From an optimization exercise on the open Yosys and OpenROAD flow, aimed at small area and a short achievable clock period; shortcuts taken in it are not production practice.
At most, simulation tests tie the RTL to the original design; equivalence was not proved.
Not every run is shown, and edits may drop behaviour that the tests do not exercise.
Function not checked in runs 3 to 11: the RTL went through the layout flow alone.
No activity file was given, so power comes from the tool's default toggle rates.

**config.mk**
```make
export PLATFORM = sky130hd
export DESIGN_NAME = fp_add
export DESIGN_NICKNAME = fp_add
export VERILOG_FILES = /design/flow/design.v
export SDC_FILE = /design/flow/constraint.sdc
export NUM_CORES = 4
export LEC_CHECK = 0
export CAP_MARGIN = 20
export CORE_MARGIN = 2
export CORE_UTILIZATION = 40
export PLACE_DENSITY = 0.6
export SLEW_MARGIN = 20
```
**constraint.sdc**
```tcl
create_clock -name core_clock -period 3.5 [get_ports {clk}]
set_input_delay 0.7000 -clock core_clock [delete_from_list [all_inputs] [get_ports {clk}]]
set_output_delay 0.7000 -clock core_clock [all_outputs]
set_load 0.01 [all_outputs]
```
**design.v**
```verilog
module fp_add (
  input logic         clk,
  input logic         rst,
  input logic         in_vld,
  input logic [31:0]  a,
  input logic [31:0]  b,
  output logic        sum_vld,
  output logic [31:0] sum
);
  localparam OVFL_BIT_POS     = 24;
  localparam IMPLICIT_BIT_POS = 23;
  localparam PIPELINE_DLY     = 7;
  logic a_sign_q;
  logic a_sign_q2;
  logic b_sign_q;
  logic b_sign_q2;
  logic [7:0] a_exp;
  logic [7:0] b_exp;
  logic [7:0] exp_norm;
  logic [7:0] exp_norm_q;
  logic [7:0] exp_norm_q2;
  logic [7:0] exp_norm_q3;
  logic [7:0] exp_norm_q4;
  logic [7:0] exp_norm_adj;
  logic a_exp_larger;
  logic [7:0] exp_diff;
  logic [22:0] a_mant_q;
  logic [22:0] b_mant_q;
  logic [23:0] a_mant_norm;
  logic [23:0] b_mant_norm;
  logic [22:0] sum_mant_adj;
  logic signed [24:0] a_mant_norm_signed;
  logic signed [24:0] b_mant_norm_signed;
  logic signed [25:0] sum_mant_signed;
  logic        [24:0] sum_mant_unsigned;
  logic [PIPELINE_DLY-1:0] sum_vld_sr;
  logic final_sign;
  logic final_sign_q;
  logic imp_bit;
  logic [4:0] mant_msb;
  assign a_exp = a[30:23];
  assign b_exp = b[30:23];
  always_ff @(posedge clk) begin
    if (rst) begin
      sum_vld_sr <= '0;
    end else begin
      sum_vld_sr <= {sum_vld_sr[$size(sum_vld_sr)-2:0], in_vld};
    end
  end
  assign sum_vld = sum_vld_sr[$size(sum_vld_sr)-1];
  always_ff @(posedge clk) begin
    a_sign_q <= a[31];
    b_sign_q <= b[31];
    a_mant_q <= a[22:0];
    b_mant_q <= b[22:0];
    if (a_exp >= b_exp) begin
      a_exp_larger <= 1;
      exp_norm     <= a_exp;
      exp_diff     <= a_exp - b_exp;
    end else begin
      a_exp_larger <= 0;
      exp_norm     <= b_exp;
      exp_diff     <= b_exp - a_exp;
    end
    a_sign_q2   <= a_sign_q;
    b_sign_q2   <= b_sign_q;
    exp_norm_q  <= exp_norm;
    a_mant_norm <= (a_exp_larger ) ? {1'b1, a_mant_q} : {1'b1, a_mant_q} >> exp_diff;
    b_mant_norm <= (!a_exp_larger) ? {1'b1, b_mant_q} : {1'b1, b_mant_q} >> exp_diff;
    exp_norm_q2        <= exp_norm_q;
    a_mant_norm_signed <= a_sign_q2 ? -a_mant_norm : a_mant_norm;
    b_mant_norm_signed <= b_sign_q2 ? -b_mant_norm : b_mant_norm;
    exp_norm_q3     <= exp_norm_q2;
    final_sign      <= sum_mant_signed[$size(sum_mant_signed)-1];
    sum_mant_signed <= a_mant_norm_signed + b_mant_norm_signed;
    final_sign_q      <= final_sign;
    exp_norm_q4       <= exp_norm_q3;
    sum_mant_unsigned <= sum_mant_signed[$size(sum_mant_signed)-1] ? -sum_mant_signed : sum_mant_signed[$size(sum_mant_signed)-2:0];
    if (!sum_mant_unsigned[OVFL_BIT_POS] && !sum_mant_unsigned[IMPLICIT_BIT_POS]) begin
      if (sum_mant_unsigned[$size(sum_mant_adj)-1:0] == '0) begin
        sum_mant_adj <= '0;
        exp_norm_adj <= '0;
      end else begin
        sum_mant_adj <= sum_mant_unsigned[$size(sum_mant_adj)-1:0] << ($size(sum_mant_adj) - mant_msb);
        exp_norm_adj <= exp_norm_q4 - ($size(sum_mant_adj) - mant_msb);
      end
    end else if (sum_mant_unsigned[OVFL_BIT_POS]) begin
      exp_norm_adj <= exp_norm_q4 + 1;
      sum_mant_adj <= sum_mant_unsigned[OVFL_BIT_POS-1:1];
    end else begin
      exp_norm_adj <= exp_norm_q4;
      sum_mant_adj <= sum_mant_unsigned[$size(sum_mant_adj)-1:0];
    end
    sum <= {final_sign_q, exp_norm_adj, sum_mant_adj};
  end
  always_comb begin
    mant_msb = 0;
    for (int i = 0; i < $size(sum_mant_adj); i++) begin
      if (sum_mant_unsigned[i]) begin
        mant_msb = i;
      end
    end
  end
endmodule
```
**run.sh**
```bash
#!/bin/bash
# synth_recipe.tcl (not shown) runs the flow's synth.tcl, then flattens the netlist and writes it again
# the make line also repeats each setting of config.mk as NAME=value (left out here)
make -C /OpenROAD-flow-scripts/flow DESIGN_CONFIG=/design/flow/config.mk WORK_HOME=/design/flow/orfs CLKGATE_MAP_FILE= SYNTH_SCRIPT=/design/flow/synth_recipe.tcl finish
```
Run 1, clock wires, drivers and flops:
Scale: 2 px per µm.
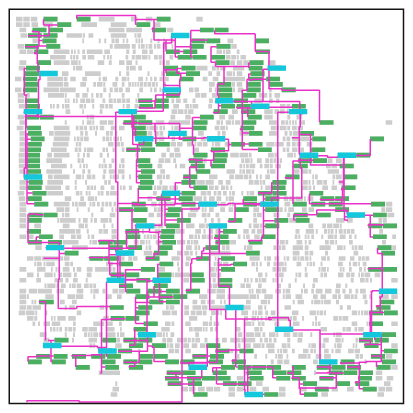
Magenta marks clock wires, length 3780 µm. Cyan marks clock drivers, count 35. Green marks flip-flops, count 320.
Position of the flops: widely spread.
clock insertion delay at the later pin of the skew report: 0.53 ns
Clk network pwr share: 24.2%
P_clk: 3890 µW
Worst Clk Skew: 0.0137 ns

Run 1, signal wires on met1:
Scale: 2 px per µm. Supply wires on this layer in grey.
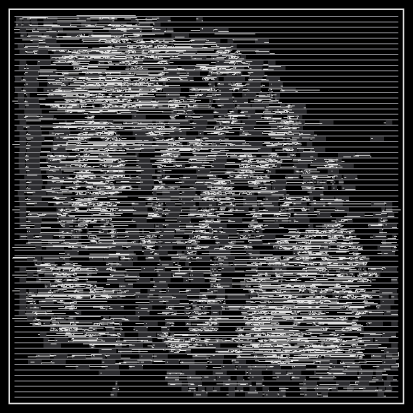
1663 nets have wire on it. The wires run mostly horizontal.
met1 layer usage reported by global route: 26.1%
vias after detailed routing: 11883
wire length reported by the detailed router: 36.7 mm

==> implementation parameters, run 1 <==
Parameter                              Value

Die
  Floorplan Core Area    36500 µm²
  Standard-cell rows    70
  Initial standard-cell utilization of the core    40.5%
  Num ports    100
  Die footprint    38500 µm²

Finish
  Commonest non-fill, non-tap cell in the layout    sky130_fd_sc_hd__dfxtp_1
  Fill cells    3439
  Share of post-route cells with drive strength above 1    10.9%
  Leading cell types in the layout, fill and taps excluded    sky130_fd_sc_hd__dfxtp_1 (318), sky130_fd_sc_hd__nand2_1 (157), sky130_fd_sc_hd__o21ai_0 (112)
  Area added between synthesis and finish    19.0%
  # nets final    1791
  Post-route design area    17600 µm²
  Final Core Density    about 48%
  Final non-filler cell total    2161
  Antenna diode instance count    0

Timing
  Setup total negative slack    0 ns
  Number of slew-limit violations in the final report    0
  Final cycle utilization of the critical path    roughly 90%
  WHS    0.316 ns
  Shortest clock period the worst path allows after layout    3.22 ns
  Minimum setup slack in the final design    0.282 ns
  Highest attainable clock frequency    311 MHz
  Relative slew margins    a little under a third
  Setup repair after global routing missed its margin    false
  Final-report setup violation count    0
  Final hold viol count    0
  Tightest Pin Transition    1.05 ns

Placement
  DP HPWL    27.8 mm
  Last weighted congestion value of the routability-driven placer    about 0.9
  Post-placement cell area    16400 µm²
  Placed cell count    2098
  Worst setup slack after placement    -0.215 ns

Power
  Maximum vdd ir drop    364 µV
  Power density over the cells    a little over 900 nW/µm²
  Final Total Pwr    16000 µW
  Leakage Power    0.00697 µW

Synth
  Instance count of the mapped netlist    1573
  Synth top area cells    sky130_fd_sc_hd__dfxtp_1 (43%), sky130_fd_sc_hd__mux4_2 (5.5%), sky130_fd_sc_hd__xnor2_1 (5.1%), sky130_fd_sc_hd__ha_1 (4.5%), sky130_fd_sc_hd__nand2_1 (4.0%)
  Total of warnings raised by yosys    1
  Flip-flop and latch count after synthesis    320
  Mean post-synth cell area    9.41 µm²
  Yosys top cell area share    a little over two fifths
  Post-synth design cell area    roughly 15000 µm²
  Share of flip-flops with an asynchronous set or reset    0%
  Fraction of the yosys area taken by sequential cells    43.3%
  Cell taking the most area after synthesis    sky130_fd_sc_hd__dfxtp_1
  Synth Flop Type    sky130_fd_sc_hd__dfxtp_1
  Post-synthesis net count    ~1700
  Cell variety after synth    76
  Number of synthesized flops with an enable pin    0

Critical path
  Worst-path cell chain    clkdlybuf4s50_1 > inv_1 > ha_1 > fa_1 > o31ai_1 > o22a_1 > a31o_2 > mux2_2 > a2bb2oi_1 > nand3b_1 > a21oi_1 > xnor2_1
  Data arrival at the endpoint of the critical path    3.67 ns
  Worst Reg-to-Reg Cells    14
  CP Launch Type    input port
  Reg-to-reg critical path endpoint    exp_norm_adj[6]$_DFF_P_
  Max Fanout on Critical Path    7
  Critical setup path kind    in2reg
  Slowest cell delay on critical path    between 0.5 and 0.6 ns
  Slowest stage cell, crit path    sky130_fd_sc_hd__clkdlybuf4s50_1
  Cell family contributing the most delay on the critical path    compound AO/OA/AOI/OAI gates
  Worst reg-to-reg setup slack    0.29 ns
  Setup crit end kind    flop
  Worst path required time    roughly 4.0 ns
  Worst r2r src    sum_mant_unsigned[11]$_DFF_P_
  Critical path buffer and inverter count    2

GRT
  Largest net degree at the start of global routing    56
  Vias in the first global route    11136
  First-pass GRT wire length    between 50 and 60 mm
  Number of antenna violations at the first check in global routing    0
  GRT Overall Usage    19.0%
  Overflow left after global routing    0

Clock tree
  H-Tree Depth    2
  TritonCTS clock tree    built
  Number of setup buffers added after CTS    0
  Clk Tree Root Cell    sky130_fd_sc_hd__clkbuf_16
  Post-cts gate resize count    0
  Clock transition at the registers of the reported paths    about 0.05 ns
  Post-cts hold buffer count    0
  CTS buffer count    35
  Maximum clock path buffer count    3
  Number of clock sinks    320

Hold path
  Class of the tightest hold or removal check    reg2reg
  Hold Path Origin    exp_norm_q3[1]$_DFF_P_
  Worst Hold Endpoint    exp_norm_q4[1]$_DFF_P_
  Hold-critical path depth    0

Route
  DRC violation count after routing    0
  Detailed Route Iter0 Violations    1006
  Count of nets left with antenna violations after detail routing    0
  Drt via density    5.50
  Number of search-and-repair iterations in the first detailed-routing pass    7
  Average wire per cell in the routed design    17.0 µm

Job
  Max-cap viol count    0

Run status
  Result of the run    finished clean
Run 1, pin placement:
Scale: 2 px per µm. Pins as bars across the die edge, other pins in grey.
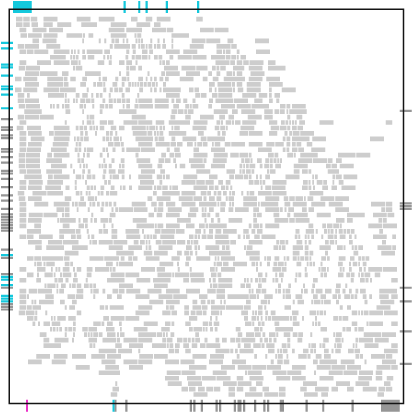
Cyan marks b, pins 32, direction input, edge 16 left, 15 top, 1 bottom. Magenta marks clk, pins 1, direction input, edge bottom.
Chip Width: 196 µm
y dimension of the die: 196 µm
buffers added on ports: 99

## run 1: cells by family (layout without fill, tap and decap cells)
logic type,count (synthesis),count (layout),share of synthesized area (%)
adder cells (fa/ha/maj),57,57,5.02
buffers and inverters,166,286,4.46
XOR/XNOR,102,102,6.04
AND/OR/NAND/NOR,426,426,13.4
AO/OA/AOI/OAI,428,428,19.7
flip-flops,320,320,43.3
multiplexers,74,74,8.13
## run 1: final cells by class
cell class	instances	area [µm²]	area share [%]
Clock buffer	48	997	5.66
Clock inverter	15	245	1.39
Inverter	76	285	1.62
Multi-Input combinational cell	1087	7730	43.9
Sequential cell	320	6410	36.4
Tap cell	468	586	3.33
Timing Repair Buffer	147	1350	7.67
## run 1: worst max-delay path by stage
stage	startpoint	to	slack, ns	cells past startpoint
after floorplan	sum_mant_unsigned[19]$_DFF_P_	exp_norm_adj[7]$_DFF_P_	0.18	17
after global routing	sum_mant_unsigned[11]$_DFF_P_	exp_norm_adj[6]$_DFF_P_	0.06	14
after detailed placement	a[23]	exp_diff[7]$_DFF_P_	-0.21	12
final	a[23]	exp_diff[7]$_DFF_P_	0.28	12
after CTS	sum_mant_unsigned[11]$_DFF_P_	exp_norm_adj[6]$_DFF_P_	0.27	14
after global placement	a[23]	exp_diff[7]$_DFF_P_	-0.28	12
## run 1: layer usage
metal	vias up	global-route usage, %	wire length (µm)
met5	-	0	0
met4	0	7.60	1030
met3	67	3.03	2280
met2	410	29.8	16600
met1	5543	26.1	16800
li1	5863	-	-
## run 1: registers in the layout, summed over array words and instances, names as in the netlist, 7 cells and up
register and flops:
sum 32, exp_norm_q2 8, b_mant_norm 24, exp_norm_adj 8
a_mant_norm_signed 25, b_mant_q 23, exp_norm_q4 8, exp_diff 8
sum_mant_adj 23, exp_norm_q3 8, sum_mant_signed 26, sum_vld_sr 7
exp_norm 8, sum_mant_unsigned 25, exp_norm_q 8, a_mant_q 23
b_mant_norm_signed 25, a_mant_norm 24
## run 1: cell usage after synthesis, drive strengths merged (19+ instances only)
cell and count:
nand3 50, clkbuf 63, ha 53, nor2 97, mux4 36, dfxtp 320, o31ai 25, inv 75
a211oi 19, nor3 19, o22ai 30, buf 27, nand2 157, o21ai 120, a22oi 20, xnor2 87
mux2i 28, a21oi 65
## run 1: power by group
group | internal, µW | switching, µW | total (µW)
Sequential | 4730 | 940 | 5670
Combinational | 2870 | 3620 | 6490
Clock | 2450 | 1430 | 3890
Run 1, cells by drive strength:
Scale: 2 px per µm.
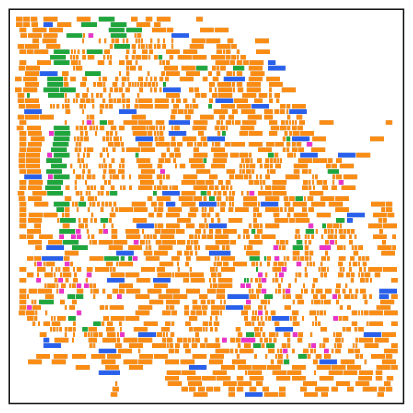

==> run 1 -> run 2 <==
==> design.v (replaced) <==
module fp_add (
  input  logic        clk,
  input  logic        rst,
  input  logic        in_vld,
  input  logic [31:0] a,
  input  logic [31:0] b,
  output logic        sum_vld,
  output logic [31:0] sum
);
  logic        swap;
  logic [31:0] x, y;
  logic [7:0]  d;
  logic [23:0] ys;
  logic        sub;
  logic [24:0] u;
  assign swap = a[30:0] < b[30:0];
  assign x    = swap ? b : a;
  assign y    = swap ? a : b;
  assign d    = x[30:23] - y[30:23];
  assign ys   = (d[7:5] != 3'd0) ? 24'd0 : ({1'b1, y[22:0]} >> d[4:0]);
  assign sub  = a[31] ^ b[31];
  assign u    = sub ? ({1'b0, 1'b1, x[22:0]} - {1'b0, ys})
                    : ({1'b0, 1'b1, x[22:0]} + {1'b0, ys});
  logic        vld_q;
  logic        sign_q;
  logic [7:0]  e_q;
  logic [24:0] u_q;
  always_ff @(posedge clk) begin
    if (rst) vld_q <= 1'b0;
    else     vld_q <= in_vld;
    sign_q <= x[31];
    e_q    <= x[30:23];
    u_q    <= u;
  end
  logic [24:0] n0, n1, n2, n3, n4, n5;
  logic [4:0]  lz;
  assign n0    = u_q;
  assign lz[4] = n0[24:9] == 16'd0;
  assign n1    = lz[4] ? {n0[8:0], 16'd0} : n0;
  assign lz[3] = n1[24:17] == 8'd0;
  assign n2    = lz[3] ? {n1[16:0], 8'd0} : n1;
  assign lz[2] = n2[24:21] == 4'd0;
  assign n3    = lz[2] ? {n2[20:0], 4'd0} : n2;
  assign lz[1] = n3[24:23] == 2'd0;
  assign n4    = lz[1] ? {n3[22:0], 2'd0} : n3;
  assign lz[0] = !n4[24];
  assign n5    = lz[0] ? {n4[23:0], 1'b0} : n4;
  logic zero;
  assign zero = !n5[24];
  assign sum_vld = vld_q;
  assign sum     = zero ? 32'd0 : {sign_q, e_q + 8'd1 - {3'd0, lz}, n5[23:1]};
endmodule
Run 2, cells by drive strength:
Scale: 3 px per µm.
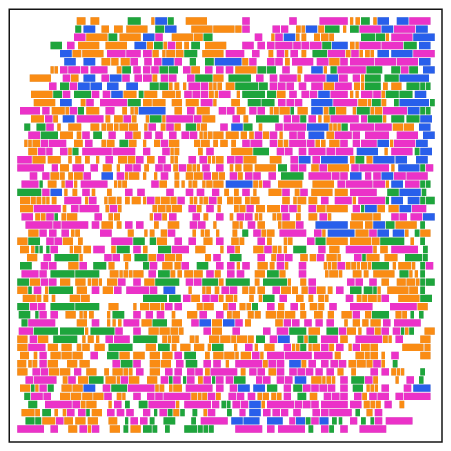
Blue marks _6 and larger, cells 92, share 5.7%. Orange marks _0 and _1 cells, cells 736, share 45%. Green marks _2 cells, cells 228, share 14%. Magenta marks _3 and _4 cells, cells 567, share 35%.
post-route design area: 14700 µm²
minimum setup slack in the final design: -4.59 ns
area added between synthesis and finish: 88.3%

Run 2, signal wires on met1:
Scale: 2 px per µm. Supply wires on this layer in grey.
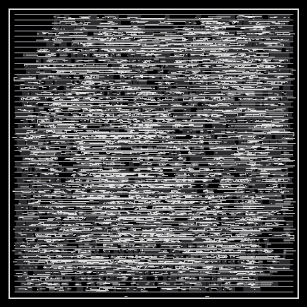
The wires run mostly horizontal. 1635 nets have wire on it. The longest straight run is 48.3 µm. The layer holds 41% of the routed length. The layer carries 14000 µm of wire.
met1 layer usage reported by global route: 38.4%
wire length reported by the detailed router: 34.2 mm

==> implementation parameters, run 2 <==
Parameter                              Value

Hold path
  Class of the tightest hold or removal check    in2reg

Finish
  Largest registers    u_q x25, e_q x8
  Number of flip-flops under the largest register name    25
  Final Core Density    76.1%
  Final non-filler cell total    1888
  Commonest non-fill, non-tap cell in the layout    sky130_fd_sc_hd__buf_4
  Antenna diode instance count    0
  Share of post-route cells with drive strength above 1    54.7%
  Top reg by flops    u_q
  Leading cell types in the layout, fill and taps excluded    sky130_fd_sc_hd__buf_4 (430), sky130_fd_sc_hd__nand2_1 (115), sky130_fd_sc_hd__mux2i_1 (82)
  # nets final    ~1800

Route
  Wl on met1    14.0 mm
  Routed length on met3    1.44 mm
  Highest routing layer actually used    met4
  Vias after detailed routing    10701
  Average wire per cell in the routed design    18.1 µm
  Count of nets left with antenna violations after detail routing    0
  DRC violation count after routing    0
  Number of search-and-repair iterations in the first detailed-routing pass    5
  Drt via density    about 5.7
  Detailed Route Iter0 Violations    621
  DR WL met2    17.0 mm

Critical path
  Critical setup path kind    in2reg
  Setup crit end kind    flop
  Worst path required time    3.71 ns
  Max Fanout on Critical Path    4
  CP Launch Type    input port
  Slowest cell delay on critical path    ~0.48 ns
  Slowest stage cell, crit path    sky130_fd_sc_hd__mux4_2
  Data arrival at the endpoint of the critical path    approximately 8.3 ns

Power
  Maximum vdd ir drop    534 µV
  Fraction of power consumed by combinational cells    89.2%
  Power density over the cells    785 nW/µm²
  Final Total Pwr    11500 µW
  Switching power    5210 µW
  Cell internal pwr    6340 µW
  Switch share    45.1%
  Sequential Power Share    6.3%
  Leakage Power    0.00661 µW

Synth
  Mux contribution to synthesized area    19.6%
  Area fraction in compound gates after synthesis    29.1%
  Cell taking the most area after synthesis    sky130_fd_sc_hd__mux2i_1
  Synth Flop Type    sky130_fd_sc_hd__dfxtp_1
  Post-synth design cell area    7810 µm²
  Share of flip-flops with an asynchronous set or reset    0%
  Share of the synthesized netlist area taken by xor and xnor gates    4.10%
  Mean post-synth cell area    7.21 µm²
  Fraction of the yosys area taken by sequential cells    8.97%
  Fraction of the mapped netlist area in simple logic gates    about a fifth
  Yosys top cell area share    12.0%
  Synth top area cells    sky130_fd_sc_hd__mux2i_1 (12%), sky130_fd_sc_hd__ha_1 (11%), sky130_fd_sc_hd__dfxtp_1 (9.0%), sky130_fd_sc_hd__nand2_1 (6.2%), sky130_fd_sc_hd__a21oi_1 (6.1%)
  Total of warnings raised by yosys    1
  Synthesized-area fraction occupied by adder cells    11.1%
  Most common library cells after synthesis    sky130_fd_sc_hd__nand2_1 (129), sky130_fd_sc_hd__a21oi_1 (95), sky130_fd_sc_hd__mux2i_1 (94)
  Number of synthesized flops with an enable pin    0
  Post-synthesis net count    between 1000 and 1500
  Largest family of logic cells by synthesized area    compound AO/OA/AOI/OAI gates
  Flip-flop and latch count after synthesis    35
  Cell variety after synth    between 80 and 90
  Instance count of the mapped netlist    1084
  Most frequently used cell type in the post-synthesis netlist    sky130_fd_sc_hd__nand2_1

Timing
  Number of slew-limit violations in the final report    0
  Highest attainable clock frequency    124 MHz
  Tightest Pin Transition    0.755 ns
  Setup total negative slack    -127.23 ns
  Shortest clock period the worst path allows after layout    8.09 ns
  Final hold viol count    0
  Minimum setup slack in the final design    -4.59 ns
  Final cycle utilization of the critical path    231%
  Setup repair after global routing missed its margin    true
  Final-report setup violation count    57
  Relative slew margins    49.7%

Clock tree
  TritonCTS clock tree    built
  Post-cts hold buffer count    0
  H-Tree Depth    2
  CTS buffer count    5
  Clock transition at the registers of the reported paths    0.06 ns
  Number of clock sinks    35
  Maximum clock path buffer count    2
  Clk Tree Root Cell    sky130_fd_sc_hd__clkbuf_16

Die
  Initial standard-cell utilization of the core    40.4%
  Chip Width    144 µm
  Y dimension of the die    144 µm
  Standard-cell rows    51
  Die footprint    20700 µm²
  Floorplan Core Area    ~19000 µm²
  Num ports    100

Placement
  DP HPWL    ~26 mm
  Last weighted congestion value of the routability-driven placer    0.973
  Placed cell count    1804
  Post-placement cell area    13000 µm²
  Buffers added on ports    99

Run status
  Result of the run    complete, but fails checks
  Layout check fault list    setup timing

GRT
  Number of antenna violations at the first check in global routing    0
  Vias in the first global route    10678
  GRT Overall Usage    32.1%
  First-pass GRT wire length    52.8 mm
  Overflow left after global routing    0
  Largest net degree at the start of global routing    58

Job
  Max-cap viol count    0
Run 2, clock wires, drivers and flops:
Scale: 3 px per µm.
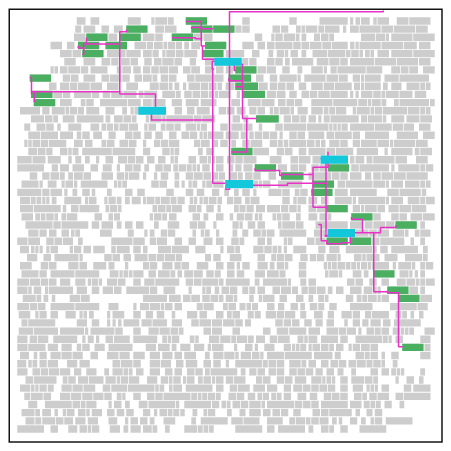
Magenta marks clock wires, length 600 µm. Cyan marks clock drivers, count 5. Green marks flip-flops, count 35.
There are 6 routed clock nets.
Clk network pwr share: 4.5%
P_clk: 520 µW

==> run 2: cell families after synthesis <==
group,after synthesis
compound gates,352
xor+xnor,35
fa+ha+maj,68
buf+inv,111
flops,35
mux,130
simple gates,353
==> run 2: final cells by class <==
class	count	area [µm²]
Multi-Input combinational cell	939	8460
Timing Repair Buffer	588	4790
Fill cell	1447	4630
Sequential cell	35	707
Tap cell	265	332
Inverter	53	254
Clock buffer	5	125
Clock inverter	3	43.8
==> run 2: power groups by stage <==
stage          combinational, µW  clock (µW)  sequential, µW
2_1_floorplan               5140           0             717
3_3_place_gp                8280           0             708
3_5_place_dp                8360           0             718
4_1_cts                     9060         532             725
5_1_grt                    11000         544             744
6_report                   10300         520             730
==> run 2: path summary, 6_finish.rpt <==
kind,cells past startpoint,from,slack (ns),to
worst min-delay path,3,a[29],0.69,e_q[6]$_DFF_P_
worst max-delay path,32,a[14],-4.59,u_q[24]$_DFF_P_
==> run 2: critical path, delay by kind of cell <==
| family | cells | cell delay [ns] |
|---|---|---|
| AOI/OAI and AO/OA | 17 | 3.94 |
| adders and majority gates | 3 | 0.68 |
| buffers and inverters | 2 | 0.40 |
| muxes | 2 | 0.81 |
| and+or+nand+nor | 8 | 1.75 |
==> run 2: metrics by stage <==
| stage | worst slack, ns | hold WS, ns |
|---|---|---|
| finish | -4.59 | 0.688 |
| global route | -4.85 | 0.729 |
| CTS | -4.41 | 0.681 |
| detailed placement | -5.37 | 1.25 |
| global placement | -5.16 | 1.24 |
| floorplan | -4.76 | 0.772 |
==> run 2: layer usage <==
metal | track usage [%] | up-vias
li1 | - | 5158
met5 | 0 | -
met2 | 57.2 | 322
met1 | 38.4 | 5139
met3 | 3.23 | 82
met4 | 15.9 | 0
==> run 2: timing repair <==
item                       in CTS  in global routing
setup buffers                  73                 35
pin swaps                     110                 63
gates cloned                    2                  1
resized for setup             504                 94
setup endpoints to repair      57                 57
Run 2, pin placement:
Scale: 2 px per µm. Pins as bars across the die edge, other pins in grey.
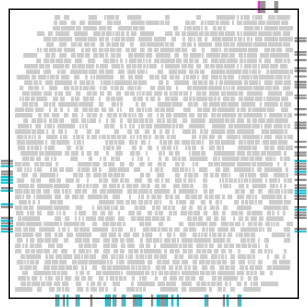

==> run 2 -> run 3 <==
==> design.v (replaced) <==
module fp_add (
  input  logic        clk,
  input  logic        rst,
  input  logic        in_vld,
  input  logic [31:0] a,
  input  logic [31:0] b,
  output logic        sum_vld,
  output logic [31:0] sum
);
  localparam bit CUT1 = 1;   
  localparam bit CUT2 = 1;   
  localparam bit CUT3 = 1;   
  localparam bit CUT4 = 1;   
  localparam bit CUT5 = 1;   
  logic        swap;
  logic [31:0] x, y;
  logic [7:0]  dd;
  logic        sub;
  assign swap = a[30:0] < b[30:0];
  assign x    = swap ? b : a;
  assign y    = swap ? a : b;
  assign dd   = swap ? b[30:23] - a[30:23] : a[30:23] - b[30:23];
  assign sub  = a[31] ^ b[31];
  logic        v1, s1, sub1, far1;
  logic [7:0]  e1;
  logic [22:0] mx1, my1;
  logic [4:0]  d1;
  if (CUT1) begin : g_cut1
    always_ff @(posedge clk) begin
      if (rst) v1 <= 1'b0;
      else     v1 <= in_vld;
      s1   <= x[31];
      e1   <= x[30:23];
      mx1  <= x[22:0];
      my1  <= y[22:0];
      d1   <= dd[4:0];
      far1 <= dd[7:5] != 3'd0;
      sub1 <= sub;
    end
  end else begin : g_nocut1
    assign v1   = in_vld;
    assign s1   = x[31];
    assign e1   = x[30:23];
    assign mx1  = x[22:0];
    assign my1  = y[22:0];
    assign d1   = dd[4:0];
    assign far1 = dd[7:5] != 3'd0;
    assign sub1 = sub;
  end
  logic [23:0] ys;
  assign ys = far1 ? 24'd0 : ({1'b1, my1} >> d1);
  logic        v2, s2, sub2;
  logic [7:0]  e2;
  logic [22:0] mx2;
  logic [23:0] ys2;
  if (CUT2) begin : g_cut2
    always_ff @(posedge clk) begin
      if (rst) v2 <= 1'b0;
      else     v2 <= v1;
      s2   <= s1;
      e2   <= e1;
      mx2  <= mx1;
      ys2  <= ys;
      sub2 <= sub1;
    end
  end else begin : g_nocut2
    assign v2   = v1;
    assign s2   = s1;
    assign e2   = e1;
    assign mx2  = mx1;
    assign ys2  = ys;
    assign sub2 = sub1;
  end
  logic [24:0] u;
  assign u = sub2 ? ({2'b01, mx2} - {1'b0, ys2}) : ({2'b01, mx2} + {1'b0, ys2});
  logic        v3, s3;
  logic [7:0]  e3;
  logic [24:0] u3;
  if (CUT3) begin : g_cut3
    always_ff @(posedge clk) begin
      if (rst) v3 <= 1'b0;
      else     v3 <= v2;
      s3 <= s2;
      e3 <= e2;
      u3 <= u;
    end
  end else begin : g_nocut3
    assign v3 = v2;
    assign s3 = s2;
    assign e3 = e2;
    assign u3 = u;
  end
  logic [24:0] n1, n2;
  logic [1:0]  lzh;
  assign lzh[1] = u3[24:9] == 16'd0;
  assign n1     = lzh[1] ? {u3[8:0], 16'd0} : u3;
  assign lzh[0] = n1[24:17] == 8'd0;
  assign n2     = lzh[0] ? {n1[16:0], 8'd0} : n1;
  logic        v4, s4;
  logic [7:0]  e4;
  logic [24:0] n24;
  logic [1:0]  lzh4;
  if (CUT4) begin : g_cut4
    always_ff @(posedge clk) begin
      if (rst) v4 <= 1'b0;
      else     v4 <= v3;
      s4   <= s3;
      e4   <= e3;
      n24  <= n2;
      lzh4 <= lzh;
    end
  end else begin : g_nocut4
    assign v4   = v3;
    assign s4   = s3;
    assign e4   = e3;
    assign n24  = n2;
    assign lzh4 = lzh;
  end
  logic [24:0] n3, n4, n5;
  logic [2:0]  lzl;
  assign lzl[2] = n24[24:21] == 4'd0;
  assign n3     = lzl[2] ? {n24[20:0], 4'd0} : n24;
  assign lzl[1] = n3[24:23] == 2'd0;
  assign n4     = lzl[1] ? {n3[22:0], 2'd0} : n3;
  assign lzl[0] = !n4[24];
  assign n5     = lzl[0] ? {n4[23:0], 1'b0} : n4;
  logic        nz;
  logic [31:0] res;
  assign nz  = n5[24];
  assign res = {s4 & nz, (e4 + 8'd1 - {3'd0, lzh4, lzl}) & {8{nz}}, n5[23:1]};
  if (CUT5) begin : g_cut5
    always_ff @(posedge clk) begin
      if (rst) sum_vld <= 1'b0;
      else     sum_vld <= v4;
      sum <= res;
    end
  end else begin : g_nocut5
    assign sum_vld = v4;
    assign sum     = res;
  end
endmodule
Run 3, pin placement:
Scale: 2 px per µm. Pins as bars across the die edge, other pins in grey.
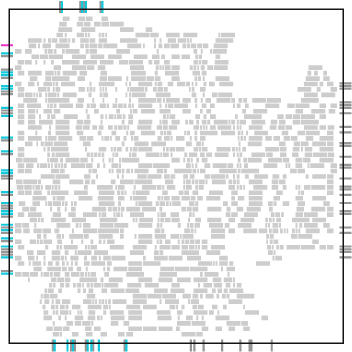
Cyan marks b, pins 32, direction input, edge 21 left, 7 bottom, 4 top. Magenta marks clk, pins 1, direction input, edge left.
All pins by edge: 44 left, 27 right, 21 bottom, 8 top.
y dimension of the die: 166 µm
Chip Width: 166 µm

Run 3, cells by drive strength:
Scale: 3 px per µm.
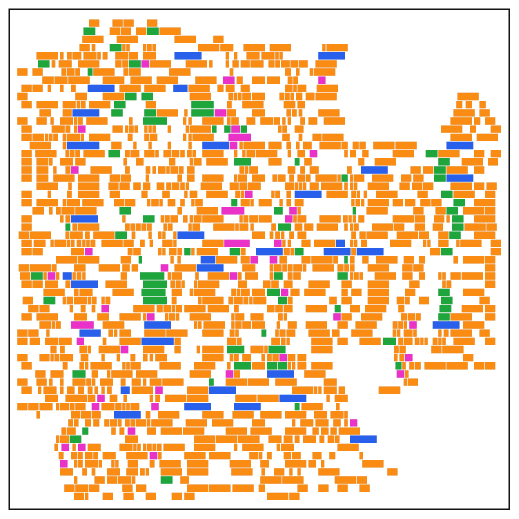
Blue marks _6 and larger, cells 33, share 2.7%. Green marks _2 cells, cells 74, share 6.0%. Magenta marks _3 and _4 cells, cells 44, share 3.6%. Orange marks _0 and _1 cells, cells 1088, share 88%.
post-route design area: 12900 µm²
area added between synthesis and finish: 22.3%
count of buffers not belonging to the clock network in the layout: 135
minimum setup slack in the final design: 0.145 ns

==> implementation parameters, run 3 <==
Parameter                              Value

Run status
  Result of the run    finished clean

Critical path
  Slowest cell delay on critical path    0.38 ns
  Worst-path cell chain    or3_4 > or2_4 > nor4_4 > nand2_2 > nor4b_4 > nor2_1 > xnor2_1 > ha_1 > a21o_1 > a21oi_2 > nand2_1 > a21oi_2 > o21ai_2 > o41ai_2 > xor2_1
  Cell type with the highest occurrence count on the critical path    sky130_fd_sc_hd__a21oi_2
  Slowest stage cell, crit path    sky130_fd_sc_hd__or3_4
  CP Launch Type    flop
  Critical path buffer and inverter count    0
  Data arrival at the endpoint of the critical path    3.79 ns
  Worst path required time    ~3.9 ns
  Max Fanout on Critical Path    5
  Critical setup path kind    reg2reg
  Cell family contributing the most delay on the critical path    simple AND/OR/NAND/NOR gates
  Setup crit end kind    flop

Synth
  Fraction of the yosys area taken by sequential cells    43.0%
  Total of warnings raised by yosys    1
  Flip-flop and latch count after synthesis    226
  Synth top area cells    sky130_fd_sc_hd__dfxtp_1 (43%), sky130_fd_sc_hd__ha_1 (8.6%), sky130_fd_sc_hd__mux2i_1 (5.1%), sky130_fd_sc_hd__mux2_2 (3.5%), sky130_fd_sc_hd__nand2_1 (3.4%)
  Mux contribution to synthesized area    between 10% and 20%
  Fraction of the mapped netlist area in simple logic gates    13.3%
  Share of flip-flops with an asynchronous set or reset    0%
  Synthesized-area fraction occupied by adder cells    9.32%
  Most frequently used cell type in the post-synthesis netlist    sky130_fd_sc_hd__dfxtp_1
  Largest family of logic cells by synthesized area    compound AO/OA/AOI/OAI gates
  Synth Flop Type    sky130_fd_sc_hd__dfxtp_1
  Most common library cells after synthesis    sky130_fd_sc_hd__dfxtp_1 (226), sky130_fd_sc_hd__nand2_1 (95), sky130_fd_sc_hd__nor2_1 (94)
  Cell taking the most area after synthesis    sky130_fd_sc_hd__dfxtp_1
  Post-synthesis net count    1250
  Number of synthesized flops with an enable pin    0
  Instance count of the mapped netlist    around 1100
  Cell variety after synth    67
  Post-synth design cell area    10500 µm²
  Yosys top cell area share    ~43%
  Area fraction in compound gates after synthesis    13.4%
  Share of the synthesized netlist area taken by xor and xnor gates    4.65%
  Mean post-synth cell area    9.51 µm²

Die
  Standard-cell rows    59
  Initial standard-cell utilization of the core    40.6%
  Floorplan Core Area    25900 µm²
  Die footprint    ~28000 µm²
  Num ports    100

Clock tree
  Number of clock sinks    226
  Maximum clock path buffer count    3
  CTS buffer count    25
  Post-cts hold buffer count    0
  Clk Tree Root Cell    sky130_fd_sc_hd__clkbuf_16
  H-Tree Depth    1
  TritonCTS clock tree    built
  Clock transition at the registers of the reported paths    0.06 ns

Timing
  Setup repair after global routing missed its margin    true
  Number of slew-limit violations in the final report    0
  Tightest Pin Transition    0.838 ns
  Final hold viol count    0
  Shortest clock period the worst path allows after layout    3.35 ns
  Relative slew margins    44.0%
  Highest attainable clock frequency    298 MHz
  Final-report setup violation count    0
  Final cycle utilization of the critical path    95.9%

Route
  DRC violation count after routing    0
  Number of search-and-repair iterations in the first detailed-routing pass    4
  Detailed Route Iter0 Violations    approximately 380
  Vias after detailed routing    a little under 8000
  Wire length reported by the detailed router    21.4 mm
  Drt via density    4.91
  Count of nets left with antenna violations after detail routing    0
  Average wire per cell in the routed design    13.6 µm

Finish
  Leading cell types in the layout, fill and taps excluded    sky130_fd_sc_hd__dfxtp_1 (224), sky130_fd_sc_hd__clkdlybuf4s50_1 (99), sky130_fd_sc_hd__nand2_1 (95)
  Number of flip-flops under the largest register name    32
  Share of post-route cells with drive strength above 1    12.2%
  Largest registers    sum x32, n24 x25, u3 x25
  # nets final    1365
  Top reg by flops    sum
  Commonest non-fill, non-tap cell in the layout    sky130_fd_sc_hd__dfxtp_1
  Final Core Density    49.7%
  Antenna diode instance count    0

Power
  Leakage Power    approximately 0.0055 µW
  Maximum vdd ir drop    502 µV
  Power density over the cells    876 nW/µm²

Job
  Max-cap viol count    0

Placement
  Last weighted congestion value of the routability-driven placer    0.943
  Buffers added on ports    99
  DP HPWL    16.8 mm
  Worst setup slack after placement    -0.0600 ns

GRT
  Number of antenna violations at the first check in global routing    0
  GRT Overall Usage    between 10% and 20%
  First-pass GRT wire length    between 30 and 40 mm
  Overflow left after global routing    0
  Largest net degree at the start of global routing    between 50 and 60
  Vias in the first global route    7299

Hold path
  Class of the tightest hold or removal check    reg2reg
Run 3, clock wires, drivers and flops:
Scale: 3 px per µm.
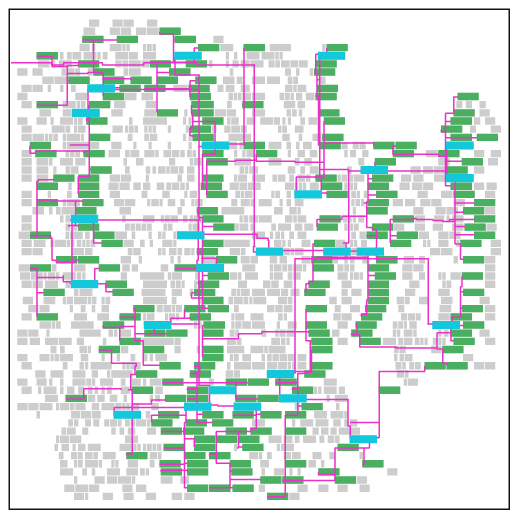
Green marks flip-flops, count 226. Magenta marks clock wires, length 2580 µm. Cyan marks clock drivers, count 25.
There are 26 routed clock nets.
P_clk: 2510 µW
Clk network pwr share: 22.3%
Worst Clk Skew: 0.00933 ns
clock insertion delay at the later pin of the skew report: 0.51 ns

-- run 3: cell count changes in the layout (fill, tap and decap cells not counted), sizes merged, moves of 27 or more --
cell           change
mux2              +31
dfxtp            +191
a21oi             -28
buf              -520
clkdlybuf4s50     +91
nand2             -31
mux2i             -40
o22ai             -27
-- run 3: power by group --
group	switching, µW	total [µW]	internal, µW	leakage (µW)
registers	468	3810	3340	0.00190
clock network	1010	2510	1500	0.000396
logic	2470	4960	2490	0.00322
-- run 3: kinds of logic (layout without fill, tap and decap cells) --
kind of cell	count (synthesis)	in the layout
flops	226	226
xor+xnor	55	55
buf+inv	122	254
fa+ha+maj	76	76
mux	110	110
simple gates	292	292
compound gates	226	226
-- run 3: worst paths after layout --
check / cells after the start / endpoint / slack [ns] / start
min: 0 / e3[1]$_DFF_P_ / 0.33 / e2[1]$_DFF_P_
min reg2reg: 0 / e3[1]$_DFF_P_ / 0.33 / e2[1]$_DFF_P_
max: 15 / u3[23]$_DFF_P_ / 0.15 / ys2[4]$_SDFF_PP0_
max reg2reg: 15 / u3[23]$_DFF_P_ / 0.15 / ys2[4]$_SDFF_PP0_
-- run 3: per-stage QoR --
step | area [µm²] | hold WS [ns] | cells | total power (µW) | setup TNS, ns
floorplan | 10500 | 0.310 | 1107 | 7230 | 0
global placement | 12000 | 0.312 | 1528 | 8660 | -0.430
detailed placement | 12000 | 0.312 | 1528 | 8700 | -1.11
CTS | 12800 | 0.324 | 1572 | 11300 | 0
global route | 12900 | 0.329 | 1574 | 12100 | -0.0593
finish | 12900 | 0.325 | 1574 | 11300 | 0
-- run 3: repair_timing --
item,4_1_cts,5_1_grt
setup buffers,0,2
resized for setup,0,12
endpoints found under the setup margin,0,7
-- run 3: per-layer routing --
layer / vias to the layer above / track usage, % / part of all wire, %
li1: 4064 / - / -
met1: 3462 / 20.3 / 48
met2: 164 / 25.7 / 46
met3: 32 / 2.45 / 3.8
met4: 0 / 4.05 / 2.1
met5: - / 0 / 0
-- run 3: layout make-up --
| class | instances | area (µm²) |
|---|---|---|
| multi-input combinational | 759 | 5570 |
| fill | 2427 | 13000 |
| clock buffer | 30 | 664 |
| inverter | 75 | 282 |
| timing repair buffer | 135 | 1270 |
| tap | 335 | 419 |
| sequential | 226 | 4530 |
| clock inverter | 14 | 136 |
Run 3, signal wires on met1:
Scale: 2 px per µm. Supply wires on this layer in grey.
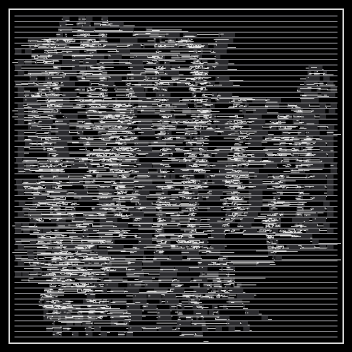

==> run 3 -> run 4 <==
--- a/config.mk
+++ b/config.mk
@@ -7,2 +7,3 @@
 export LEC_CHECK = 0
+export ABC_AREA = 1
 export CAP_MARGIN = 20
Run 4, signal wires on met1:
Scale: 2 px per µm. Supply wires on this layer in grey.
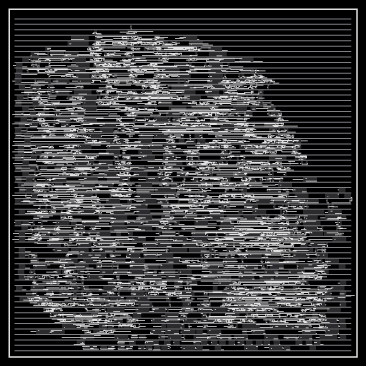
The wires run mostly horizontal. The layer carries 13000 µm of wire.
wire length reported by the detailed router: 27.5 mm
vias after detailed routing: 9645
met1 layer usage reported by global route: 24.2%

Run 4, pin placement:
Scale: 2 px per µm. Pins as bars across the die edge, other pins in grey.
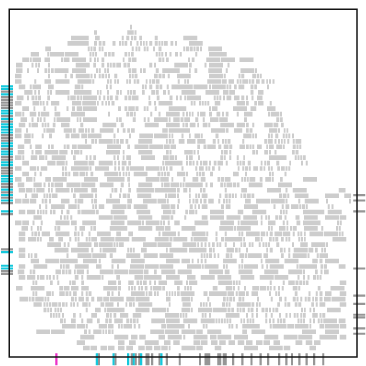
Cyan marks b, pins 32, direction input, edge 26 left, 6 bottom. Magenta marks clk, pins 1, direction input, edge bottom.
All pins by edge: 52 left, 38 bottom, 10 right.
y dimension of the die: 173 µm
Chip Width: 173 µm

Run 4, cells by drive strength:
Scale: 3 px per µm.
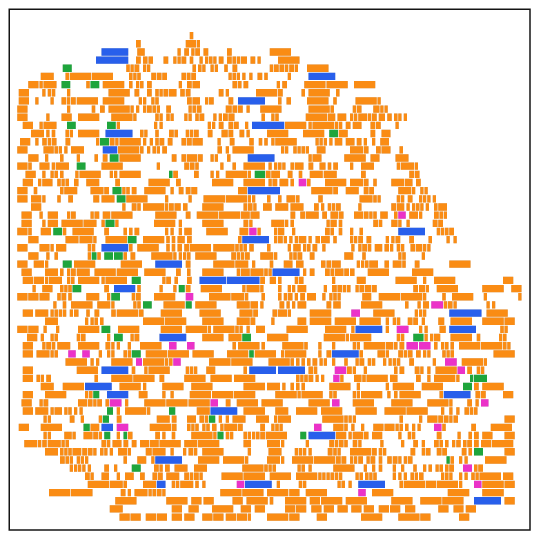
Green marks _2 cells, cells 48, share 2.9%. Blue marks _6 and larger, cells 36, share 2.2%. Magenta marks _3 and _4 cells, cells 30, share 1.8%. Orange marks _0 and _1 cells, cells 1548, share 93%.
count of buffers not belonging to the clock network in the layout: 110
area added between synthesis and finish: 19.1%
post-route design area: 13600 µm²
minimum setup slack in the final design: 0.416 ns

==> implementation parameters, run 4 <==
Parameter                              Value

Clock tree
  Clock insertion delay at the later pin of the skew report    0.54 ns
  H-Tree Depth    1
  TritonCTS clock tree    built
  Clk Tree Root Cell    sky130_fd_sc_hd__clkbuf_16
  CTS buffer count    26
  Post-cts gate resize count    0

Hold path
  Class of the tightest hold or removal check    reg2reg

Critical path
  Cell family contributing the most delay on the critical path    simple AND/OR/NAND/NOR gates
  Slowest cell delay on critical path    roughly 0.4 ns
  Setup crit end kind    flop
  Worst reg-to-reg setup slack    0.42 ns
  Worst Reg-to-Reg Cells    18
  Worst-path cell chain    inv_2 > nand4_2 > o21ai_1 > inv_1 > o21ai_2 > ha_1 > ha_1 > inv_1 > fa_1 > nor2_1 > o21ai_0 > nand2_1 > nand2_1 > nand2_1 > a21oi_1 > or2_2 > nand3_1 > inv_1
  Worst path required time    3.93 ns
  Critical path buffer and inverter count    4
  Worst r2r src    n24[23]$_DFF_P_
  Crit path depth    18
  Critical path capture point    sum[30]$_DFF_P_

Finish
  Final Core Density    48.8%
  Antenna diode instance count    0
  Number of flip-flops under the largest register name    32
  Commonest non-fill, non-tap cell in the layout    sky130_fd_sc_hd__nand2_1
  Top reg by flops    sum
  Leading cell types in the layout, fill and taps excluded    sky130_fd_sc_hd__nand2_1 (439), sky130_fd_sc_hd__dfxtp_1 (226), sky130_fd_sc_hd__inv_1 (188)

Run status
  Result of the run    finished clean

Timing
  Final-report setup violation count    0
  WHS    0.325 ns
  Number of slew-limit violations in the final report    0
  Final hold viol count    0
  Setup repair after global routing missed its margin    false
  Worst Clk Skew    0.0171 ns
  Tightest Pin Transition    ~0.63 ns
  Final cycle utilization of the critical path    88.1%
  Shortest clock period the worst path allows after layout    3.08 ns
  Highest attainable clock frequency    324 MHz

Power
  Sequential Power Share    a little under a third
  Leakage Power    0.00663 µW
  Power density over the cells    895 nW/µm²
  Switch share    between 40% and 50%
  Cell internal pwr    between 7000 and 8000 µW
  Maximum vdd ir drop    404 µV
  Fraction of power consumed by combinational cells    46.2%

GRT
  First-pass GRT wire length    44.4 mm
  GRT Overall Usage    17.9%
  Overflow left after global routing    0
  Number of antenna violations at the first check in global routing    0
  Vias in the first global route    ~9000

Route
  Count of nets left with antenna violations after detail routing    0
  Number of search-and-repair iterations in the first detailed-routing pass    5
  DRC violation count after routing    0
  Drt via density    roughly 4.7
  Detailed Route Iter0 Violations    516

Synth
  Synth top area cells    sky130_fd_sc_hd__dfxtp_1 (40%), sky130_fd_sc_hd__nand2_1 (14%), sky130_fd_sc_hd__ha_1 (7.9%), sky130_fd_sc_hd__inv_1 (6.2%), sky130_fd_sc_hd__o21ai_0 (5.4%)
  Share of flip-flops with an asynchronous set or reset    0%
  Cell variety after synth    47
  Instance count of the mapped netlist    about 1600
  Post-synthesis net count    1698
  Mean post-synth cell area    7.36 µm²
  Cell taking the most area after synthesis    sky130_fd_sc_hd__dfxtp_1
  Yosys top cell area share    39.6%
  Total of warnings raised by yosys    1
  Post-synth design cell area    11400 µm²

Die
  Initial standard-cell utilization of the core    40.9%
  Standard-cell rows    61
  Num ports    100

Placement
  Worst setup slack after placement    0.212 ns
  DP HPWL    22.3 mm
[run 4: cell families after synthesis]
| family | after synthesis | synth area share (%) |
|---|---|---|
| flip-flops | 226 | 39.6 |
| buffers and inverters | 244 | 9.02 |
| adder cells (fa/ha/maj) | 76 | 8.58 |
| multiplexers | 12 | 1.05 |
| AND/OR/NAND/NOR | 682 | 24.8 |
| XOR/XNOR | 52 | 3.98 |
| AO/OA/AOI/OAI | 263 | 13.0 |
[run 4: per-layer routing]
layer | share of wire [%] | vias to the layer above | GRT usage (%)
met5 | 0 | - | 0
met2 | 46 | 193 | 30.1
li1 | - | 5124 | -
met3 | 4.3 | 40 | 2.07
met1 | 47 | 4288 | 24.2
met4 | 2.2 | 0 | 5.01
[run 4: power by group through the flow]
| stage | registers [µW] | logic, µW | clock network (µW) |
|---|---|---|---|
| finish | 3740 | 5640 | 2820 |
| global route | 3800 | 6410 | 3010 |
| CTS | 3750 | 5670 | 2900 |
| detailed placement | 3800 | 5640 | 0 |
| global placement | 3800 | 5610 | 0 |
| floorplan | 3740 | 4040 | 0 |
[run 4: how the worst min path moves through the flow]
stage	start	to	slack [ns]	cells after the start
2_1_floorplan	e1[0]$_DFF_P_	e2[0]$_DFF_P_	0.31	0
3_3_place_gp	e1[0]$_DFF_P_	e2[0]$_DFF_P_	0.31	0
3_5_place_dp	e1[5]$_DFF_P_	e2[5]$_DFF_P_	0.31	0
4_1_cts	e2[0]$_DFF_P_	e3[0]$_DFF_P_	0.33	0
5_1_grt	e2[0]$_DFF_P_	e3[0]$_DFF_P_	0.33	0
6_report	e2[5]$_DFF_P_	e3[5]$_DFF_P_	0.33	0
[run 4: final cells by class]
cell class,instances,area [µm²]
fillers,2834,14300
clock buffers,27,664
flip-flops and latches,226,4520
well taps,378,473
multi-input cells,1085,5880
clock inverters,19,258
inverters,195,737
repair buffers,110,1090
[run 4: stage by stage]
step                      total power (µW)  cell area (µm²)  std cells
after floorplan                       7780            11400       1555
after global placement                9400            12700       1994
after detailed placement              9440            12700       1994
after CTS                            12300            13600       2040
after global routing                 13200            13600       2040
final                                12200            13600       2040
Run 4, clock wires, drivers and flops:
Scale: 3 px per µm.
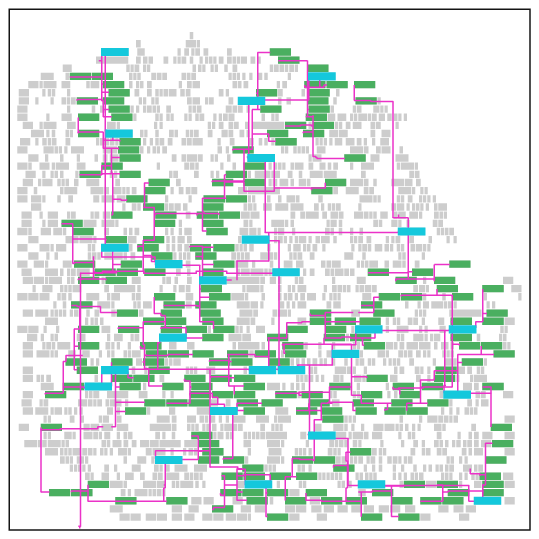

==> run 4 -> run 5 <==
--- a/config.mk
+++ b/config.mk
@@ -7,3 +7,3 @@
 export LEC_CHECK = 0
-export ABC_AREA = 1
+export ABC_CLOCK_PERIOD_IN_PS = 2500
 export CAP_MARGIN = 20
@@ -12,2 +12,3 @@
 export PLACE_DENSITY = 0.6
+export SETUP_SLACK_MARGIN = 1.0
 export SLEW_MARGIN = 20
Run 5, clock wires, drivers and flops:
Scale: 3 px per µm.
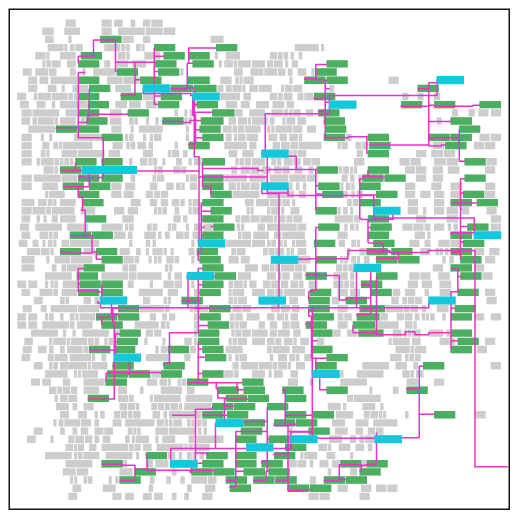
Cyan marks clock drivers, count 24. Magenta marks clock wires, length 2460 µm. Green marks flip-flops, count 226.
Position of the flops: widely spread. There are 25 routed clock nets.
Worst Clk Skew: 0.0151 ns
P_clk: 2460 µW

Run 5, pin placement:
Scale: 2 px per µm. Pins as bars across the die edge, other pins in grey.
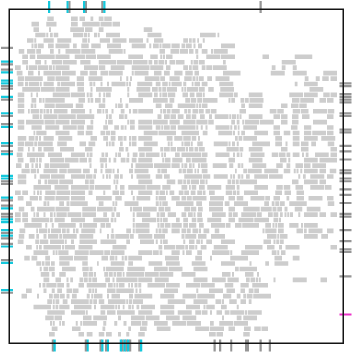
Magenta marks clk, pins 1, direction input, edge right. Cyan marks b, pins 32, direction input, edge 20 left, 8 bottom, 4 top.
All pins by edge: 41 left, 28 right, 23 bottom, 8 top.
y dimension of the die: 166 µm
Chip Width: 166 µm

Run 5, top view of the die:
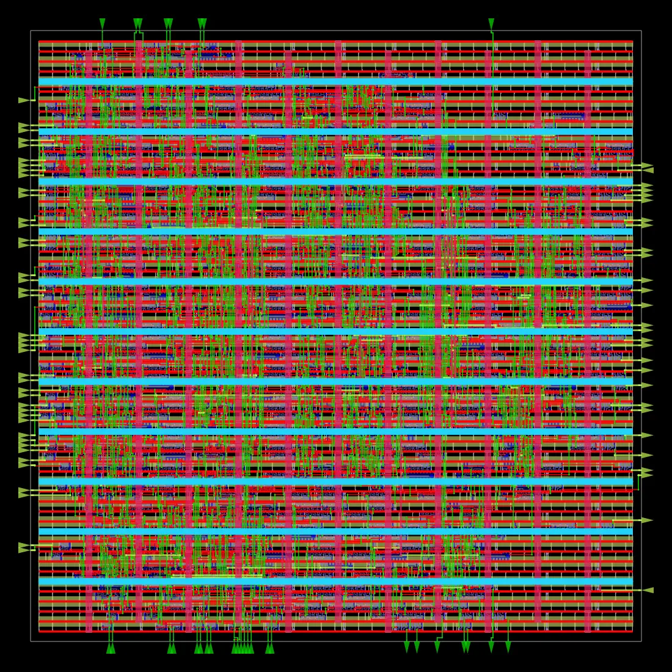
final non-filler cell total: 1635
post-route design area: 14400 µm²
Final Core Density: 55.4%

==> implementation parameters, run 5 <==
Parameter                              Value

GRT
  Vias in the first global route    7933
  M2 GR Usage    28.5%
  Number of antenna violations at the first check in global routing    0
  Overflow left after global routing    0
  Met1 layer usage reported by global route    19.7%
  Fraction of met3 tracks used by global routing    2.53%
  Largest net degree at the start of global routing    33
  Most heavily used metal layer in global routing    met2

Hold path
  Class of the tightest hold or removal check    reg2reg
  Hold-critical path depth    0
  Hold Path Origin    e3[1]$_DFF_P_
  Worst Hold Endpoint    e4[1]$_DFF_P_

Run status
  Result of the run    finished clean

Finish
  Share of post-route cells with drive strength above 1    27.8%
  Top reg by flops    sum
  Area added between synthesis and finish    36.5%
  Commonest non-fill, non-tap cell in the layout    sky130_fd_sc_hd__dfxtp_1
  Leading cell types in the layout, fill and taps excluded    sky130_fd_sc_hd__dfxtp_1 (216), sky130_fd_sc_hd__nor2_1 (89), sky130_fd_sc_hd__nand2_1 (87)
  Number of flip-flops under the largest register name    32
  Largest registers    sum x32, n24 x25, u3 x25

Timing
  Final hold viol count    0
  Setup repair after global routing missed its margin    true
  Number of slew-limit violations in the final report    0
  Highest attainable clock frequency    just over 300 MHz
  Relative slew margins    43.8%
  WHS    ~0.32 ns
  Tightest Pin Transition    roughly 0.84 ns
  Final-report setup violation count    0
  Shortest clock period the worst path allows after layout    3.30 ns
  Final cycle utilization of the critical path    94.2%
  Setup total negative slack    0 ns

Placement
  Worst setup slack after placement    -0.111 ns
  DP HPWL    16.8 mm
  Buffers added on ports    99
  Last weighted congestion value of the routability-driven placer    0.964

Critical path
  Worst path required time    3.89 ns
  Worst r2r src    ys2[4]$_SDFF_PP0_
  Data arrival at the endpoint of the critical path    approximately 3.7 ns
  Setup crit end kind    flop
  Crit. Startpoint    ys2[4]$_SDFF_PP0_
  Critical setup path kind    reg2reg
  Worst Reg-to-Reg Cells    17
  Worst reg-to-reg setup slack    about 0.20 ns
  Max Fanout on Critical Path    4
  Reg-to-reg critical path endpoint    u3[24]$_DFF_P_
  Critical path capture point    u3[24]$_DFF_P_

Route
  Average wire per cell in the routed design    14.3 µm
  Number of search-and-repair iterations in the first detailed-routing pass    5
  Drt via density    4.94
  Detailed Route Iter0 Violations    253
  Highest routing layer actually used    met4
  Count of nets left with antenna violations after detail routing    0
  DR WL met2    11.6 mm
  DRC violation count after routing    0
  Wire length reported by the detailed router    23.4 mm
  Vias after detailed routing    roughly 8100

Synth
  Total of warnings raised by yosys    1
  Most common library cells after synthesis    sky130_fd_sc_hd__dfxtp_1 (226), sky130_fd_sc_hd__nand2_1 (95), sky130_fd_sc_hd__nor2_1 (94)
  Most frequently used cell type in the post-synthesis netlist    sky130_fd_sc_hd__dfxtp_1
  Cell taking the most area after synthesis    sky130_fd_sc_hd__dfxtp_1
  Share of flip-flops with an asynchronous set or reset    0%
  Synth top area cells    sky130_fd_sc_hd__dfxtp_1 (43%), sky130_fd_sc_hd__ha_1 (8.6%), sky130_fd_sc_hd__mux2i_1 (5.1%), sky130_fd_sc_hd__mux2_2 (3.5%), sky130_fd_sc_hd__nand2_1 (3.4%)
  Fraction of the yosys area taken by sequential cells    43.0%
  Mean post-synth cell area    between 9 and 10 µm²
  Flip-flop and latch count after synthesis    226
  Yosys top cell area share    43.0%
  Post-synthesis net count    1250
  Post-synth design cell area    approximately 11000 µm²
  Instance count of the mapped netlist    1107
  Number of synthesized flops with an enable pin    0
  Cell variety after synth    67

Clock tree
  Clock transition at the registers of the reported paths    0.06 ns
  Number of clock sinks    226
  Maximum clock path buffer count    3
  H-Tree Depth    1
  TritonCTS clock tree    built
  Clk Tree Root Cell    sky130_fd_sc_hd__clkbuf_16
  Clock insertion delay at the later pin of the skew report    approximately 0.51 ns
  CTS buffer count    24

Power
  Power density over the cells    860 nW/µm²
  Leakage Power    0.00616 µW
  Maximum vdd ir drop    around 700 µV

Die
  Floorplan Core Area    25900 µm²
  Num ports    100
  Initial standard-cell utilization of the core    40.6%
  Standard-cell rows    59
  Die footprint    27600 µm²
[run 5: where the power goes]
group	total, µW	internal, µW	switching (µW)
Combinational	6040	3160	2870
Sequential	3860	3350	509
Clock	2460	1490	978
[run 5: through the flow]
| step | std cells | cell area [µm²] | total power (µW) |
|---|---|---|---|
| floorplan | 1107 | 10900 | 7550 |
| global placement | 1525 | 12300 | 8860 |
| detailed placement | 1525 | 12300 | 8900 |
| CTS | 1603 | 13700 | 11900 |
| global route | 1635 | 14400 | 13200 |
| finish | 1635 | 14400 | 12400 |
[run 5: final cells by class]
class / instances / area, µm²
clock buffers: 33 / 706
clock inverters: 10 / 90.1
fillers: 2269 / 11500
inverters: 75 / 297
multi-input cells: 759 / 6350
flip-flops and latches: 226 / 4540
well taps: 335 / 419
repair buffers: 197 / 1960
[run 5: worst max-delay path, stage by stage, from the launching register on]
cell and delay [ns]:
sky130_fd_sc_hd__dfxtp_2 0.32, sky130_fd_sc_hd__or3_4 0.38, sky130_fd_sc_hd__or2_4 0.28, sky130_fd_sc_hd__buf_4 0.14
sky130_fd_sc_hd__buf_6 0.11, sky130_fd_sc_hd__nor2_4 0.10, sky130_fd_sc_hd__nor2_1 0.06, sky130_fd_sc_hd__xnor2_1 0.13
sky130_fd_sc_hd__ha_1 0.37, sky130_fd_sc_hd__a21o_1 0.21, sky130_fd_sc_hd__a21oi_2 0.15, sky130_fd_sc_hd__o21ai_1 0.09
sky130_fd_sc_hd__nand2_1 0.15, sky130_fd_sc_hd__a31oi_4 0.12, sky130_fd_sc_hd__o22ai_4 0.23, sky130_fd_sc_hd__buf_4 0.16
sky130_fd_sc_hd__o21ai_2 0.05, sky130_fd_sc_hd__xnor2_1 0.12
[run 5: logic make-up (layout without fill, tap and decap cells)]
| family | Yosys count | in the layout | share of synthesized area, % |
|---|---|---|---|
| adders and majority gates | 76 | 76 | 9.32 |
| buffers and inverters | 122 | 315 | 4.70 |
| muxes | 110 | 110 | 11.7 |
| xor gates and xnor gates | 55 | 55 | 4.65 |
| AOI/OAI and AO/OA | 226 | 226 | 13.4 |
| DFF | 226 | 226 | 43.0 |
| and+or+nand+nor | 292 | 292 | 13.3 |
[run 5: timing repair]
item / CTS / global route
hold buffers: 0 / 0
pin swaps: 55 / 44
gates resized for setup: 156 / 95
buffers inserted: 33 / 25
gates cloned: 2 / 7
endpoints found under the setup margin: 78 / 71
Run 5, cells by drive strength:
Scale: 3 px per µm.
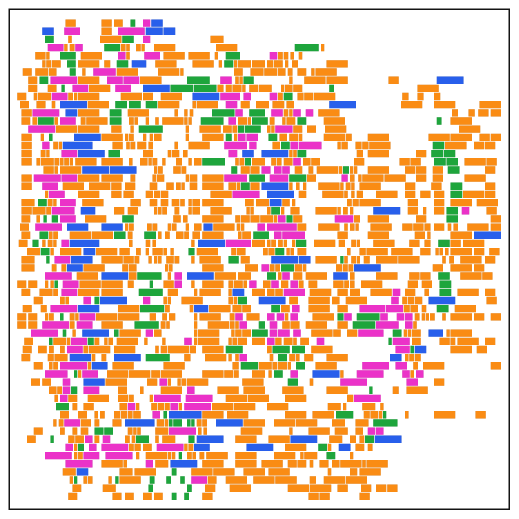

==> run 5 -> run 6 <==
--- a/design.v
+++ b/design.v
@@ -74,3 +74,3 @@
   logic [24:0] u;
-  assign u = sub2 ? ({2'b01, mx2} - {1'b0, ys2}) : ({2'b01, mx2} + {1'b0, ys2});
+  assign u = {2'b01, mx2} + ({1'b0, ys2} ^ {25{sub2}}) + {24'd0, sub2};
   logic        v3, s3;
--- a/config.mk
+++ b/config.mk
@@ -7,3 +7,2 @@
 export LEC_CHECK = 0
-export ABC_CLOCK_PERIOD_IN_PS = 2500
 export CAP_MARGIN = 20
@@ -11,4 +10,4 @@
 export CORE_UTILIZATION = 40
+export CTS_BUF_LIST = sky130_fd_sc_hd__clkbuf_4
 export PLACE_DENSITY = 0.6
-export SETUP_SLACK_MARGIN = 1.0
 export SLEW_MARGIN = 20
Run 6, cells by drive strength:
Scale: 3 px per µm.
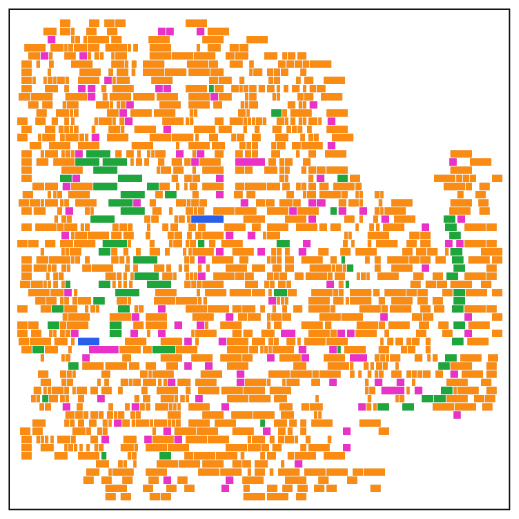
Magenta marks _3 and _4 cells, cells 112, share 8.9%. Green marks _2 cells, cells 64, share 5.1%. Blue marks _6 and larger, cells 2, share 0.16%. Orange marks _0 and _1 cells, cells 1077, share 86%.
area added between synthesis and finish: 20.5%
minimum setup slack in the final design: 0.349 ns
post-route design area: 12700 µm²

Run 6, clock wires, drivers and flops:
Scale: 3 px per µm.
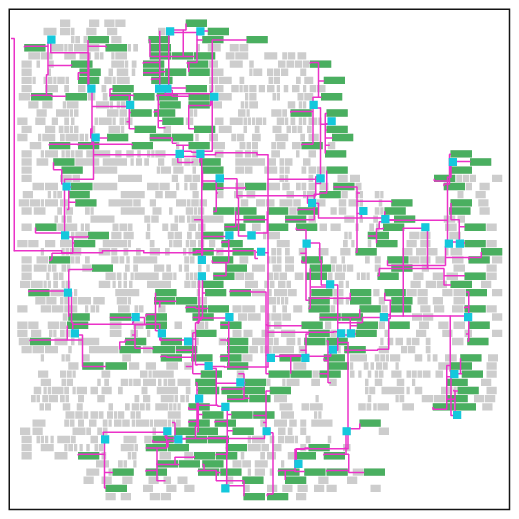
Magenta marks clock wires, length 2940 µm. Green marks flip-flops, count 226. Cyan marks clock drivers, count 57.
Position of the flops: widely spread. There are 58 routed clock nets.
clock insertion delay at the later pin of the skew report: 0.68 ns
Clk network pwr share: 22.9%
P_clk: 2150 µW
Worst Clk Skew: 0.0569 ns

Run 6, signal wires on met1:
Scale: 2 px per µm. Supply wires on this layer in grey.
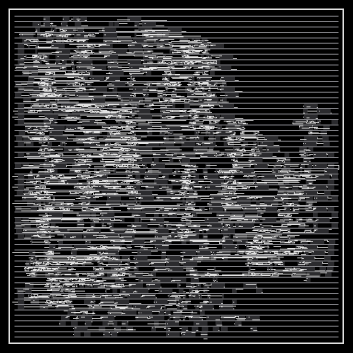
The layer carries 10400 µm of wire. The longest straight run is 42.8 µm. 1251 nets have wire on it. The layer holds 47% of the routed length.
met1 layer usage reported by global route: 20.1%
vias after detailed routing: 7773

==> implementation parameters, run 6 <==
Parameter                              Value

Critical path
  Slowest stage cell, crit path    sky130_fd_sc_hd__dfxtp_1
  Data arrival at the endpoint of the critical path    3.66 ns
  Slowest cell delay on critical path    approximately 0.67 ns
  Worst-path cell chain    buf_4 > xor2_1 > ha_1 > a21o_1 > a21oi_1 > o21bai_1 > a21o_1 > a311oi_1 > o31ai_1 > xnor2_1
  Worst path required time    between 4 and 5 ns
  Critical setup path kind    reg2reg
  Cell type with the highest occurrence count on the critical path    sky130_fd_sc_hd__a21o_1
  Cell family contributing the most delay on the critical path    compound AO/OA/AOI/OAI gates
  Setup crit end kind    flop
  Critical path buffer and inverter count    1
  CP Launch Type    flop

Die
  Floorplan Core Area    26000 µm²
  Initial standard-cell utilization of the core    approximately two fifths
  Standard-cell rows    59
  Chip Width    between 150 and 200 µm
  Y dimension of the die    166 µm

GRT
  Largest net degree at the start of global routing    51
  Vias in the first global route    7668
  First-pass GRT wire length    36.7 mm
  GRT Overall Usage    16.0%
  Overflow left after global routing    0

Synth
  Yosys top cell area share    a little over two fifths
  Most frequently used cell type in the post-synthesis netlist    sky130_fd_sc_hd__dfxtp_1
  Mean post-synth cell area    9.79 µm²
  Fraction of the yosys area taken by sequential cells    43.0%
  Instance count of the mapped netlist    1076
  Post-synth design cell area    10500 µm²
  Cell taking the most area after synthesis    sky130_fd_sc_hd__dfxtp_1
  Synth Flop Type    sky130_fd_sc_hd__dfxtp_1
  Flip-flop and latch count after synthesis    226
  Post-synthesis net count    ~1200
  Most common library cells after synthesis    sky130_fd_sc_hd__dfxtp_1 (226), sky130_fd_sc_hd__nand2_1 (89), sky130_fd_sc_hd__a21oi_1 (72)
  Share of flip-flops with an asynchronous set or reset    0%
  Total of warnings raised by yosys    1
  Cell variety after synth    66

Route
  Average wire per cell in the routed design    13.9 µm
  Drt via density    4.88
  Detailed Route Iter0 Violations    390
  Wire length reported by the detailed router    22.2 mm
  DRC violation count after routing    0
  Count of nets left with antenna violations after detail routing    0

Clock tree
  TritonCTS clock tree    built
  Clk Tree Root Cell    sky130_fd_sc_hd__clkbuf_4
  Post-cts gate resize count    0
  CTS buffer count    57
  H-Tree Depth    2

Placement
  Post-placement cell area    12000 µm²
  DP HPWL    16.9 mm
  Last weighted congestion value of the routability-driven placer    0.861
  Buffers added on ports    99

Finish
  # nets final    1355
  Final non-filler cell total    1592
  Commonest non-fill, non-tap cell in the layout    sky130_fd_sc_hd__dfxtp_1
  Fill cells    between 2000 and 3000
  Number of flip-flops under the largest register name    32
  Leading cell types in the layout, fill and taps excluded    sky130_fd_sc_hd__dfxtp_1 (225), sky130_fd_sc_hd__clkdlybuf4s50_1 (99), sky130_fd_sc_hd__nand2_1 (89)
  Largest registers    sum x32, n24 x25, u3 x25

Timing
  Final cycle utilization of the critical path    90.0%
  Setup repair after global routing missed its margin    false
  Relative slew margins    51.2%
  Final hold viol count    0
  Final-report setup violation count    0
  Tightest Pin Transition    0.730 ns
  Highest attainable clock frequency    approximately 320 MHz
  Number of slew-limit violations in the final report    0
  Shortest clock period the worst path allows after layout    3.15 ns

Power
  Power density over the cells    742 nW/µm²
  Leakage Power    ~0.0055 µW
  Maximum vdd ir drop    456 µV

Hold path
  Class of the tightest hold or removal check    reg2reg

Job
  Max-cap viol count    0

Run status
  Result of the run    finished clean
run 6: changes by cell type in the layout (fill, tap and decap cells not counted), sizes merged, moves of 12 or more:
cell,before,now
buf,95,26
clkbuf,46,81
clkdlybuf4s50,44,99
clkinv,6,18
dlygate4sd2,35,0
nor2,95,70
xnor2,40,22
xor2,15,33
run 6: layout make-up:
| cell class | count | area, µm² | area share (%) |
|---|---|---|---|
| Antenna cell | 2 | 5.00 | 0.0394 |
| Clock buffer | 81 | 608 | 4.79 |
| Clock inverter | 19 | 108 | 0.848 |
| Inverter | 65 | 244 | 1.92 |
| Multi-Input combinational cell | 739 | 5580 | 44.0 |
| Sequential cell | 226 | 4530 | 35.7 |
| Tap cell | 335 | 419 | 3.30 |
| Timing Repair Buffer | 125 | 1200 | 9.45 |
run 6: through the flow:
| step | hold slack [ns] | util, % | setup WS (ns) | TNS, ns | power, µW |
|---|---|---|---|---|---|
| after floorplan | 0.310 | - | 0.388 | 0 | 6110 |
| after global placement | 0.310 | 46.0 | 0.0315 | 0 | 7300 |
| after detailed placement | 0.312 | 46.0 | -0.0502 | -0.874 | 7320 |
| after CTS | 0.317 | 48.8 | 0.280 | 0 | 9540 |
| after global routing | 0.328 | 48.8 | 0.0835 | 0 | 10100 |
| final | 0.303 | 48.8 | 0.349 | 0 | 9410 |
run 6: path summary, 6_finish.rpt:
kind / startpoint / to / slack (ns) / cells past startpoint
min reg2reg: e2[1]$_DFF_P_ / e3[1]$_DFF_P_ / 0.30 / 0
max reg2reg: sub2$_DFF_P_ / u3[23]$_DFF_P_ / 0.35 / 10
max: sub2$_DFF_P_ / u3[23]$_DFF_P_ / 0.35 / 10
min: e2[1]$_DFF_P_ / e3[1]$_DFF_P_ / 0.30 / 0
run 6: cell families after synthesis:
family                     after synthesis  share of synthesized area [%]
and+or+nand+nor                        268                           12.2
AOI/OAI and AO/OA                      228                           13.7
DFF                                    226                           43.0
muxes                                  114                           13.2
buffers and inverters                  111                           4.32
adders and majority gates               74                           9.08
xor gates and xnor gates                55                           4.57
run 6: routing by layer:
metal  global-route usage (%)  part of all wire [%]
met2                     26.8                    47
met5                        0                     0
met1                     20.1                    47
met3                     3.24                   4.0
met4                     6.56                   2.6
run 6: power breakdown:
| group | switching, µW | internal (µW) | leakage [µW] |
|---|---|---|---|
| combinational | 1690 | 1780 | 0.00321 |
| clock | 1020 | 1140 | 0.000430 |
| sequential | 490 | 3290 | 0.00190 |
Run 6, pin placement:
Scale: 2 px per µm. Pins as bars across the die edge, other pins in grey.
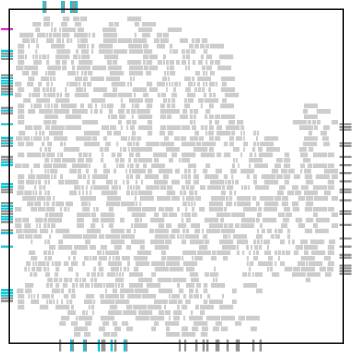

==> run 6 -> run 7 <==
--- a/config.mk
+++ b/config.mk
@@ -10,3 +10,4 @@
 export CORE_UTILIZATION = 40
-export CTS_BUF_LIST = sky130_fd_sc_hd__clkbuf_4
+export CTS_BUF_LIST = sky130_fd_sc_hd__clkbuf_8
+export CTS_CLUSTER_SIZE = 40
 export PLACE_DENSITY = 0.6
Run 7, pin placement:
Scale: 2 px per µm. Pins as bars across the die edge, other pins in grey.
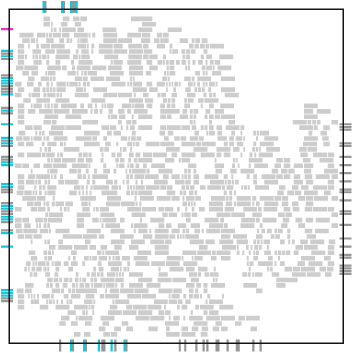
Cyan marks b, pins 32, direction input, edge 23 left, 5 bottom, 4 top. Magenta marks clk, pins 1, direction input, edge left.
All pins by edge: 45 left, 24 bottom, 23 right, 8 top.
Chip Width: 166 µm
y dimension of the die: 166 µm

Run 7, signal wires on met1:
Scale: 2 px per µm. Supply wires on this layer in grey.
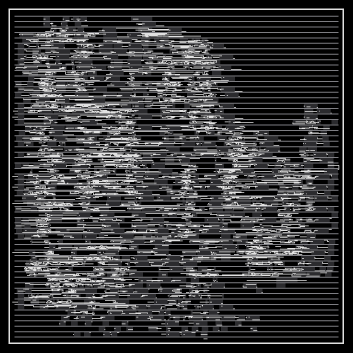
The wires run mostly horizontal. The layer carries 10200 µm of wire. The layer holds 47% of the routed length.
met1 layer usage reported by global route: 20.3%
wire length reported by the detailed router: 21.8 mm
vias after detailed routing: 7612

Run 7, cells by drive strength:
Scale: 3 px per µm.
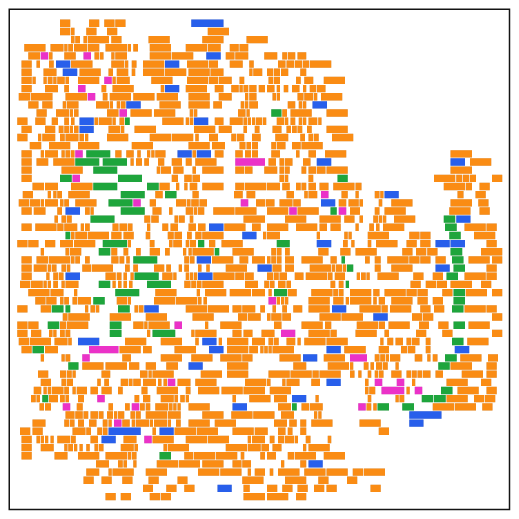
Magenta marks _3 and _4 cells, cells 31, share 2.5%. Orange marks _0 and _1 cells, cells 1075, share 88%. Blue marks _6 and larger, cells 49, share 4.0%. Green marks _2 cells, cells 64, share 5.3%.
minimum setup slack in the final design: 0.333 ns
area added between synthesis and finish: 21.0%
post-route design area: 12700 µm²
count of buffers not belonging to the clock network in the layout: 125

==> implementation parameters, run 7 <==
Parameter                              Value

Placement
  Buffers added on ports    99

Timing
  Highest attainable clock frequency    316 MHz
  Worst Clk Skew    0.0234 ns
  Shortest clock period the worst path allows after layout    3.17 ns
  Setup repair after global routing missed its margin    false
  Final-report setup violation count    0
  Final hold viol count    0

Route
  DR WL met2    a little over 10 mm
  Routed length on met3    between 800 and 900 µm
  Detailed Route Iter0 Violations    377
  DRC violation count after routing    0
  Average wire per cell in the routed design    around 14 µm
  Wl on met1    10.2 mm
  Count of nets left with antenna violations after detail routing    0
  Highest routing layer actually used    met4
  Drt via density    4.90

Clock tree
  Clock insertion delay at the later pin of the skew report    0.52 ns
  Number of setup buffers added after CTS    0
  CTS buffer count    38
  Number of clock sinks    between 200 and 250
  Clock transition at the registers of the reported paths    0.06 ns
  Post-cts gate resize count    0
  H-Tree Depth    2
  Post-cts hold buffer count    0
  TritonCTS clock tree    built

GRT
  Number of antenna violations at the first check in global routing    0
  Vias in the first global route    7469
  Fraction of met3 tracks used by global routing    2.69%
  M2 GR Usage    26.3%
  GRT Overall Usage    about 16%
  Largest net degree at the start of global routing    51
  First-pass GRT wire length    36.2 mm

Power
  Leakage Power    0.00555 µW
  Power density over the cells    between 700 and 800 nW/µm²
  Maximum vdd ir drop    450 µV
  Sequential Power Share    39.3%
  Switching power    approximately 3200 µW
  Cell internal pwr    6460 µW
  Final Total Pwr    9630 µW

Synth
  Post-synth design cell area    10500 µm²
  Cell variety after synth    66
  Yosys top cell area share    43.0%
  Most common library cells after synthesis    sky130_fd_sc_hd__dfxtp_1 (226), sky130_fd_sc_hd__nand2_1 (89), sky130_fd_sc_hd__a21oi_1 (72)
  Mean post-synth cell area    9.79 µm²
  Synth top area cells    sky130_fd_sc_hd__dfxtp_1 (43%), sky130_fd_sc_hd__ha_1 (8.3%), sky130_fd_sc_hd__mux2i_1 (4.7%), sky130_fd_sc_hd__a21oi_1 (3.4%), sky130_fd_sc_hd__mux2_2 (3.4%)
  Post-synthesis net count    1217
  Share of flip-flops with an asynchronous set or reset    0%
  Number of synthesized flops with an enable pin    0
  Synth Flop Type    sky130_fd_sc_hd__dfxtp_1
  Most frequently used cell type in the post-synthesis netlist    sky130_fd_sc_hd__dfxtp_1

Critical path
  Worst path required time    3.88 ns
  Setup crit end kind    flop
  Cell family contributing the most delay on the critical path    compound AO/OA/AOI/OAI gates
  Max Fanout on Critical Path    15
  Critical path buffer and inverter count    1
  Worst Reg-to-Reg Cells    10
  Slowest stage cell, crit path    sky130_fd_sc_hd__dfxtp_1
  Worst-path cell chain    buf_4 > xor2_1 > ha_1 > a21o_1 > a21oi_1 > nor2_1 > or4_1 > o31a_2 > a2111oi_4 > a211oi_1
  Worst r2r src    sub2$_DFF_P_
  Critical path capture point    u3[24]$_DFF_P_

Finish
  Commonest non-fill, non-tap cell in the layout    sky130_fd_sc_hd__dfxtp_1
  Number of flip-flops under the largest register name    32
  Antenna diode instance count    0
  Final non-filler cell total    around 1600
  Share of post-route cells with drive strength above 1    11.8%
  Fill cells    2486
  # nets final    1336
  Leading cell types in the layout, fill and taps excluded    sky130_fd_sc_hd__dfxtp_1 (225), sky130_fd_sc_hd__clkdlybuf4s50_1 (99), sky130_fd_sc_hd__nand2_1 (89)
  Top reg by flops    sum

Die
  Standard-cell rows    59
  Initial standard-cell utilization of the core    about two fifths
  Die footprint    27600 µm²

Job
  Max-cap viol count    0

Run status
  Result of the run    finished clean
-- run 7: kinds of logic (layout without fill, tap and decap cells) --
family                   count (synthesis)  after routing  synth area share [%]
flip-flops                             226            226                  43.0
XOR/XNOR                                55             55                  4.57
AO/OA/AOI/OAI                          228            228                  13.7
buffers and inverters                  111            254                  4.32
AND/OR/NAND/NOR                        268            268                  12.2
adder cells (fa/ha/maj)                 74             74                  9.08
multiplexers                           114            114                  13.2
-- run 7: area by class of cell --
cell class,count,area (µm²),share of cell area (%)
inverter,65,244,1.91
clock buffer,45,619,4.86
sequential,226,4530,35.5
clock inverter,19,160,1.26
tap,335,419,3.29
timing repair buffer,125,1200,9.40
multi-input combinational,739,5580,43.8
-- run 7: power groups by stage --
| stage | sequential (µW) | combinational (µW) | clock [µW] |
|---|---|---|---|
| finish | 3780 | 3470 | 2370 |
| global route | 3860 | 3850 | 2580 |
| CTS | 3780 | 3510 | 2450 |
| detailed placement | 3840 | 3480 | 0 |
| global placement | 3830 | 3470 | 0 |
| floorplan | 3700 | 2410 | 0 |
-- run 7: through the flow --
| step | utilization [%] | TNS, ns | worst slack [ns] | hold WS, ns | instance area, µm² |
|---|---|---|---|---|---|
| floorplan | - | 0 | 0.388 | 0.310 | 10500 |
| finish | 49.1 | 0 | 0.333 | 0.323 | 12700 |
| global placement | 46.0 | 0 | 0.0315 | 0.310 | 12000 |
| global route | 49.1 | 0 | 0.0885 | 0.327 | 12700 |
| detailed placement | 46.0 | -0.874 | -0.0502 | 0.312 | 12000 |
| CTS | 49.0 | 0 | 0.266 | 0.323 | 12700 |
-- run 7: worst min path at each step --
stage | start | endpoint | slack (ns) | cells past startpoint
6_report | e1[0]$_DFF_P_ | e2[0]$_DFF_P_ | 0.32 | 0
3_5_place_dp | e2[0]$_DFF_P_ | e3[0]$_DFF_P_ | 0.31 | 0
3_3_place_gp | e1[7]$_DFF_P_ | e2[7]$_DFF_P_ | 0.31 | 0
5_1_grt | e3[1]$_DFF_P_ | e4[1]$_DFF_P_ | 0.33 | 0
4_1_cts | e3[2]$_DFF_P_ | e4[2]$_DFF_P_ | 0.32 | 0
2_1_floorplan | e1[0]$_DFF_P_ | e2[0]$_DFF_P_ | 0.31 | 0
Run 7, top view of the die:
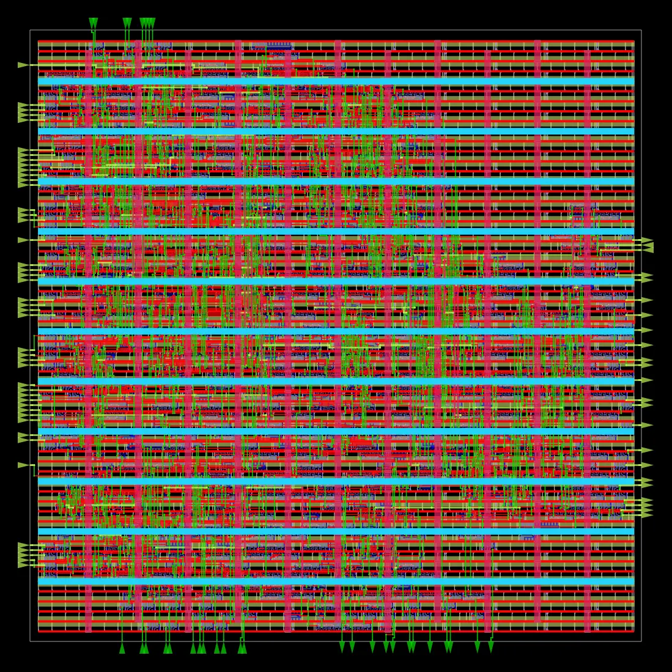

--- run 8 (changed files replaced; the others as in run 7) ---
==> design.v <==
module fp_add (
  input  logic        clk,
  input  logic        rst,
  input  logic        in_vld,
  input  logic [31:0] a,
  input  logic [31:0] b,
  output logic        sum_vld,
  output logic [31:0] sum
);
  localparam bit CUT1 = 1;   
  localparam bit CUT2 = 1;   
  localparam bit CUT3 = 1;   
  localparam bit CUT4 = 1;   
  localparam bit CUT5 = 1;   
  function automatic logic lt31(input logic [30:0] xa, input logic [30:0] ya);
    logic [31:0] g, e;
    integer w, i;
    g = {1'b0, ~xa & ya};
    e = {1'b1, ~(xa ^ ya)};
    for (w = 1; w < 32; w = w * 2)
      for (i = 0; i + w < 32; i = i + 2 * w) begin
        g[i] = g[i + w] | (e[i + w] & g[i]);
        e[i] = e[i + w] & e[i];
      end
    lt31 = g[0];
  endfunction
  function automatic logic [24:0] psum25(input logic [24:0] gi, input logic [24:0] pi,
                                         input logic ci);
    logic [25:0] g, p;
    integer w, i;
    g = {gi, ci};
    p = {pi, 1'b0};
    for (w = 1; w < 26; w = w * 2)
      for (i = 25; i >= 0; i--)
        if ((i / w) % 2 == 1) begin
          g[i] = g[i] | (p[i] & g[(i / w) * w - 1]);
          p[i] = p[i] & p[(i / w) * w - 1];
        end
    psum25 = pi ^ g[24:0];
  endfunction
  logic        swap;
  logic [31:0] x, y;
  logic [7:0]  dd;
  logic        sub;
  logic [8:0]  dab, dba;
  assign swap = lt31(a[30:0], b[30:0]);
  assign x    = swap ? b : a;
  assign y    = swap ? a : b;
  assign dab  = {1'b0, a[30:23]} - {1'b0, b[30:23]};
  assign dba  = {1'b0, b[30:23]} - {1'b0, a[30:23]};
  assign dd   = dab[8] ? dba[7:0] : dab[7:0];
  assign sub  = a[31] ^ b[31];
  logic        v1, s1, sub1, far1;
  logic [7:0]  e1;
  logic [22:0] mx1, my1;
  logic [4:0]  d1;
  if (CUT1) begin : g_cut1
    always_ff @(posedge clk) begin
      if (rst) v1 <= 1'b0;
      else     v1 <= in_vld;
      s1   <= x[31];
      e1   <= x[30:23];
      mx1  <= x[22:0];
      my1  <= y[22:0];
      d1   <= dd[4:0];
      far1 <= dd[7:5] != 3'd0;
      sub1 <= sub;
    end
  end else begin : g_nocut1
    assign v1   = in_vld;
    assign s1   = x[31];
    assign e1   = x[30:23];
    assign mx1  = x[22:0];
    assign my1  = y[22:0];
    assign d1   = dd[4:0];
    assign far1 = dd[7:5] != 3'd0;
    assign sub1 = sub;
  end
  logic [23:0] ys;
  logic [24:0] yo, gg, pp;
  assign ys = far1 ? 24'd0 : ({1'b1, my1} >> d1);
  assign yo = {1'b0, ys} ^ {25{sub1}};
  assign gg = {2'b01, mx1} & yo;
  assign pp = {2'b01, mx1} ^ yo;
  logic        v2, s2, c2;
  logic [7:0]  e2;
  logic [24:0] g2, p2;
  if (CUT2) begin : g_cut2
    always_ff @(posedge clk) begin
      if (rst) v2 <= 1'b0;
      else     v2 <= v1;
      s2 <= s1;
      e2 <= e1;
      g2 <= gg;
      p2 <= pp;
      c2 <= sub1;
    end
  end else begin : g_nocut2
    assign v2 = v1;
    assign s2 = s1;
    assign e2 = e1;
    assign g2 = gg;
    assign p2 = pp;
    assign c2 = sub1;
  end
  logic [24:0] u;
  assign u = psum25(g2, p2, c2);
  logic        v3, s3;
  logic [7:0]  e3;
  logic [24:0] u3;
  if (CUT3) begin : g_cut3
    always_ff @(posedge clk) begin
      if (rst) v3 <= 1'b0;
      else     v3 <= v2;
      s3 <= s2;
      e3 <= e2;
      u3 <= u;
    end
  end else begin : g_nocut3
    assign v3 = v2;
    assign s3 = s2;
    assign e3 = e2;
    assign u3 = u;
  end
  logic [24:0] n1, n2, n3;
  logic [2:0]  lzh;
  logic [7:0]  eh;
  assign lzh[2] = u3[24:9] == 16'd0;
  assign n1     = lzh[2] ? {u3[8:0], 16'd0} : u3;
  assign lzh[1] = n1[24:17] == 8'd0;
  assign n2     = lzh[1] ? {n1[16:0], 8'd0} : n1;
  assign lzh[0] = n2[24:21] == 4'd0;
  assign n3     = lzh[0] ? {n2[20:0], 4'd0} : n2;
  assign eh     = e3 + 8'd1 - {3'd0, lzh, 2'd0};
  logic        v4, s4;
  logic [7:0]  e4;
  logic [24:0] n34;
  if (CUT4) begin : g_cut4
    always_ff @(posedge clk) begin
      if (rst) v4 <= 1'b0;
      else     v4 <= v3;
      s4  <= s3;
      e4  <= eh;
      n34 <= n3;
    end
  end else begin : g_nocut4
    assign v4  = v3;
    assign s4  = s3;
    assign e4  = eh;
    assign n34 = n3;
  end
  logic [24:0] n4, n5;
  logic [1:0]  lzl;
  assign lzl[1] = n34[24:23] == 2'd0;
  assign n4     = lzl[1] ? {n34[22:0], 2'd0} : n34;
  assign lzl[0] = !n4[24];
  assign n5     = lzl[0] ? {n4[23:0], 1'b0} : n4;
  logic        nz;
  logic [31:0] res;
  assign nz  = n5[24];
  assign res = {s4 & nz, (e4 - {6'd0, lzl}) & {8{nz}}, n5[23:1]};
  if (CUT5) begin : g_cut5
    always_ff @(posedge clk) begin
      if (rst) sum_vld <= 1'b0;
      else     sum_vld <= v4;
      sum <= res;
    end
  end else begin : g_nocut5
    assign sum_vld = v4;
    assign sum     = res;
  end
endmodule
==> config.mk <==
export PLATFORM = sky130hd
export DESIGN_NAME = fp_add
export DESIGN_NICKNAME = fp_add
export VERILOG_FILES = /design/flow/design.v
export SDC_FILE = /design/flow/constraint.sdc
export NUM_CORES = 4
export LEC_CHECK = 0
export CAP_MARGIN = 20
export CORE_MARGIN = 2
export CORE_UTILIZATION = 40
export PLACE_DENSITY = 0.6
export SETUP_SLACK_MARGIN = 0.7
export SLEW_MARGIN = 20
Run 8, top view of the die:
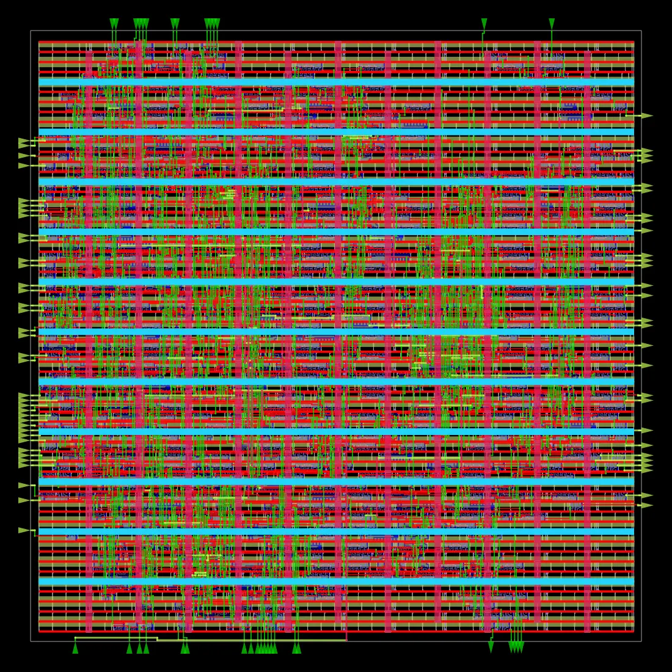
y dimension of the die: 166 µm
wire length reported by the detailed router: 21.9 mm
die footprint: 27700 µm²
Final Core Density: 51.7%

Run 8, cells by drive strength:
Scale: 3 px per µm.
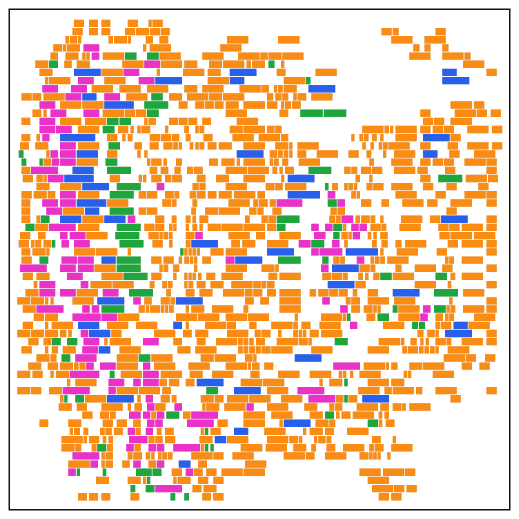
Orange marks _0 and _1 cells, cells 899, share 78%. Magenta marks _3 and _4 cells, cells 118, share 10%. Green marks _2 cells, cells 82, share 7.1%. Blue marks _6 and larger, cells 49, share 4.3%.
area added between synthesis and finish: 27.5%
minimum setup slack in the final design: 0.744 ns
count of buffers not belonging to the clock network in the layout: 163
post-route design area: 13400 µm²

==> implementation parameters, run 8 <==
Parameter                              Value

GRT
  M2 GR Usage    approximately 27%
  Vias in the first global route    7179
  Overflow left after global routing    0
  Number of antenna violations at the first check in global routing    0
  First-pass GRT wire length    36.0 mm
  Fraction of met3 tracks used by global routing    2.07%
  Largest net degree at the start of global routing    30

Synth
  Most common library cells after synthesis    sky130_fd_sc_hd__dfxtp_1 (225), sky130_fd_sc_hd__ha_1 (78), sky130_fd_sc_hd__inv_1 (64)
  Post-synthesis net count    between 1000 and 1500
  Cell variety after synth    68
  Flip-flop and latch count after synthesis    225
  Yosys top cell area share    42.7%
  Number of synthesized flops with an enable pin    0
  Most frequently used cell type in the post-synthesis netlist    sky130_fd_sc_hd__dfxtp_1
  Synth Flop Type    sky130_fd_sc_hd__dfxtp_1
  Total of warnings raised by yosys    1
  Instance count of the mapped netlist    between 900 and 1000
  Synth top area cells    sky130_fd_sc_hd__dfxtp_1 (43%), sky130_fd_sc_hd__ha_1 (9.3%), sky130_fd_sc_hd__mux2i_1 (6.0%), sky130_fd_sc_hd__mux2_4 (6.0%), sky130_fd_sc_hd__mux4_2 (3.0%)
  Cell taking the most area after synthesis    sky130_fd_sc_hd__dfxtp_1
  Share of flip-flops with an asynchronous set or reset    0%
  Mean post-synth cell area    10.8 µm²

Power
  Leakage Power    about 0.0061 µW
  Final Total Pwr    9750 µW
  Maximum vdd ir drop    500 µV
  Power density over the cells    726 nW/µm²

Critical path
  Cell type with the highest occurrence count on the critical path    sky130_fd_sc_hd__inv_2
  Worst Reg-to-Reg Cells    15
  Cell family contributing the most delay on the critical path    simple AND/OR/NAND/NOR gates
  Data arrival at the endpoint of the critical path    3.19 ns
  Max Fanout on Critical Path    3
  Slowest cell delay on critical path    0.40 ns
  Slowest stage cell, crit path    sky130_fd_sc_hd__or3_4
  Critical setup path kind    reg2reg
  CP Launch Type    flop
  Worst r2r src    u3[14]$_DFF_P_
  Critical path capture point    e4[7]$_DFF_P_
  Setup crit end kind    flop
  Crit. Startpoint    u3[14]$_DFF_P_
  Crit path depth    15

Timing
  Final-report setup violation count    0
  Tightest Pin Transition    ~1 ns
  Final cycle utilization of the critical path    78.7%
  Setup repair after global routing missed its margin    true
  Setup total negative slack    0 ns
  Highest attainable clock frequency    between 300 and 400 MHz
  Relative slew margins    about a third
  Final hold viol count    0

Finish
  Share of post-route cells with drive strength above 1    a little over a fifth
  Antenna diode instance count    0
  Commonest non-fill, non-tap cell in the layout    sky130_fd_sc_hd__dfxtp_1
  Top reg by flops    sum
  # nets final    1279
  Largest registers    sum x32, n34 x25, u3 x25

Route
  Wl on met1    10.1 mm
  Routed length on met3    714 µm
  Count of nets left with antenna violations after detail routing    0
  Detailed Route Iter0 Violations    355
  Highest routing layer actually used    met4
  Number of search-and-repair iterations in the first detailed-routing pass    5
  Drt via density    4.92
  Average wire per cell in the routed design    14.8 µm
  DRC violation count after routing    0
  DR WL met2    10.5 mm

Clock tree
  H-Tree Depth    1
  TritonCTS clock tree    built
  Maximum clock path buffer count    3
  Number of clock sinks    225
  Clock transition at the registers of the reported paths    0.06 ns
  Post-cts hold buffer count    0
  CTS buffer count    25
  Clock insertion delay at the later pin of the skew report    0.51 ns

Die
  Chip Width    ~170 µm
  Standard-cell rows    59
  Initial standard-cell utilization of the core    between 40% and 50%

Placement
  DP HPWL    16.3 mm
  Worst setup slack after placement    -0.179 ns
  Last weighted congestion value of the routability-driven placer    between 0.8 and 0.9

Hold path
  Worst Hold Endpoint    e3[2]$_DFF_P_

Job
  Max-cap viol count    0

Run status
  Result of the run    finished clean
Run 8, signal wires on met1:
Scale: 2 px per µm. Supply wires on this layer in grey.
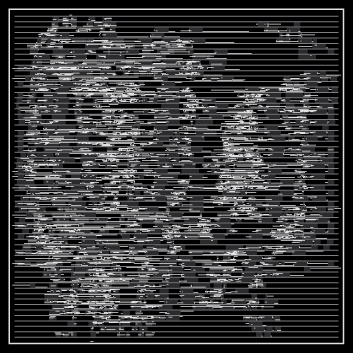
The layer holds 46% of the routed length. The layer carries 10100 µm of wire.
vias after detailed routing: 7295
met1 layer usage reported by global route: 20.0%

-- run 8: cell types whose count changed after synthesis, moves of 10 or more --
cell | previous run | this run
sky130_fd_sc_hd__a21oi_1 | 72 | 58
sky130_fd_sc_hd__nor2_1 | 69 | 57
sky130_fd_sc_hd__mux2_2 | 32 | 15
sky130_fd_sc_hd__mux2i_1 | 49 | 63
sky130_fd_sc_hd__nor2b_1 | 33 | 20
sky130_fd_sc_hd__nand3_1 | 18 | 8
sky130_fd_sc_hd__o21ai_0 | 62 | 28
sky130_fd_sc_hd__mux2_4 | 0 | 42
sky130_fd_sc_hd__clkbuf_1 | 25 | 14
sky130_fd_sc_hd__mux2_1 | 18 | 0
sky130_fd_sc_hd__xnor2_1 | 22 | 33
sky130_fd_sc_hd__nand2_1 | 89 | 48
-- run 8: cells by family (layout without fill, tap and decap cells) --
| logic type | count (synthesis) | count (layout) | share of synthesized area [%] |
|---|---|---|---|
| DFF | 225 | 225 | 42.7 |
| and+or+nand+nor | 187 | 187 | 8.67 |
| AOI/OAI and AO/OA | 185 | 185 | 11.8 |
| muxes | 134 | 134 | 16.6 |
| buffers and inverters | 105 | 275 | 5.35 |
| adders and majority gates | 81 | 81 | 9.83 |
| xor gates and xnor gates | 61 | 61 | 5.07 |
-- run 8: cell type report --
cell class,instances,area (µm²),area share (%)
Clock inverter,7,92.6,0.689
Sequential cell,225,4520,33.6
Tap cell,335,419,3.12
Timing Repair Buffer,163,1610,12.0
Multi-Input combinational cell,648,5780,43.1
Clock buffer,37,751,5.59
Inverter,68,263,1.96
-- run 8: metrics by stage --
stage	hold slack (ns)	instances
after floorplan	0.310	978
after global placement	0.313	1410
after detailed placement	0.313	1410
after CTS	0.327	1477
after global routing	0.334	1483
final	0.325	1483
-- run 8: power breakdown --
group	total (µW)	switching, µW	leakage [µW]	internal, µW
clock	2600	977	0.000419	1620
sequential	4070	685	0.00190	3390
combinational	3080	1370	0.00376	1700
total	9750	3040	0.00608	6710
-- run 8: what timing repair did --
| item | in CTS | in global routing |
|---|---|---|
| setup buffers | 19 | 6 |
| setup endpoints to repair | 64 | 60 |
| gates resized for setup | 79 | 39 |
| pin swaps | 22 | 25 |
| gates cloned | 4 | 0 |
Run 8, pin placement:
Scale: 2 px per µm. Pins as bars across the die edge, other pins in grey.
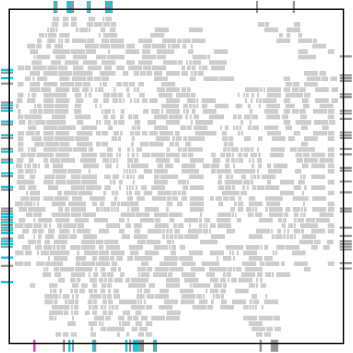

==> run 8 -> run 9 <==
--- a/config.mk
+++ b/config.mk
@@ -11,3 +11,2 @@
 export PLACE_DENSITY = 0.6
-export SETUP_SLACK_MARGIN = 0.7
 export SLEW_MARGIN = 20
Run 9, pin placement:
Scale: 2 px per µm. Pins as bars across the die edge, other pins in grey.
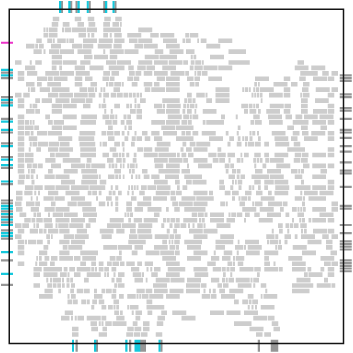
Cyan marks b, pins 32, direction input, edge 19 left, 7 bottom, 6 top. Magenta marks clk, pins 1, direction input, edge left.
Chip Width: 166 µm

Run 9, cells by drive strength:
Scale: 3 px per µm.
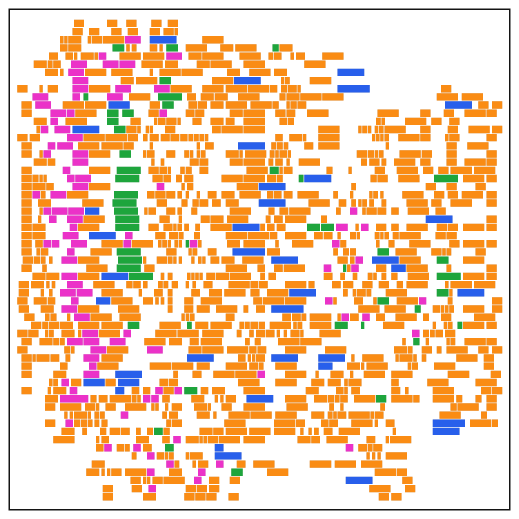
Magenta marks _3 and _4 cells, cells 99, share 8.7%. Green marks _2 cells, cells 47, share 4.1%. Orange marks _0 and _1 cells, cells 956, share 84%. Blue marks _6 and larger, cells 38, share 3.3%.
minimum setup slack in the final design: 0.308 ns
post-route design area: 13000 µm²
area added between synthesis and finish: 23.3%
count of buffers not belonging to the clock network in the layout: 156

Run 9, top view of the die:
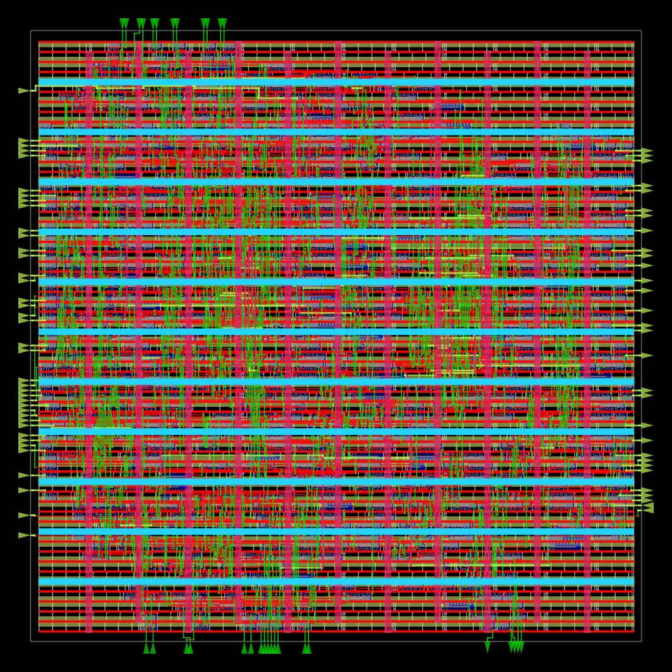
Final Core Density: 50.0%
standard-cell rows: 59
num ports: 100
final non-filler cell total: 1475

==> implementation parameters, run 9 <==
Parameter                              Value

Timing
  Setup total negative slack    0 ns
  Shortest clock period the worst path allows after layout    between 3 and 4 ns
  WHS    0.326 ns
  Final cycle utilization of the critical path    91.2%
  Relative slew margins    36.9%
  Tightest Pin Transition    ~0.94 ns
  Final hold viol count    0
  Final-report setup violation count    0
  Setup repair after global routing missed its margin    false
  Worst Clk Skew    0.0106 ns
  Number of slew-limit violations in the final report    0
  Highest attainable clock frequency    313 MHz

GRT
  Met1 layer usage reported by global route    19.0%
  First-pass GRT wire length    34.8 mm
  Overflow left after global routing    0
  Fraction of met3 tracks used by global routing    2.26%
  Vias in the first global route    7218
  M2 GR Usage    26.2%
  GRT Overall Usage    14.9%
  Number of antenna violations at the first check in global routing    0
  Most heavily used metal layer in global routing    met2
  Largest net degree at the start of global routing    29

Placement
  Buffers added on ports    99
  Last weighted congestion value of the routability-driven placer    0.930
  DP HPWL    16.6 mm
  Placed cell count    between 1000 and 1500
  Worst setup slack after placement    -0.178 ns
  Post-placement cell area    12100 µm²

Synth
  Most frequently used cell type in the post-synthesis netlist    sky130_fd_sc_hd__dfxtp_1
  Synth top area cells    sky130_fd_sc_hd__dfxtp_1 (43%), sky130_fd_sc_hd__ha_1 (9.3%), sky130_fd_sc_hd__mux2i_1 (6.0%), sky130_fd_sc_hd__mux2_4 (6.0%), sky130_fd_sc_hd__mux4_2 (3.0%)
  Post-synthesis net count    1126
  Flip-flop and latch count after synthesis    225
  Post-synth design cell area    between 10000 and 15000 µm²
  Mean post-synth cell area    10.8 µm²
  Yosys top cell area share    42.7%
  Cell variety after synth    68
  Number of synthesized flops with an enable pin    0
  Total of warnings raised by yosys    1
  Share of flip-flops with an asynchronous set or reset    0%
  Fraction of the yosys area taken by sequential cells    42.7%
  Most common library cells after synthesis    sky130_fd_sc_hd__dfxtp_1 (225), sky130_fd_sc_hd__ha_1 (78), sky130_fd_sc_hd__inv_1 (64)
  Instance count of the mapped netlist    978
  Cell taking the most area after synthesis    sky130_fd_sc_hd__dfxtp_1
  Synth Flop Type    sky130_fd_sc_hd__dfxtp_1

Power
  Power density over the cells    between 700 and 800 nW/µm²
  Maximum vdd ir drop    between 400 and 500 µV
  Leakage Power    0.00585 µW
  Final Total Pwr    9620 µW

Clock tree
  Clk Tree Root Cell    sky130_fd_sc_hd__clkbuf_16
  TritonCTS clock tree    built
  Number of clock sinks    ~230
  Clock insertion delay at the later pin of the skew report    slightly above 0.5 ns
  CTS buffer count    24
  Clock transition at the registers of the reported paths    0.06 ns
  H-Tree Depth    1
  Number of setup buffers added after CTS    0
  Maximum clock path buffer count    3

Critical path
  CP Launch Type    flop
  Max Fanout on Critical Path    10
  Data arrival at the endpoint of the critical path    3.62 ns
  Setup crit end kind    flop
  Critical setup path kind    reg2reg
  Worst path required time    slightly below 4 ns

Job
  Max-cap viol count    0

Finish
  Largest registers    sum x32, n34 x25, u3 x25
  Leading cell types in the layout, fill and taps excluded    sky130_fd_sc_hd__dfxtp_1 (225), sky130_fd_sc_hd__clkdlybuf4s50_1 (99), sky130_fd_sc_hd__ha_1 (78)
  Commonest non-fill, non-tap cell in the layout    sky130_fd_sc_hd__dfxtp_1
  # nets final    1271
  Share of post-route cells with drive strength above 1    16.1%
  Top reg by flops    sum
  Number of flip-flops under the largest register name    32
  Antenna diode instance count    0

Route
  Detailed Route Iter0 Violations    257
  DRC violation count after routing    0
  Average wire per cell in the routed design    about 14 µm
  Number of search-and-repair iterations in the first detailed-routing pass    5
  Drt via density    slightly below 5
  Vias after detailed routing    ~7200
  Wire length reported by the detailed router    20.9 mm
  Count of nets left with antenna violations after detail routing    0

Hold path
  Class of the tightest hold or removal check    reg2reg

Die
  Die footprint    27700 µm²
  Initial standard-cell utilization of the core    about two fifths
  Floorplan Core Area    26000 µm²

Run status
  Result of the run    finished clean
==> run 9: cell counts after synthesis <==
Identical to the previous run, type by type.
==> run 9: kinds of logic after synthesis <==
logic type	synth area share, %
adder cells (fa/ha/maj)	9.83
XOR/XNOR	5.07
flip-flops	42.7
buffers and inverters	5.35
multiplexers	16.6
AND/OR/NAND/NOR	8.67
AO/OA/AOI/OAI	11.8
==> run 9: layout make-up <==
class	count	area, µm²
fill	2439	13000
clock buffer	32	692
clock inverter	11	165
tap	335	419
inverter	68	255
sequential	225	4500
multi-input combinational	648	5500
timing repair buffer	156	1460
==> run 9: worst paths after layout <==
kind	start	to	slack [ns]	cells past startpoint
worst max-delay path	u3[13]$_DFF_P_	e4[7]$_DFF_P_	0.31	15
worst min-delay path	e2[7]$_DFF_P_	e3[7]$_DFF_P_	0.33	0
worst max register to register	u3[13]$_DFF_P_	e4[7]$_DFF_P_	0.31	15
worst min register to register	e2[7]$_DFF_P_	e3[7]$_DFF_P_	0.33	0
==> run 9: power by group <==
| part | total (µW) | internal, µW | switching [µW] |
|---|---|---|---|
| clock network | 2660 | 1680 | 972 |
| registers | 4040 | 3370 | 665 |
| logic | 2920 | 1610 | 1310 |
| total | 9620 | 6670 | 2950 |
==> run 9: repair_timing <==
action / CTS / global route
hold buffers: 0 / 0
resized for setup: 0 / 1
setup endpoints to repair: 0 / 1
==> run 9: metal layers <==
| metal | share of wire [%] | vias up |
|---|---|---|
| met1 | 46 | 3270 |
| li1 | - | 3727 |
| met4 | 2.6 | 0 |
| met3 | 4.1 | 48 |
| met5 | 0 | - |
| met2 | 47 | 160 |
==> run 9: worst max-delay path, cell delays in order (launching register included) <==
cell and delay (ns):
sky130_fd_sc_hd__dfxtp_1 0.32, sky130_fd_sc_hd__or3_1 0.42, sky130_fd_sc_hd__or3b_1 0.45, sky130_fd_sc_hd__o21ai_0 0.20
sky130_fd_sc_hd__nor2_1 0.09, sky130_fd_sc_hd__nor2_4 0.25, sky130_fd_sc_hd__inv_2 0.07, sky130_fd_sc_hd__ha_1 0.29
sky130_fd_sc_hd__inv_1 0.06, sky130_fd_sc_hd__ha_1 0.17, sky130_fd_sc_hd__inv_1 0.05, sky130_fd_sc_hd__a21o_1 0.15
sky130_fd_sc_hd__a21oi_1 0.21, sky130_fd_sc_hd__o21bai_1 0.09, sky130_fd_sc_hd__a21oi_1 0.17, sky130_fd_sc_hd__xnor2_1 0.13
Run 9, clock wires, drivers and flops:
Scale: 3 px per µm.
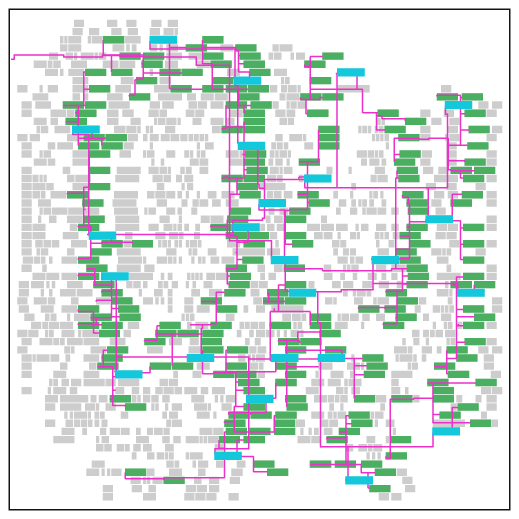

==> run 9 -> run 10 <==
--- a/config.mk
+++ b/config.mk
@@ -11,2 +11,3 @@
 export PLACE_DENSITY = 0.6
+export SETUP_SLACK_MARGIN = 1.4
 export SLEW_MARGIN = 20
Run 10, clock wires, drivers and flops:
Scale: 3 px per µm.
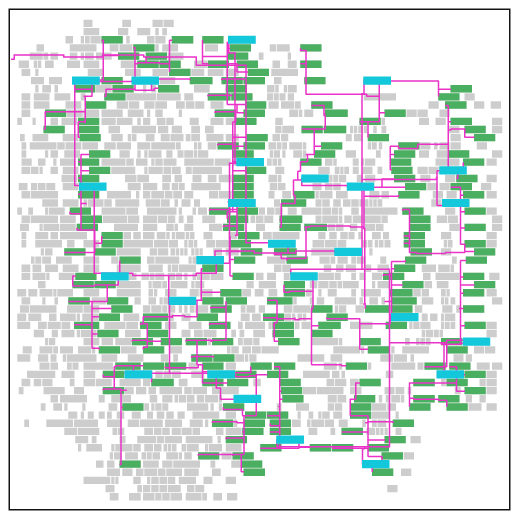
Magenta marks clock wires, length 2520 µm. Cyan marks clock drivers, count 25. Green marks flip-flops, count 225.
There are 26 routed clock nets.
Worst Clk Skew: 0.0102 ns
clock insertion delay at the later pin of the skew report: 0.51 ns
P_clk: 2390 µW
Clk network pwr share: 23.2%

Run 10, cells by drive strength:
Scale: 3 px per µm.
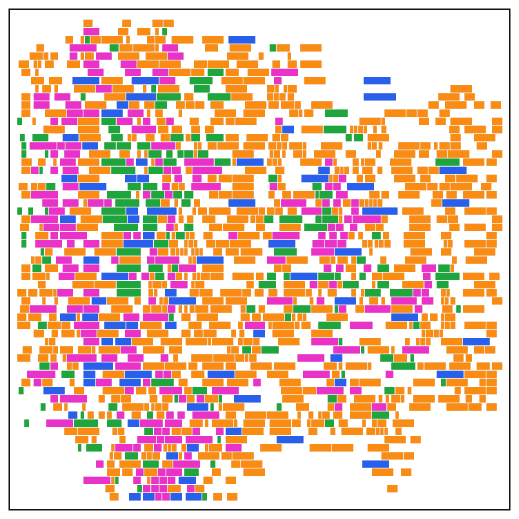
Green marks _2 cells, cells 153, share 13%. Orange marks _0 and _1 cells, cells 784, share 64%. Magenta marks _3 and _4 cells, cells 209, share 17%. Blue marks _6 and larger, cells 74, share 6.1%.
minimum setup slack in the final design: 0.795 ns
area added between synthesis and finish: 39.2%
count of buffers not belonging to the clock network in the layout: 232

==> implementation parameters, run 10 <==
Parameter                              Value

Clock tree
  Clock transition at the registers of the reported paths    0.06 ns
  TritonCTS clock tree    built
  CTS buffer count    25
  H-Tree Depth    1
  Number of clock sinks    225
  Maximum clock path buffer count    3
  Clk Tree Root Cell    sky130_fd_sc_hd__clkbuf_16

GRT
  GRT Overall Usage    16.4%
  First-pass GRT wire length    38.0 mm
  Overflow left after global routing    0
  Largest net degree at the start of global routing    29
  Number of antenna violations at the first check in global routing    0
  Vias in the first global route    roughly 7700

Finish
  Antenna diode instance count    0
  Largest registers    sum x32, n34 x25, u3 x25
  Top reg by flops    sum
  # nets final    1350
  Fill cells    between 2000 and 2500
  Number of flip-flops under the largest register name    32
  Leading cell types in the layout, fill and taps excluded    sky130_fd_sc_hd__dfxtp_1 (208), sky130_fd_sc_hd__buf_4 (92), sky130_fd_sc_hd__ha_1 (50)
  Commonest non-fill, non-tap cell in the layout    sky130_fd_sc_hd__dfxtp_1
  Share of post-route cells with drive strength above 1    35.7%

Die
  Chip Width    166 µm
  Y dimension of the die    between 150 and 200 µm
  Initial standard-cell utilization of the core    between 40% and 50%
  Num ports    100
  Standard-cell rows    between 50 and 60
  Die footprint    roughly 28000 µm²
  Floorplan Core Area    26000 µm²

Synth
  Cell taking the most area after synthesis    sky130_fd_sc_hd__dfxtp_1
  Mean post-synth cell area    10.8 µm²
  Cell variety after synth    68
  Most frequently used cell type in the post-synthesis netlist    sky130_fd_sc_hd__dfxtp_1
  Post-synth design cell area    10500 µm²
  Most common library cells after synthesis    sky130_fd_sc_hd__dfxtp_1 (225), sky130_fd_sc_hd__ha_1 (78), sky130_fd_sc_hd__inv_1 (64)
  Flip-flop and latch count after synthesis    225
  Synth top area cells    sky130_fd_sc_hd__dfxtp_1 (43%), sky130_fd_sc_hd__ha_1 (9.3%), sky130_fd_sc_hd__mux2i_1 (6.0%), sky130_fd_sc_hd__mux2_4 (6.0%), sky130_fd_sc_hd__mux4_2 (3.0%)
  Share of flip-flops with an asynchronous set or reset    0%
  Fraction of the yosys area taken by sequential cells    a little over two fifths
  Synth Flop Type    sky130_fd_sc_hd__dfxtp_1
  Total of warnings raised by yosys    1
  Post-synthesis net count    1126
  Instance count of the mapped netlist    between 900 and 1000
  Yosys top cell area share    about 43%
  Number of synthesized flops with an enable pin    0

Route
  DRC violation count after routing    0
  Vias after detailed routing    between 7000 and 8000
  Count of nets left with antenna violations after detail routing    0
  Wire length reported by the detailed router    23.7 mm
  Drt via density    4.97
  Number of search-and-repair iterations in the first detailed-routing pass    5
  Average wire per cell in the routed design    15.3 µm
  Detailed Route Iter0 Violations    370

Power
  Sequential Power Share    39.7%
  Maximum vdd ir drop    approximately 520 µV
  Switch share    32.5%
  Switching power    3340 µW
  Power density over the cells    701 nW/µm²
  Fraction of power consumed by combinational cells    a little under two fifths
  Cell internal pwr    between 6000 and 7000 µW
  Leakage Power    about 0.0065 µW

Placement
  Worst setup slack after placement    -0.108 ns
  DP HPWL    16.2 mm
  Buffers added on ports    99
  Last weighted congestion value of the routability-driven placer    0.909

Timing
  Setup total negative slack    0 ns
  Highest attainable clock frequency    370 MHz
  Relative slew margins    around 44%
  Final hold viol count    0
  Shortest clock period the worst path allows after layout    2.70 ns
  Tightest Pin Transition    around 0.84 ns
  WHS    about 0.32 ns
  Number of slew-limit violations in the final report    0
  Final cycle utilization of the critical path    77.3%
  Final-report setup violation count    0
  Setup repair after global routing missed its margin    true

Critical path
  Setup crit end kind    flop
  Worst-path cell chain    or3_4 > or3b_4 > o21ai_2 > nor2_2 > nor2_4 > inv_2 > ha_4 > inv_2 > ha_4 > inv_2 > a21o_1 > a21oi_2 > o21bai_1 > a21oi_1 > xnor2_1
  Data arrival at the endpoint of the critical path    ~3.1 ns
  Slowest stage cell, crit path    sky130_fd_sc_hd__or3_4
  Critical path buffer and inverter count    3
  CP Launch Type    flop
  Cell family contributing the most delay on the critical path    simple AND/OR/NAND/NOR gates
  Critical setup path kind    reg2reg
  Max Fanout on Critical Path    2
  Worst path required time    3.93 ns
  Slowest cell delay on critical path    0.39 ns
  Cell type with the highest occurrence count on the critical path    sky130_fd_sc_hd__inv_2

Hold path
  Class of the tightest hold or removal check    reg2reg

Job
  Max-cap viol count    0

Run status
  Result of the run    finished clean
Run 10, pin placement:
Scale: 2 px per µm. Pins as bars across the die edge, other pins in grey.
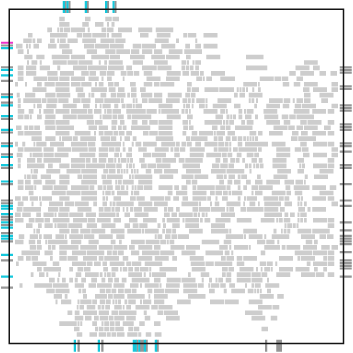
Magenta marks clk, pins 1, direction input, edge left. Cyan marks b, pins 32, direction input, edge 20 left, 7 bottom, 5 top.
All pins by edge: 41 left, 31 right, 18 bottom, 10 top.

[run 10: worst paths after layout]
kind                                       to  cells after the start  slack [ns]      startpoint
worst min register to register     s3$_DFF_P_                      0        0.32      s2$_DFF_P_
worst max-delay path            e4[7]$_DFF_P_                     15        0.80  u3[14]$_DFF_P_
worst max register to register  e4[7]$_DFF_P_                     15        0.80  u3[14]$_DFF_P_
worst min-delay path               s3$_DFF_P_                      0        0.32      s2$_DFF_P_
[run 10: cell families (layout without fill, tap and decap cells)]
| group | count (synthesis) | in the layout | synth area share [%] |
|---|---|---|---|
| flip-flops | 225 | 225 | 42.7 |
| AND/OR/NAND/NOR | 187 | 187 | 8.67 |
| multiplexers | 134 | 134 | 16.6 |
| adder cells (fa/ha/maj) | 81 | 81 | 9.83 |
| buffers and inverters | 105 | 346 | 5.35 |
| XOR/XNOR | 61 | 61 | 5.07 |
| AO/OA/AOI/OAI | 185 | 186 | 11.8 |
[run 10: routing by layer]
| layer | part of all wire, % | track usage, % | up-vias |
|---|---|---|---|
| met2 | 48 | 28.6 | 208 |
| met4 | 3.5 | 5.77 | 0 |
| met3 | 4.2 | 2.57 | 67 |
| met1 | 44 | 20.5 | 3552 |
| met5 | 0 | 0 | - |
| li1 | - | - | 3904 |
[run 10: area by class of cell]
cell class	instances	area [µm²]	area share [%]
well taps	335	419	2.86
multi-input cells	649	6430	43.8
repair buffers	232	2220	15.1
inverters	68	287	1.95
clock buffers	35	673	4.59
flip-flops and latches	225	4540	31.0
repair inverters	1	7.51	0.0512
clock inverters	10	85.1	0.580
[run 10: metrics by stage]
stage	instances	instance area, µm²	utilization (%)	total power [µW]
final	1555	14700	56.4	10300
after global routing	1555	14700	56.4	10900
after CTS	1536	14100	54.4	10000
after detailed placement	1414	12200	47.0	7090
after global placement	1414	12200	47.0	7070
after floorplan	978	10800	-	6030
[run 10: power groups by stage]
stage               logic [µW]  clock network, µW  registers, µW
floorplan                 2120                  0           3900
global placement          2980                  0           4080
detailed placement        3000                  0           4080
CTS                       3560               2460           4030
global route              4180               2570           4170
finish                    3810               2390           4080
[run 10: timing repair]
action	CTS	global route
hold buffers	0	0
resized for setup	242	108
setup endpoints to repair	137	119
buffers inserted	70	19
cloned	7	0
pin swaps	77	69
Run 10, signal wires on met1:
Scale: 2 px per µm. Supply wires on this layer in grey.
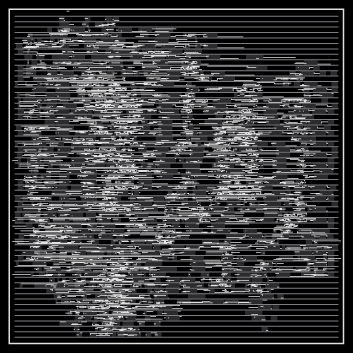

==> run 10 -> run 11 <==
--- a/config.mk
+++ b/config.mk
@@ -11,3 +11,3 @@
 export PLACE_DENSITY = 0.6
-export SETUP_SLACK_MARGIN = 1.4
+export SETUP_SLACK_MARGIN = 1.0
 export SLEW_MARGIN = 20
Run 11, signal wires on met1:
Scale: 2 px per µm. Supply wires on this layer in grey.
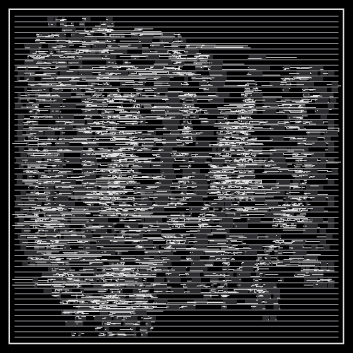
The layer carries 10000 µm of wire. The wires run mostly horizontal. The longest straight run is 51.5 µm. The layer holds 45% of the routed length. 1185 nets have wire on it.
met1 layer usage reported by global route: 19.7%
wire length reported by the detailed router: 22.5 mm
vias after detailed routing: 7461

Run 11, cells by drive strength:
Scale: 3 px per µm.
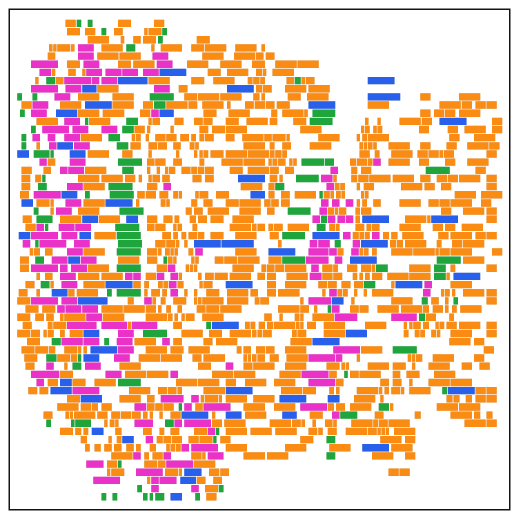
Green marks _2 cells, cells 99, share 8.5%. Magenta marks _3 and _4 cells, cells 149, share 13%. Orange marks _0 and _1 cells, cells 857, share 73%. Blue marks _6 and larger, cells 61, share 5.2%.
count of buffers not belonging to the clock network in the layout: 180
post-route design area: 13700 µm²
area added between synthesis and finish: 30.4%

==> implementation parameters, run 11 <==
Parameter                              Value

Die
  Floorplan Core Area    26000 µm²
  Chip Width    166 µm
  Num ports    100
  Standard-cell rows    59
  Initial standard-cell utilization of the core    about two fifths

Timing
  Relative slew margins    43.2%
  Number of slew-limit violations in the final report    0
  WHS    0.322 ns
  Setup repair after global routing missed its margin    true
  Highest attainable clock frequency    367 MHz
  Setup total negative slack    0 ns
  Minimum setup slack in the final design    0.775 ns
  Tightest Pin Transition    ~0.84 ns
  Final cycle utilization of the critical path    just under 80%
  Final hold viol count    0
  Final-report setup violation count    0

Critical path
  Reg-to-reg critical path endpoint    e4[7]$_DFF_P_
  Worst path required time    about 3.9 ns
  Crit. Startpoint    u3[13]$_DFF_P_
  Worst Reg-to-Reg Cells    15
  Critical setup path kind    reg2reg
  Setup crit end kind    flop
  Data arrival at the endpoint of the critical path    between 3 and 4 ns
  Worst reg-to-reg setup slack    0.77 ns

Finish
  Leading cell types in the layout, fill and taps excluded    sky130_fd_sc_hd__dfxtp_1 (214), sky130_fd_sc_hd__mux2i_1 (63), sky130_fd_sc_hd__buf_4 (58)
  Fill cells    2293
  Top reg by flops    sum
  Final Core Density    52.9%
  Antenna diode instance count    0
  Final non-filler cell total    ~1500
  # nets final    1296

Clock tree
  Clock insertion delay at the later pin of the skew report    0.51 ns
  Maximum clock path buffer count    3
  Clk Tree Root Cell    sky130_fd_sc_hd__clkbuf_16
  Post-cts hold buffer count    0

Job
  Max-cap viol count    0

Synth
  Post-synth design cell area    around 11000 µm²
  Mux contribution to synthesized area    16.6%
  Synth Flop Type    sky130_fd_sc_hd__dfxtp_1
  Mean post-synth cell area    10.8 µm²
  Share of flip-flops with an asynchronous set or reset    0%
  Area fraction in compound gates after synthesis    a little under an eighth
  Flip-flop and latch count after synthesis    225
  Fraction of the mapped netlist area in simple logic gates    8.67%
  Synthesized-area fraction occupied by adder cells    9.83%
  Most common library cells after synthesis    sky130_fd_sc_hd__dfxtp_1 (225), sky130_fd_sc_hd__ha_1 (78), sky130_fd_sc_hd__inv_1 (64)
  Yosys top cell area share    42.7%
  Cell taking the most area after synthesis    sky130_fd_sc_hd__dfxtp_1
  Largest family of logic cells by synthesized area    multiplexers
  Post-synthesis net count    1126

Placement
  Last weighted congestion value of the routability-driven placer    0.909
  Placed cell count    around 1400
  DP HPWL    16.3 mm

Power
  Clk network pwr share    25.7%
  Switching power    3130 µW

GRT
  Overflow left after global routing    0
  Number of antenna violations at the first check in global routing    0

Run status
  Result of the run    finished clean

Hold path
  Class of the tightest hold or removal check    reg2reg
  Hold Path Origin    e1[5]$_DFF_P_

Route
  DRC violation count after routing    0
  Average wire per cell in the routed design    between 10 and 15 µm
  Count of nets left with antenna violations after detail routing    0
Run 11, pin placement:
Scale: 2 px per µm. Pins as bars across the die edge, other pins in grey.
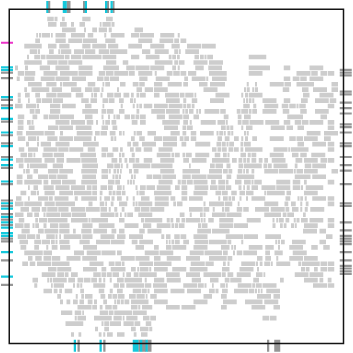
Cyan marks b, pins 32, direction input, edge 19 left, 7 bottom, 6 top. Magenta marks clk, pins 1, direction input, edge left.

==> run 11: logic make-up after synthesis <==
kind of cell,count (synthesis)
fa+ha+maj,81
simple gates,187
buf+inv,105
mux,134
flops,225
compound gates,185
xor+xnor,61
==> run 11: worst max-delay path by stage <==
| stage | slack [ns] | endpoint |
|---|---|---|
| floorplan | 0.65 | e4[7]$_DFF_P_ |
| global placement | -0.08 | mx1[1]$_DFF_P_ |
| detailed placement | -0.13 | my1[11]$_DFF_P_ |
| CTS | 0.81 | e4[7]$_DFF_P_ |
| global route | 0.68 | e4[7]$_DFF_P_ |
| finish | 0.77 | e4[7]$_DFF_P_ |
==> run 11: area by class of cell <==
cell class	count	area (µm²)	share of cell area (%)
flip-flops and latches	225	4530	32.9
clock inverters	10	105	0.765
well taps	335	419	3.05
inverters	68	274	1.99
multi-input cells	648	5980	43.5
repair buffers	180	1730	12.6
clock buffers	35	703	5.12
==> run 11: power groups by stage <==
stage | registers (µW) | logic [µW] | clock network, µW
final | 4080 | 3250 | 2530
after global routing | 4170 | 3590 | 2700
after CTS | 4040 | 3140 | 2600
after global placement | 4070 | 2970 | 0
after detailed placement | 4080 | 2980 | 0
after floorplan | 3890 | 2070 | 0
==> run 11: timing repair <==
item | CTS | global route
setup buffers | 24 | 11
cloned | 2 | 2
pin swaps | 38 | 35
resized for setup | 155 | 89
endpoints found under the setup margin | 91 | 84
==> run 11: worst max-delay path, cell delays in order, from the launching register on <==
cell,delay [ns]
sky130_fd_sc_hd__dfxtp_2,0.32
sky130_fd_sc_hd__or3_4,0.41
sky130_fd_sc_hd__or3b_4,0.40
sky130_fd_sc_hd__o21ai_2,0.13
sky130_fd_sc_hd__nor2_2,0.06
sky130_fd_sc_hd__nor2_4,0.16
sky130_fd_sc_hd__inv_2,0.07
sky130_fd_sc_hd__ha_4,0.22
sky130_fd_sc_hd__inv_4,0.05
sky130_fd_sc_hd__ha_4,0.13
sky130_fd_sc_hd__inv_2,0.03
sky130_fd_sc_hd__a21o_1,0.16
sky130_fd_sc_hd__a21oi_2,0.14
sky130_fd_sc_hd__o21bai_1,0.08
sky130_fd_sc_hd__a21oi_1,0.15
sky130_fd_sc_hd__xnor2_1,0.14
==> run 11: layer usage <==
layer,vias up,GRT usage [%],part of all wire (%)
met5,-,0,0
li1,3789,-,-
met3,57,2.50,4.2
met4,0,6.33,4.4
met2,204,26.2,47
met1,3411,19.7,45

## Gallery

Top view of the die.
panel A
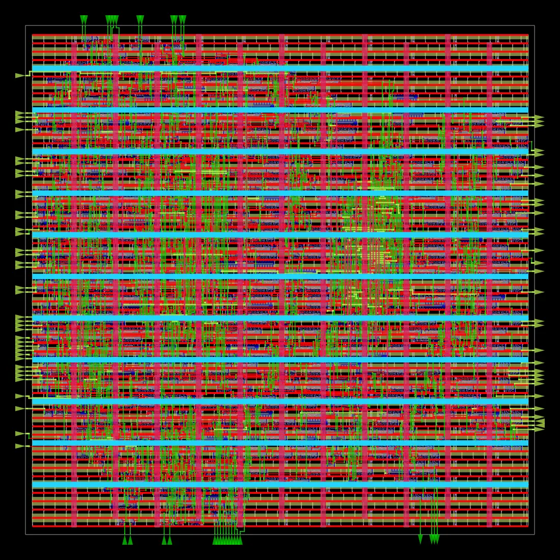
panel B
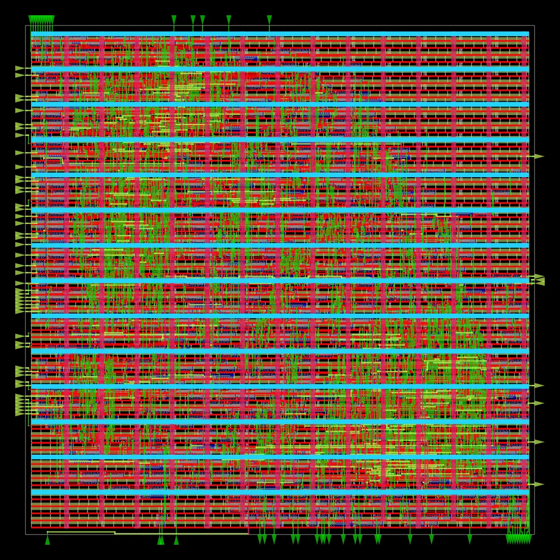
panel C
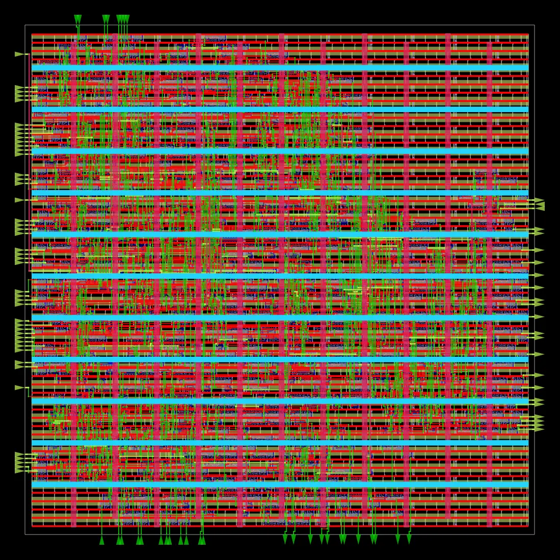
panel D
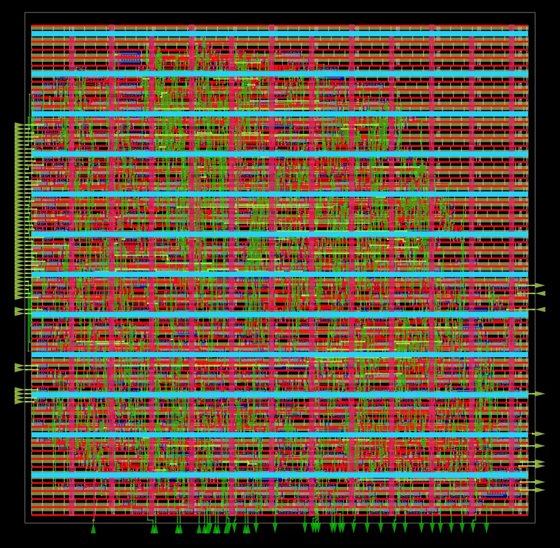
panel E
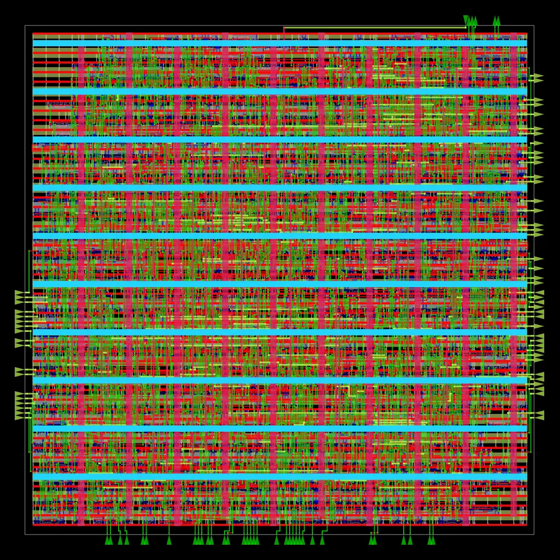
| from | picture |
|---|---|
| run 2 | panel E |
| run 4 | panel D |
| run 6 | panel C |
| run 11 | panel A |
| run 1 | panel B |


## Gallery

Clock wires, drivers and flops.
Scale: 3 px per µm.
picture 1
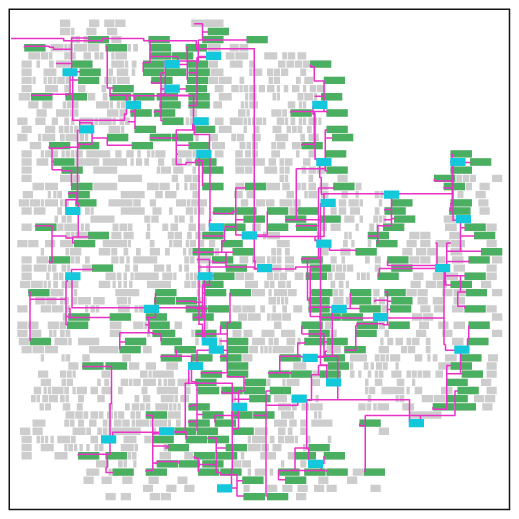
picture 2
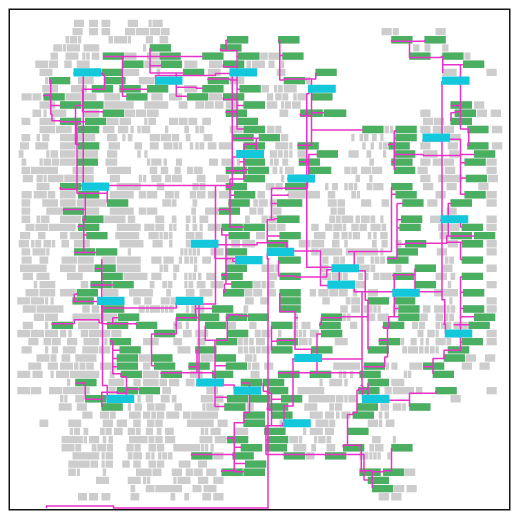
Picture 2 comes from run 8.
Picture 1 comes from run 7.

Key to picture 1:
Green marks flip-flops, count 226. Cyan marks clock drivers, count 38. Magenta marks clock wires, length 2820 µm.
Position of the flops: widely spread.

## what the ideal ports hide
The flow's constraints put no driver on any port. The routed layouts listed below were extracted and timed again, unchanged, in two steps. Step 1 sets driving cells, clkbuf_16 on the clock port and buf_2 on the other inputs (assumed; they add their load-dependent delay and slew). Step 2 moves the port delays by t, midway between the first and last clock arrival at a register: inputs arrive t later, outputs are due t later. That takes back most of the time a late clock gives input paths. Slacks: ideal / step 1 / step 2; pairs: ideal / step 1.
run	t (ns)	setup WS [ns]	hold slack, ns	worst register clock-pin slew, ns	worst data-port slew with drivers (ns)
run 1	0.573	0.282 / 0.291 / -0.283	0.316 / 0.316 / 0.316	0.06 / 0.06	0.04
run 2	0.326	-4.593 / -4.590 / -4.916	0.688 / 0.671 / 0.997	0.06 / 0.06	0.05
run 3	0.554	0.145 / 0.145 / -0.035	0.325 / 0.325 / 0.325	0.06 / 0.06	0.03
run 4	0.579	0.416 / 0.416 / 0.222	0.325 / 0.325 / 0.325	0.06 / 0.06	0.04
run 5	0.552	0.203 / 0.203 / 0.203	0.323 / 0.323 / 0.323	0.06 / 0.06	0.04
run 6	0.698	0.349 / 0.349 / -0.040	0.303 / 0.303 / 0.303	0.07 / 0.07	0.03
run 7	0.557	0.333 / 0.333 / -0.046	0.323 / 0.323 / 0.323	0.06 / 0.06	0.03
run 8	0.549	0.744 / 0.744 / 0.223	0.325 / 0.325 / 0.325	0.06 / 0.06	0.03
run 9	0.549	0.308 / 0.308 / -0.163	0.326 / 0.326 / 0.326	0.06 / 0.06	0.03
run 10	0.546	0.795 / 0.795 / 0.361	0.322 / 0.322 / 0.322	0.06 / 0.06	0.05
run 11	0.555	0.775 / 0.775 / 0.355	0.322 / 0.322 / 0.322	0.06 / 0.06	0.06
Met with ideal ports but missed after step 2: setup timing in 5 of these runs. For run 1, which loses most, drivers alone change the setup slack by +0.009 ns; drivers and shift together by -0.565 ns.
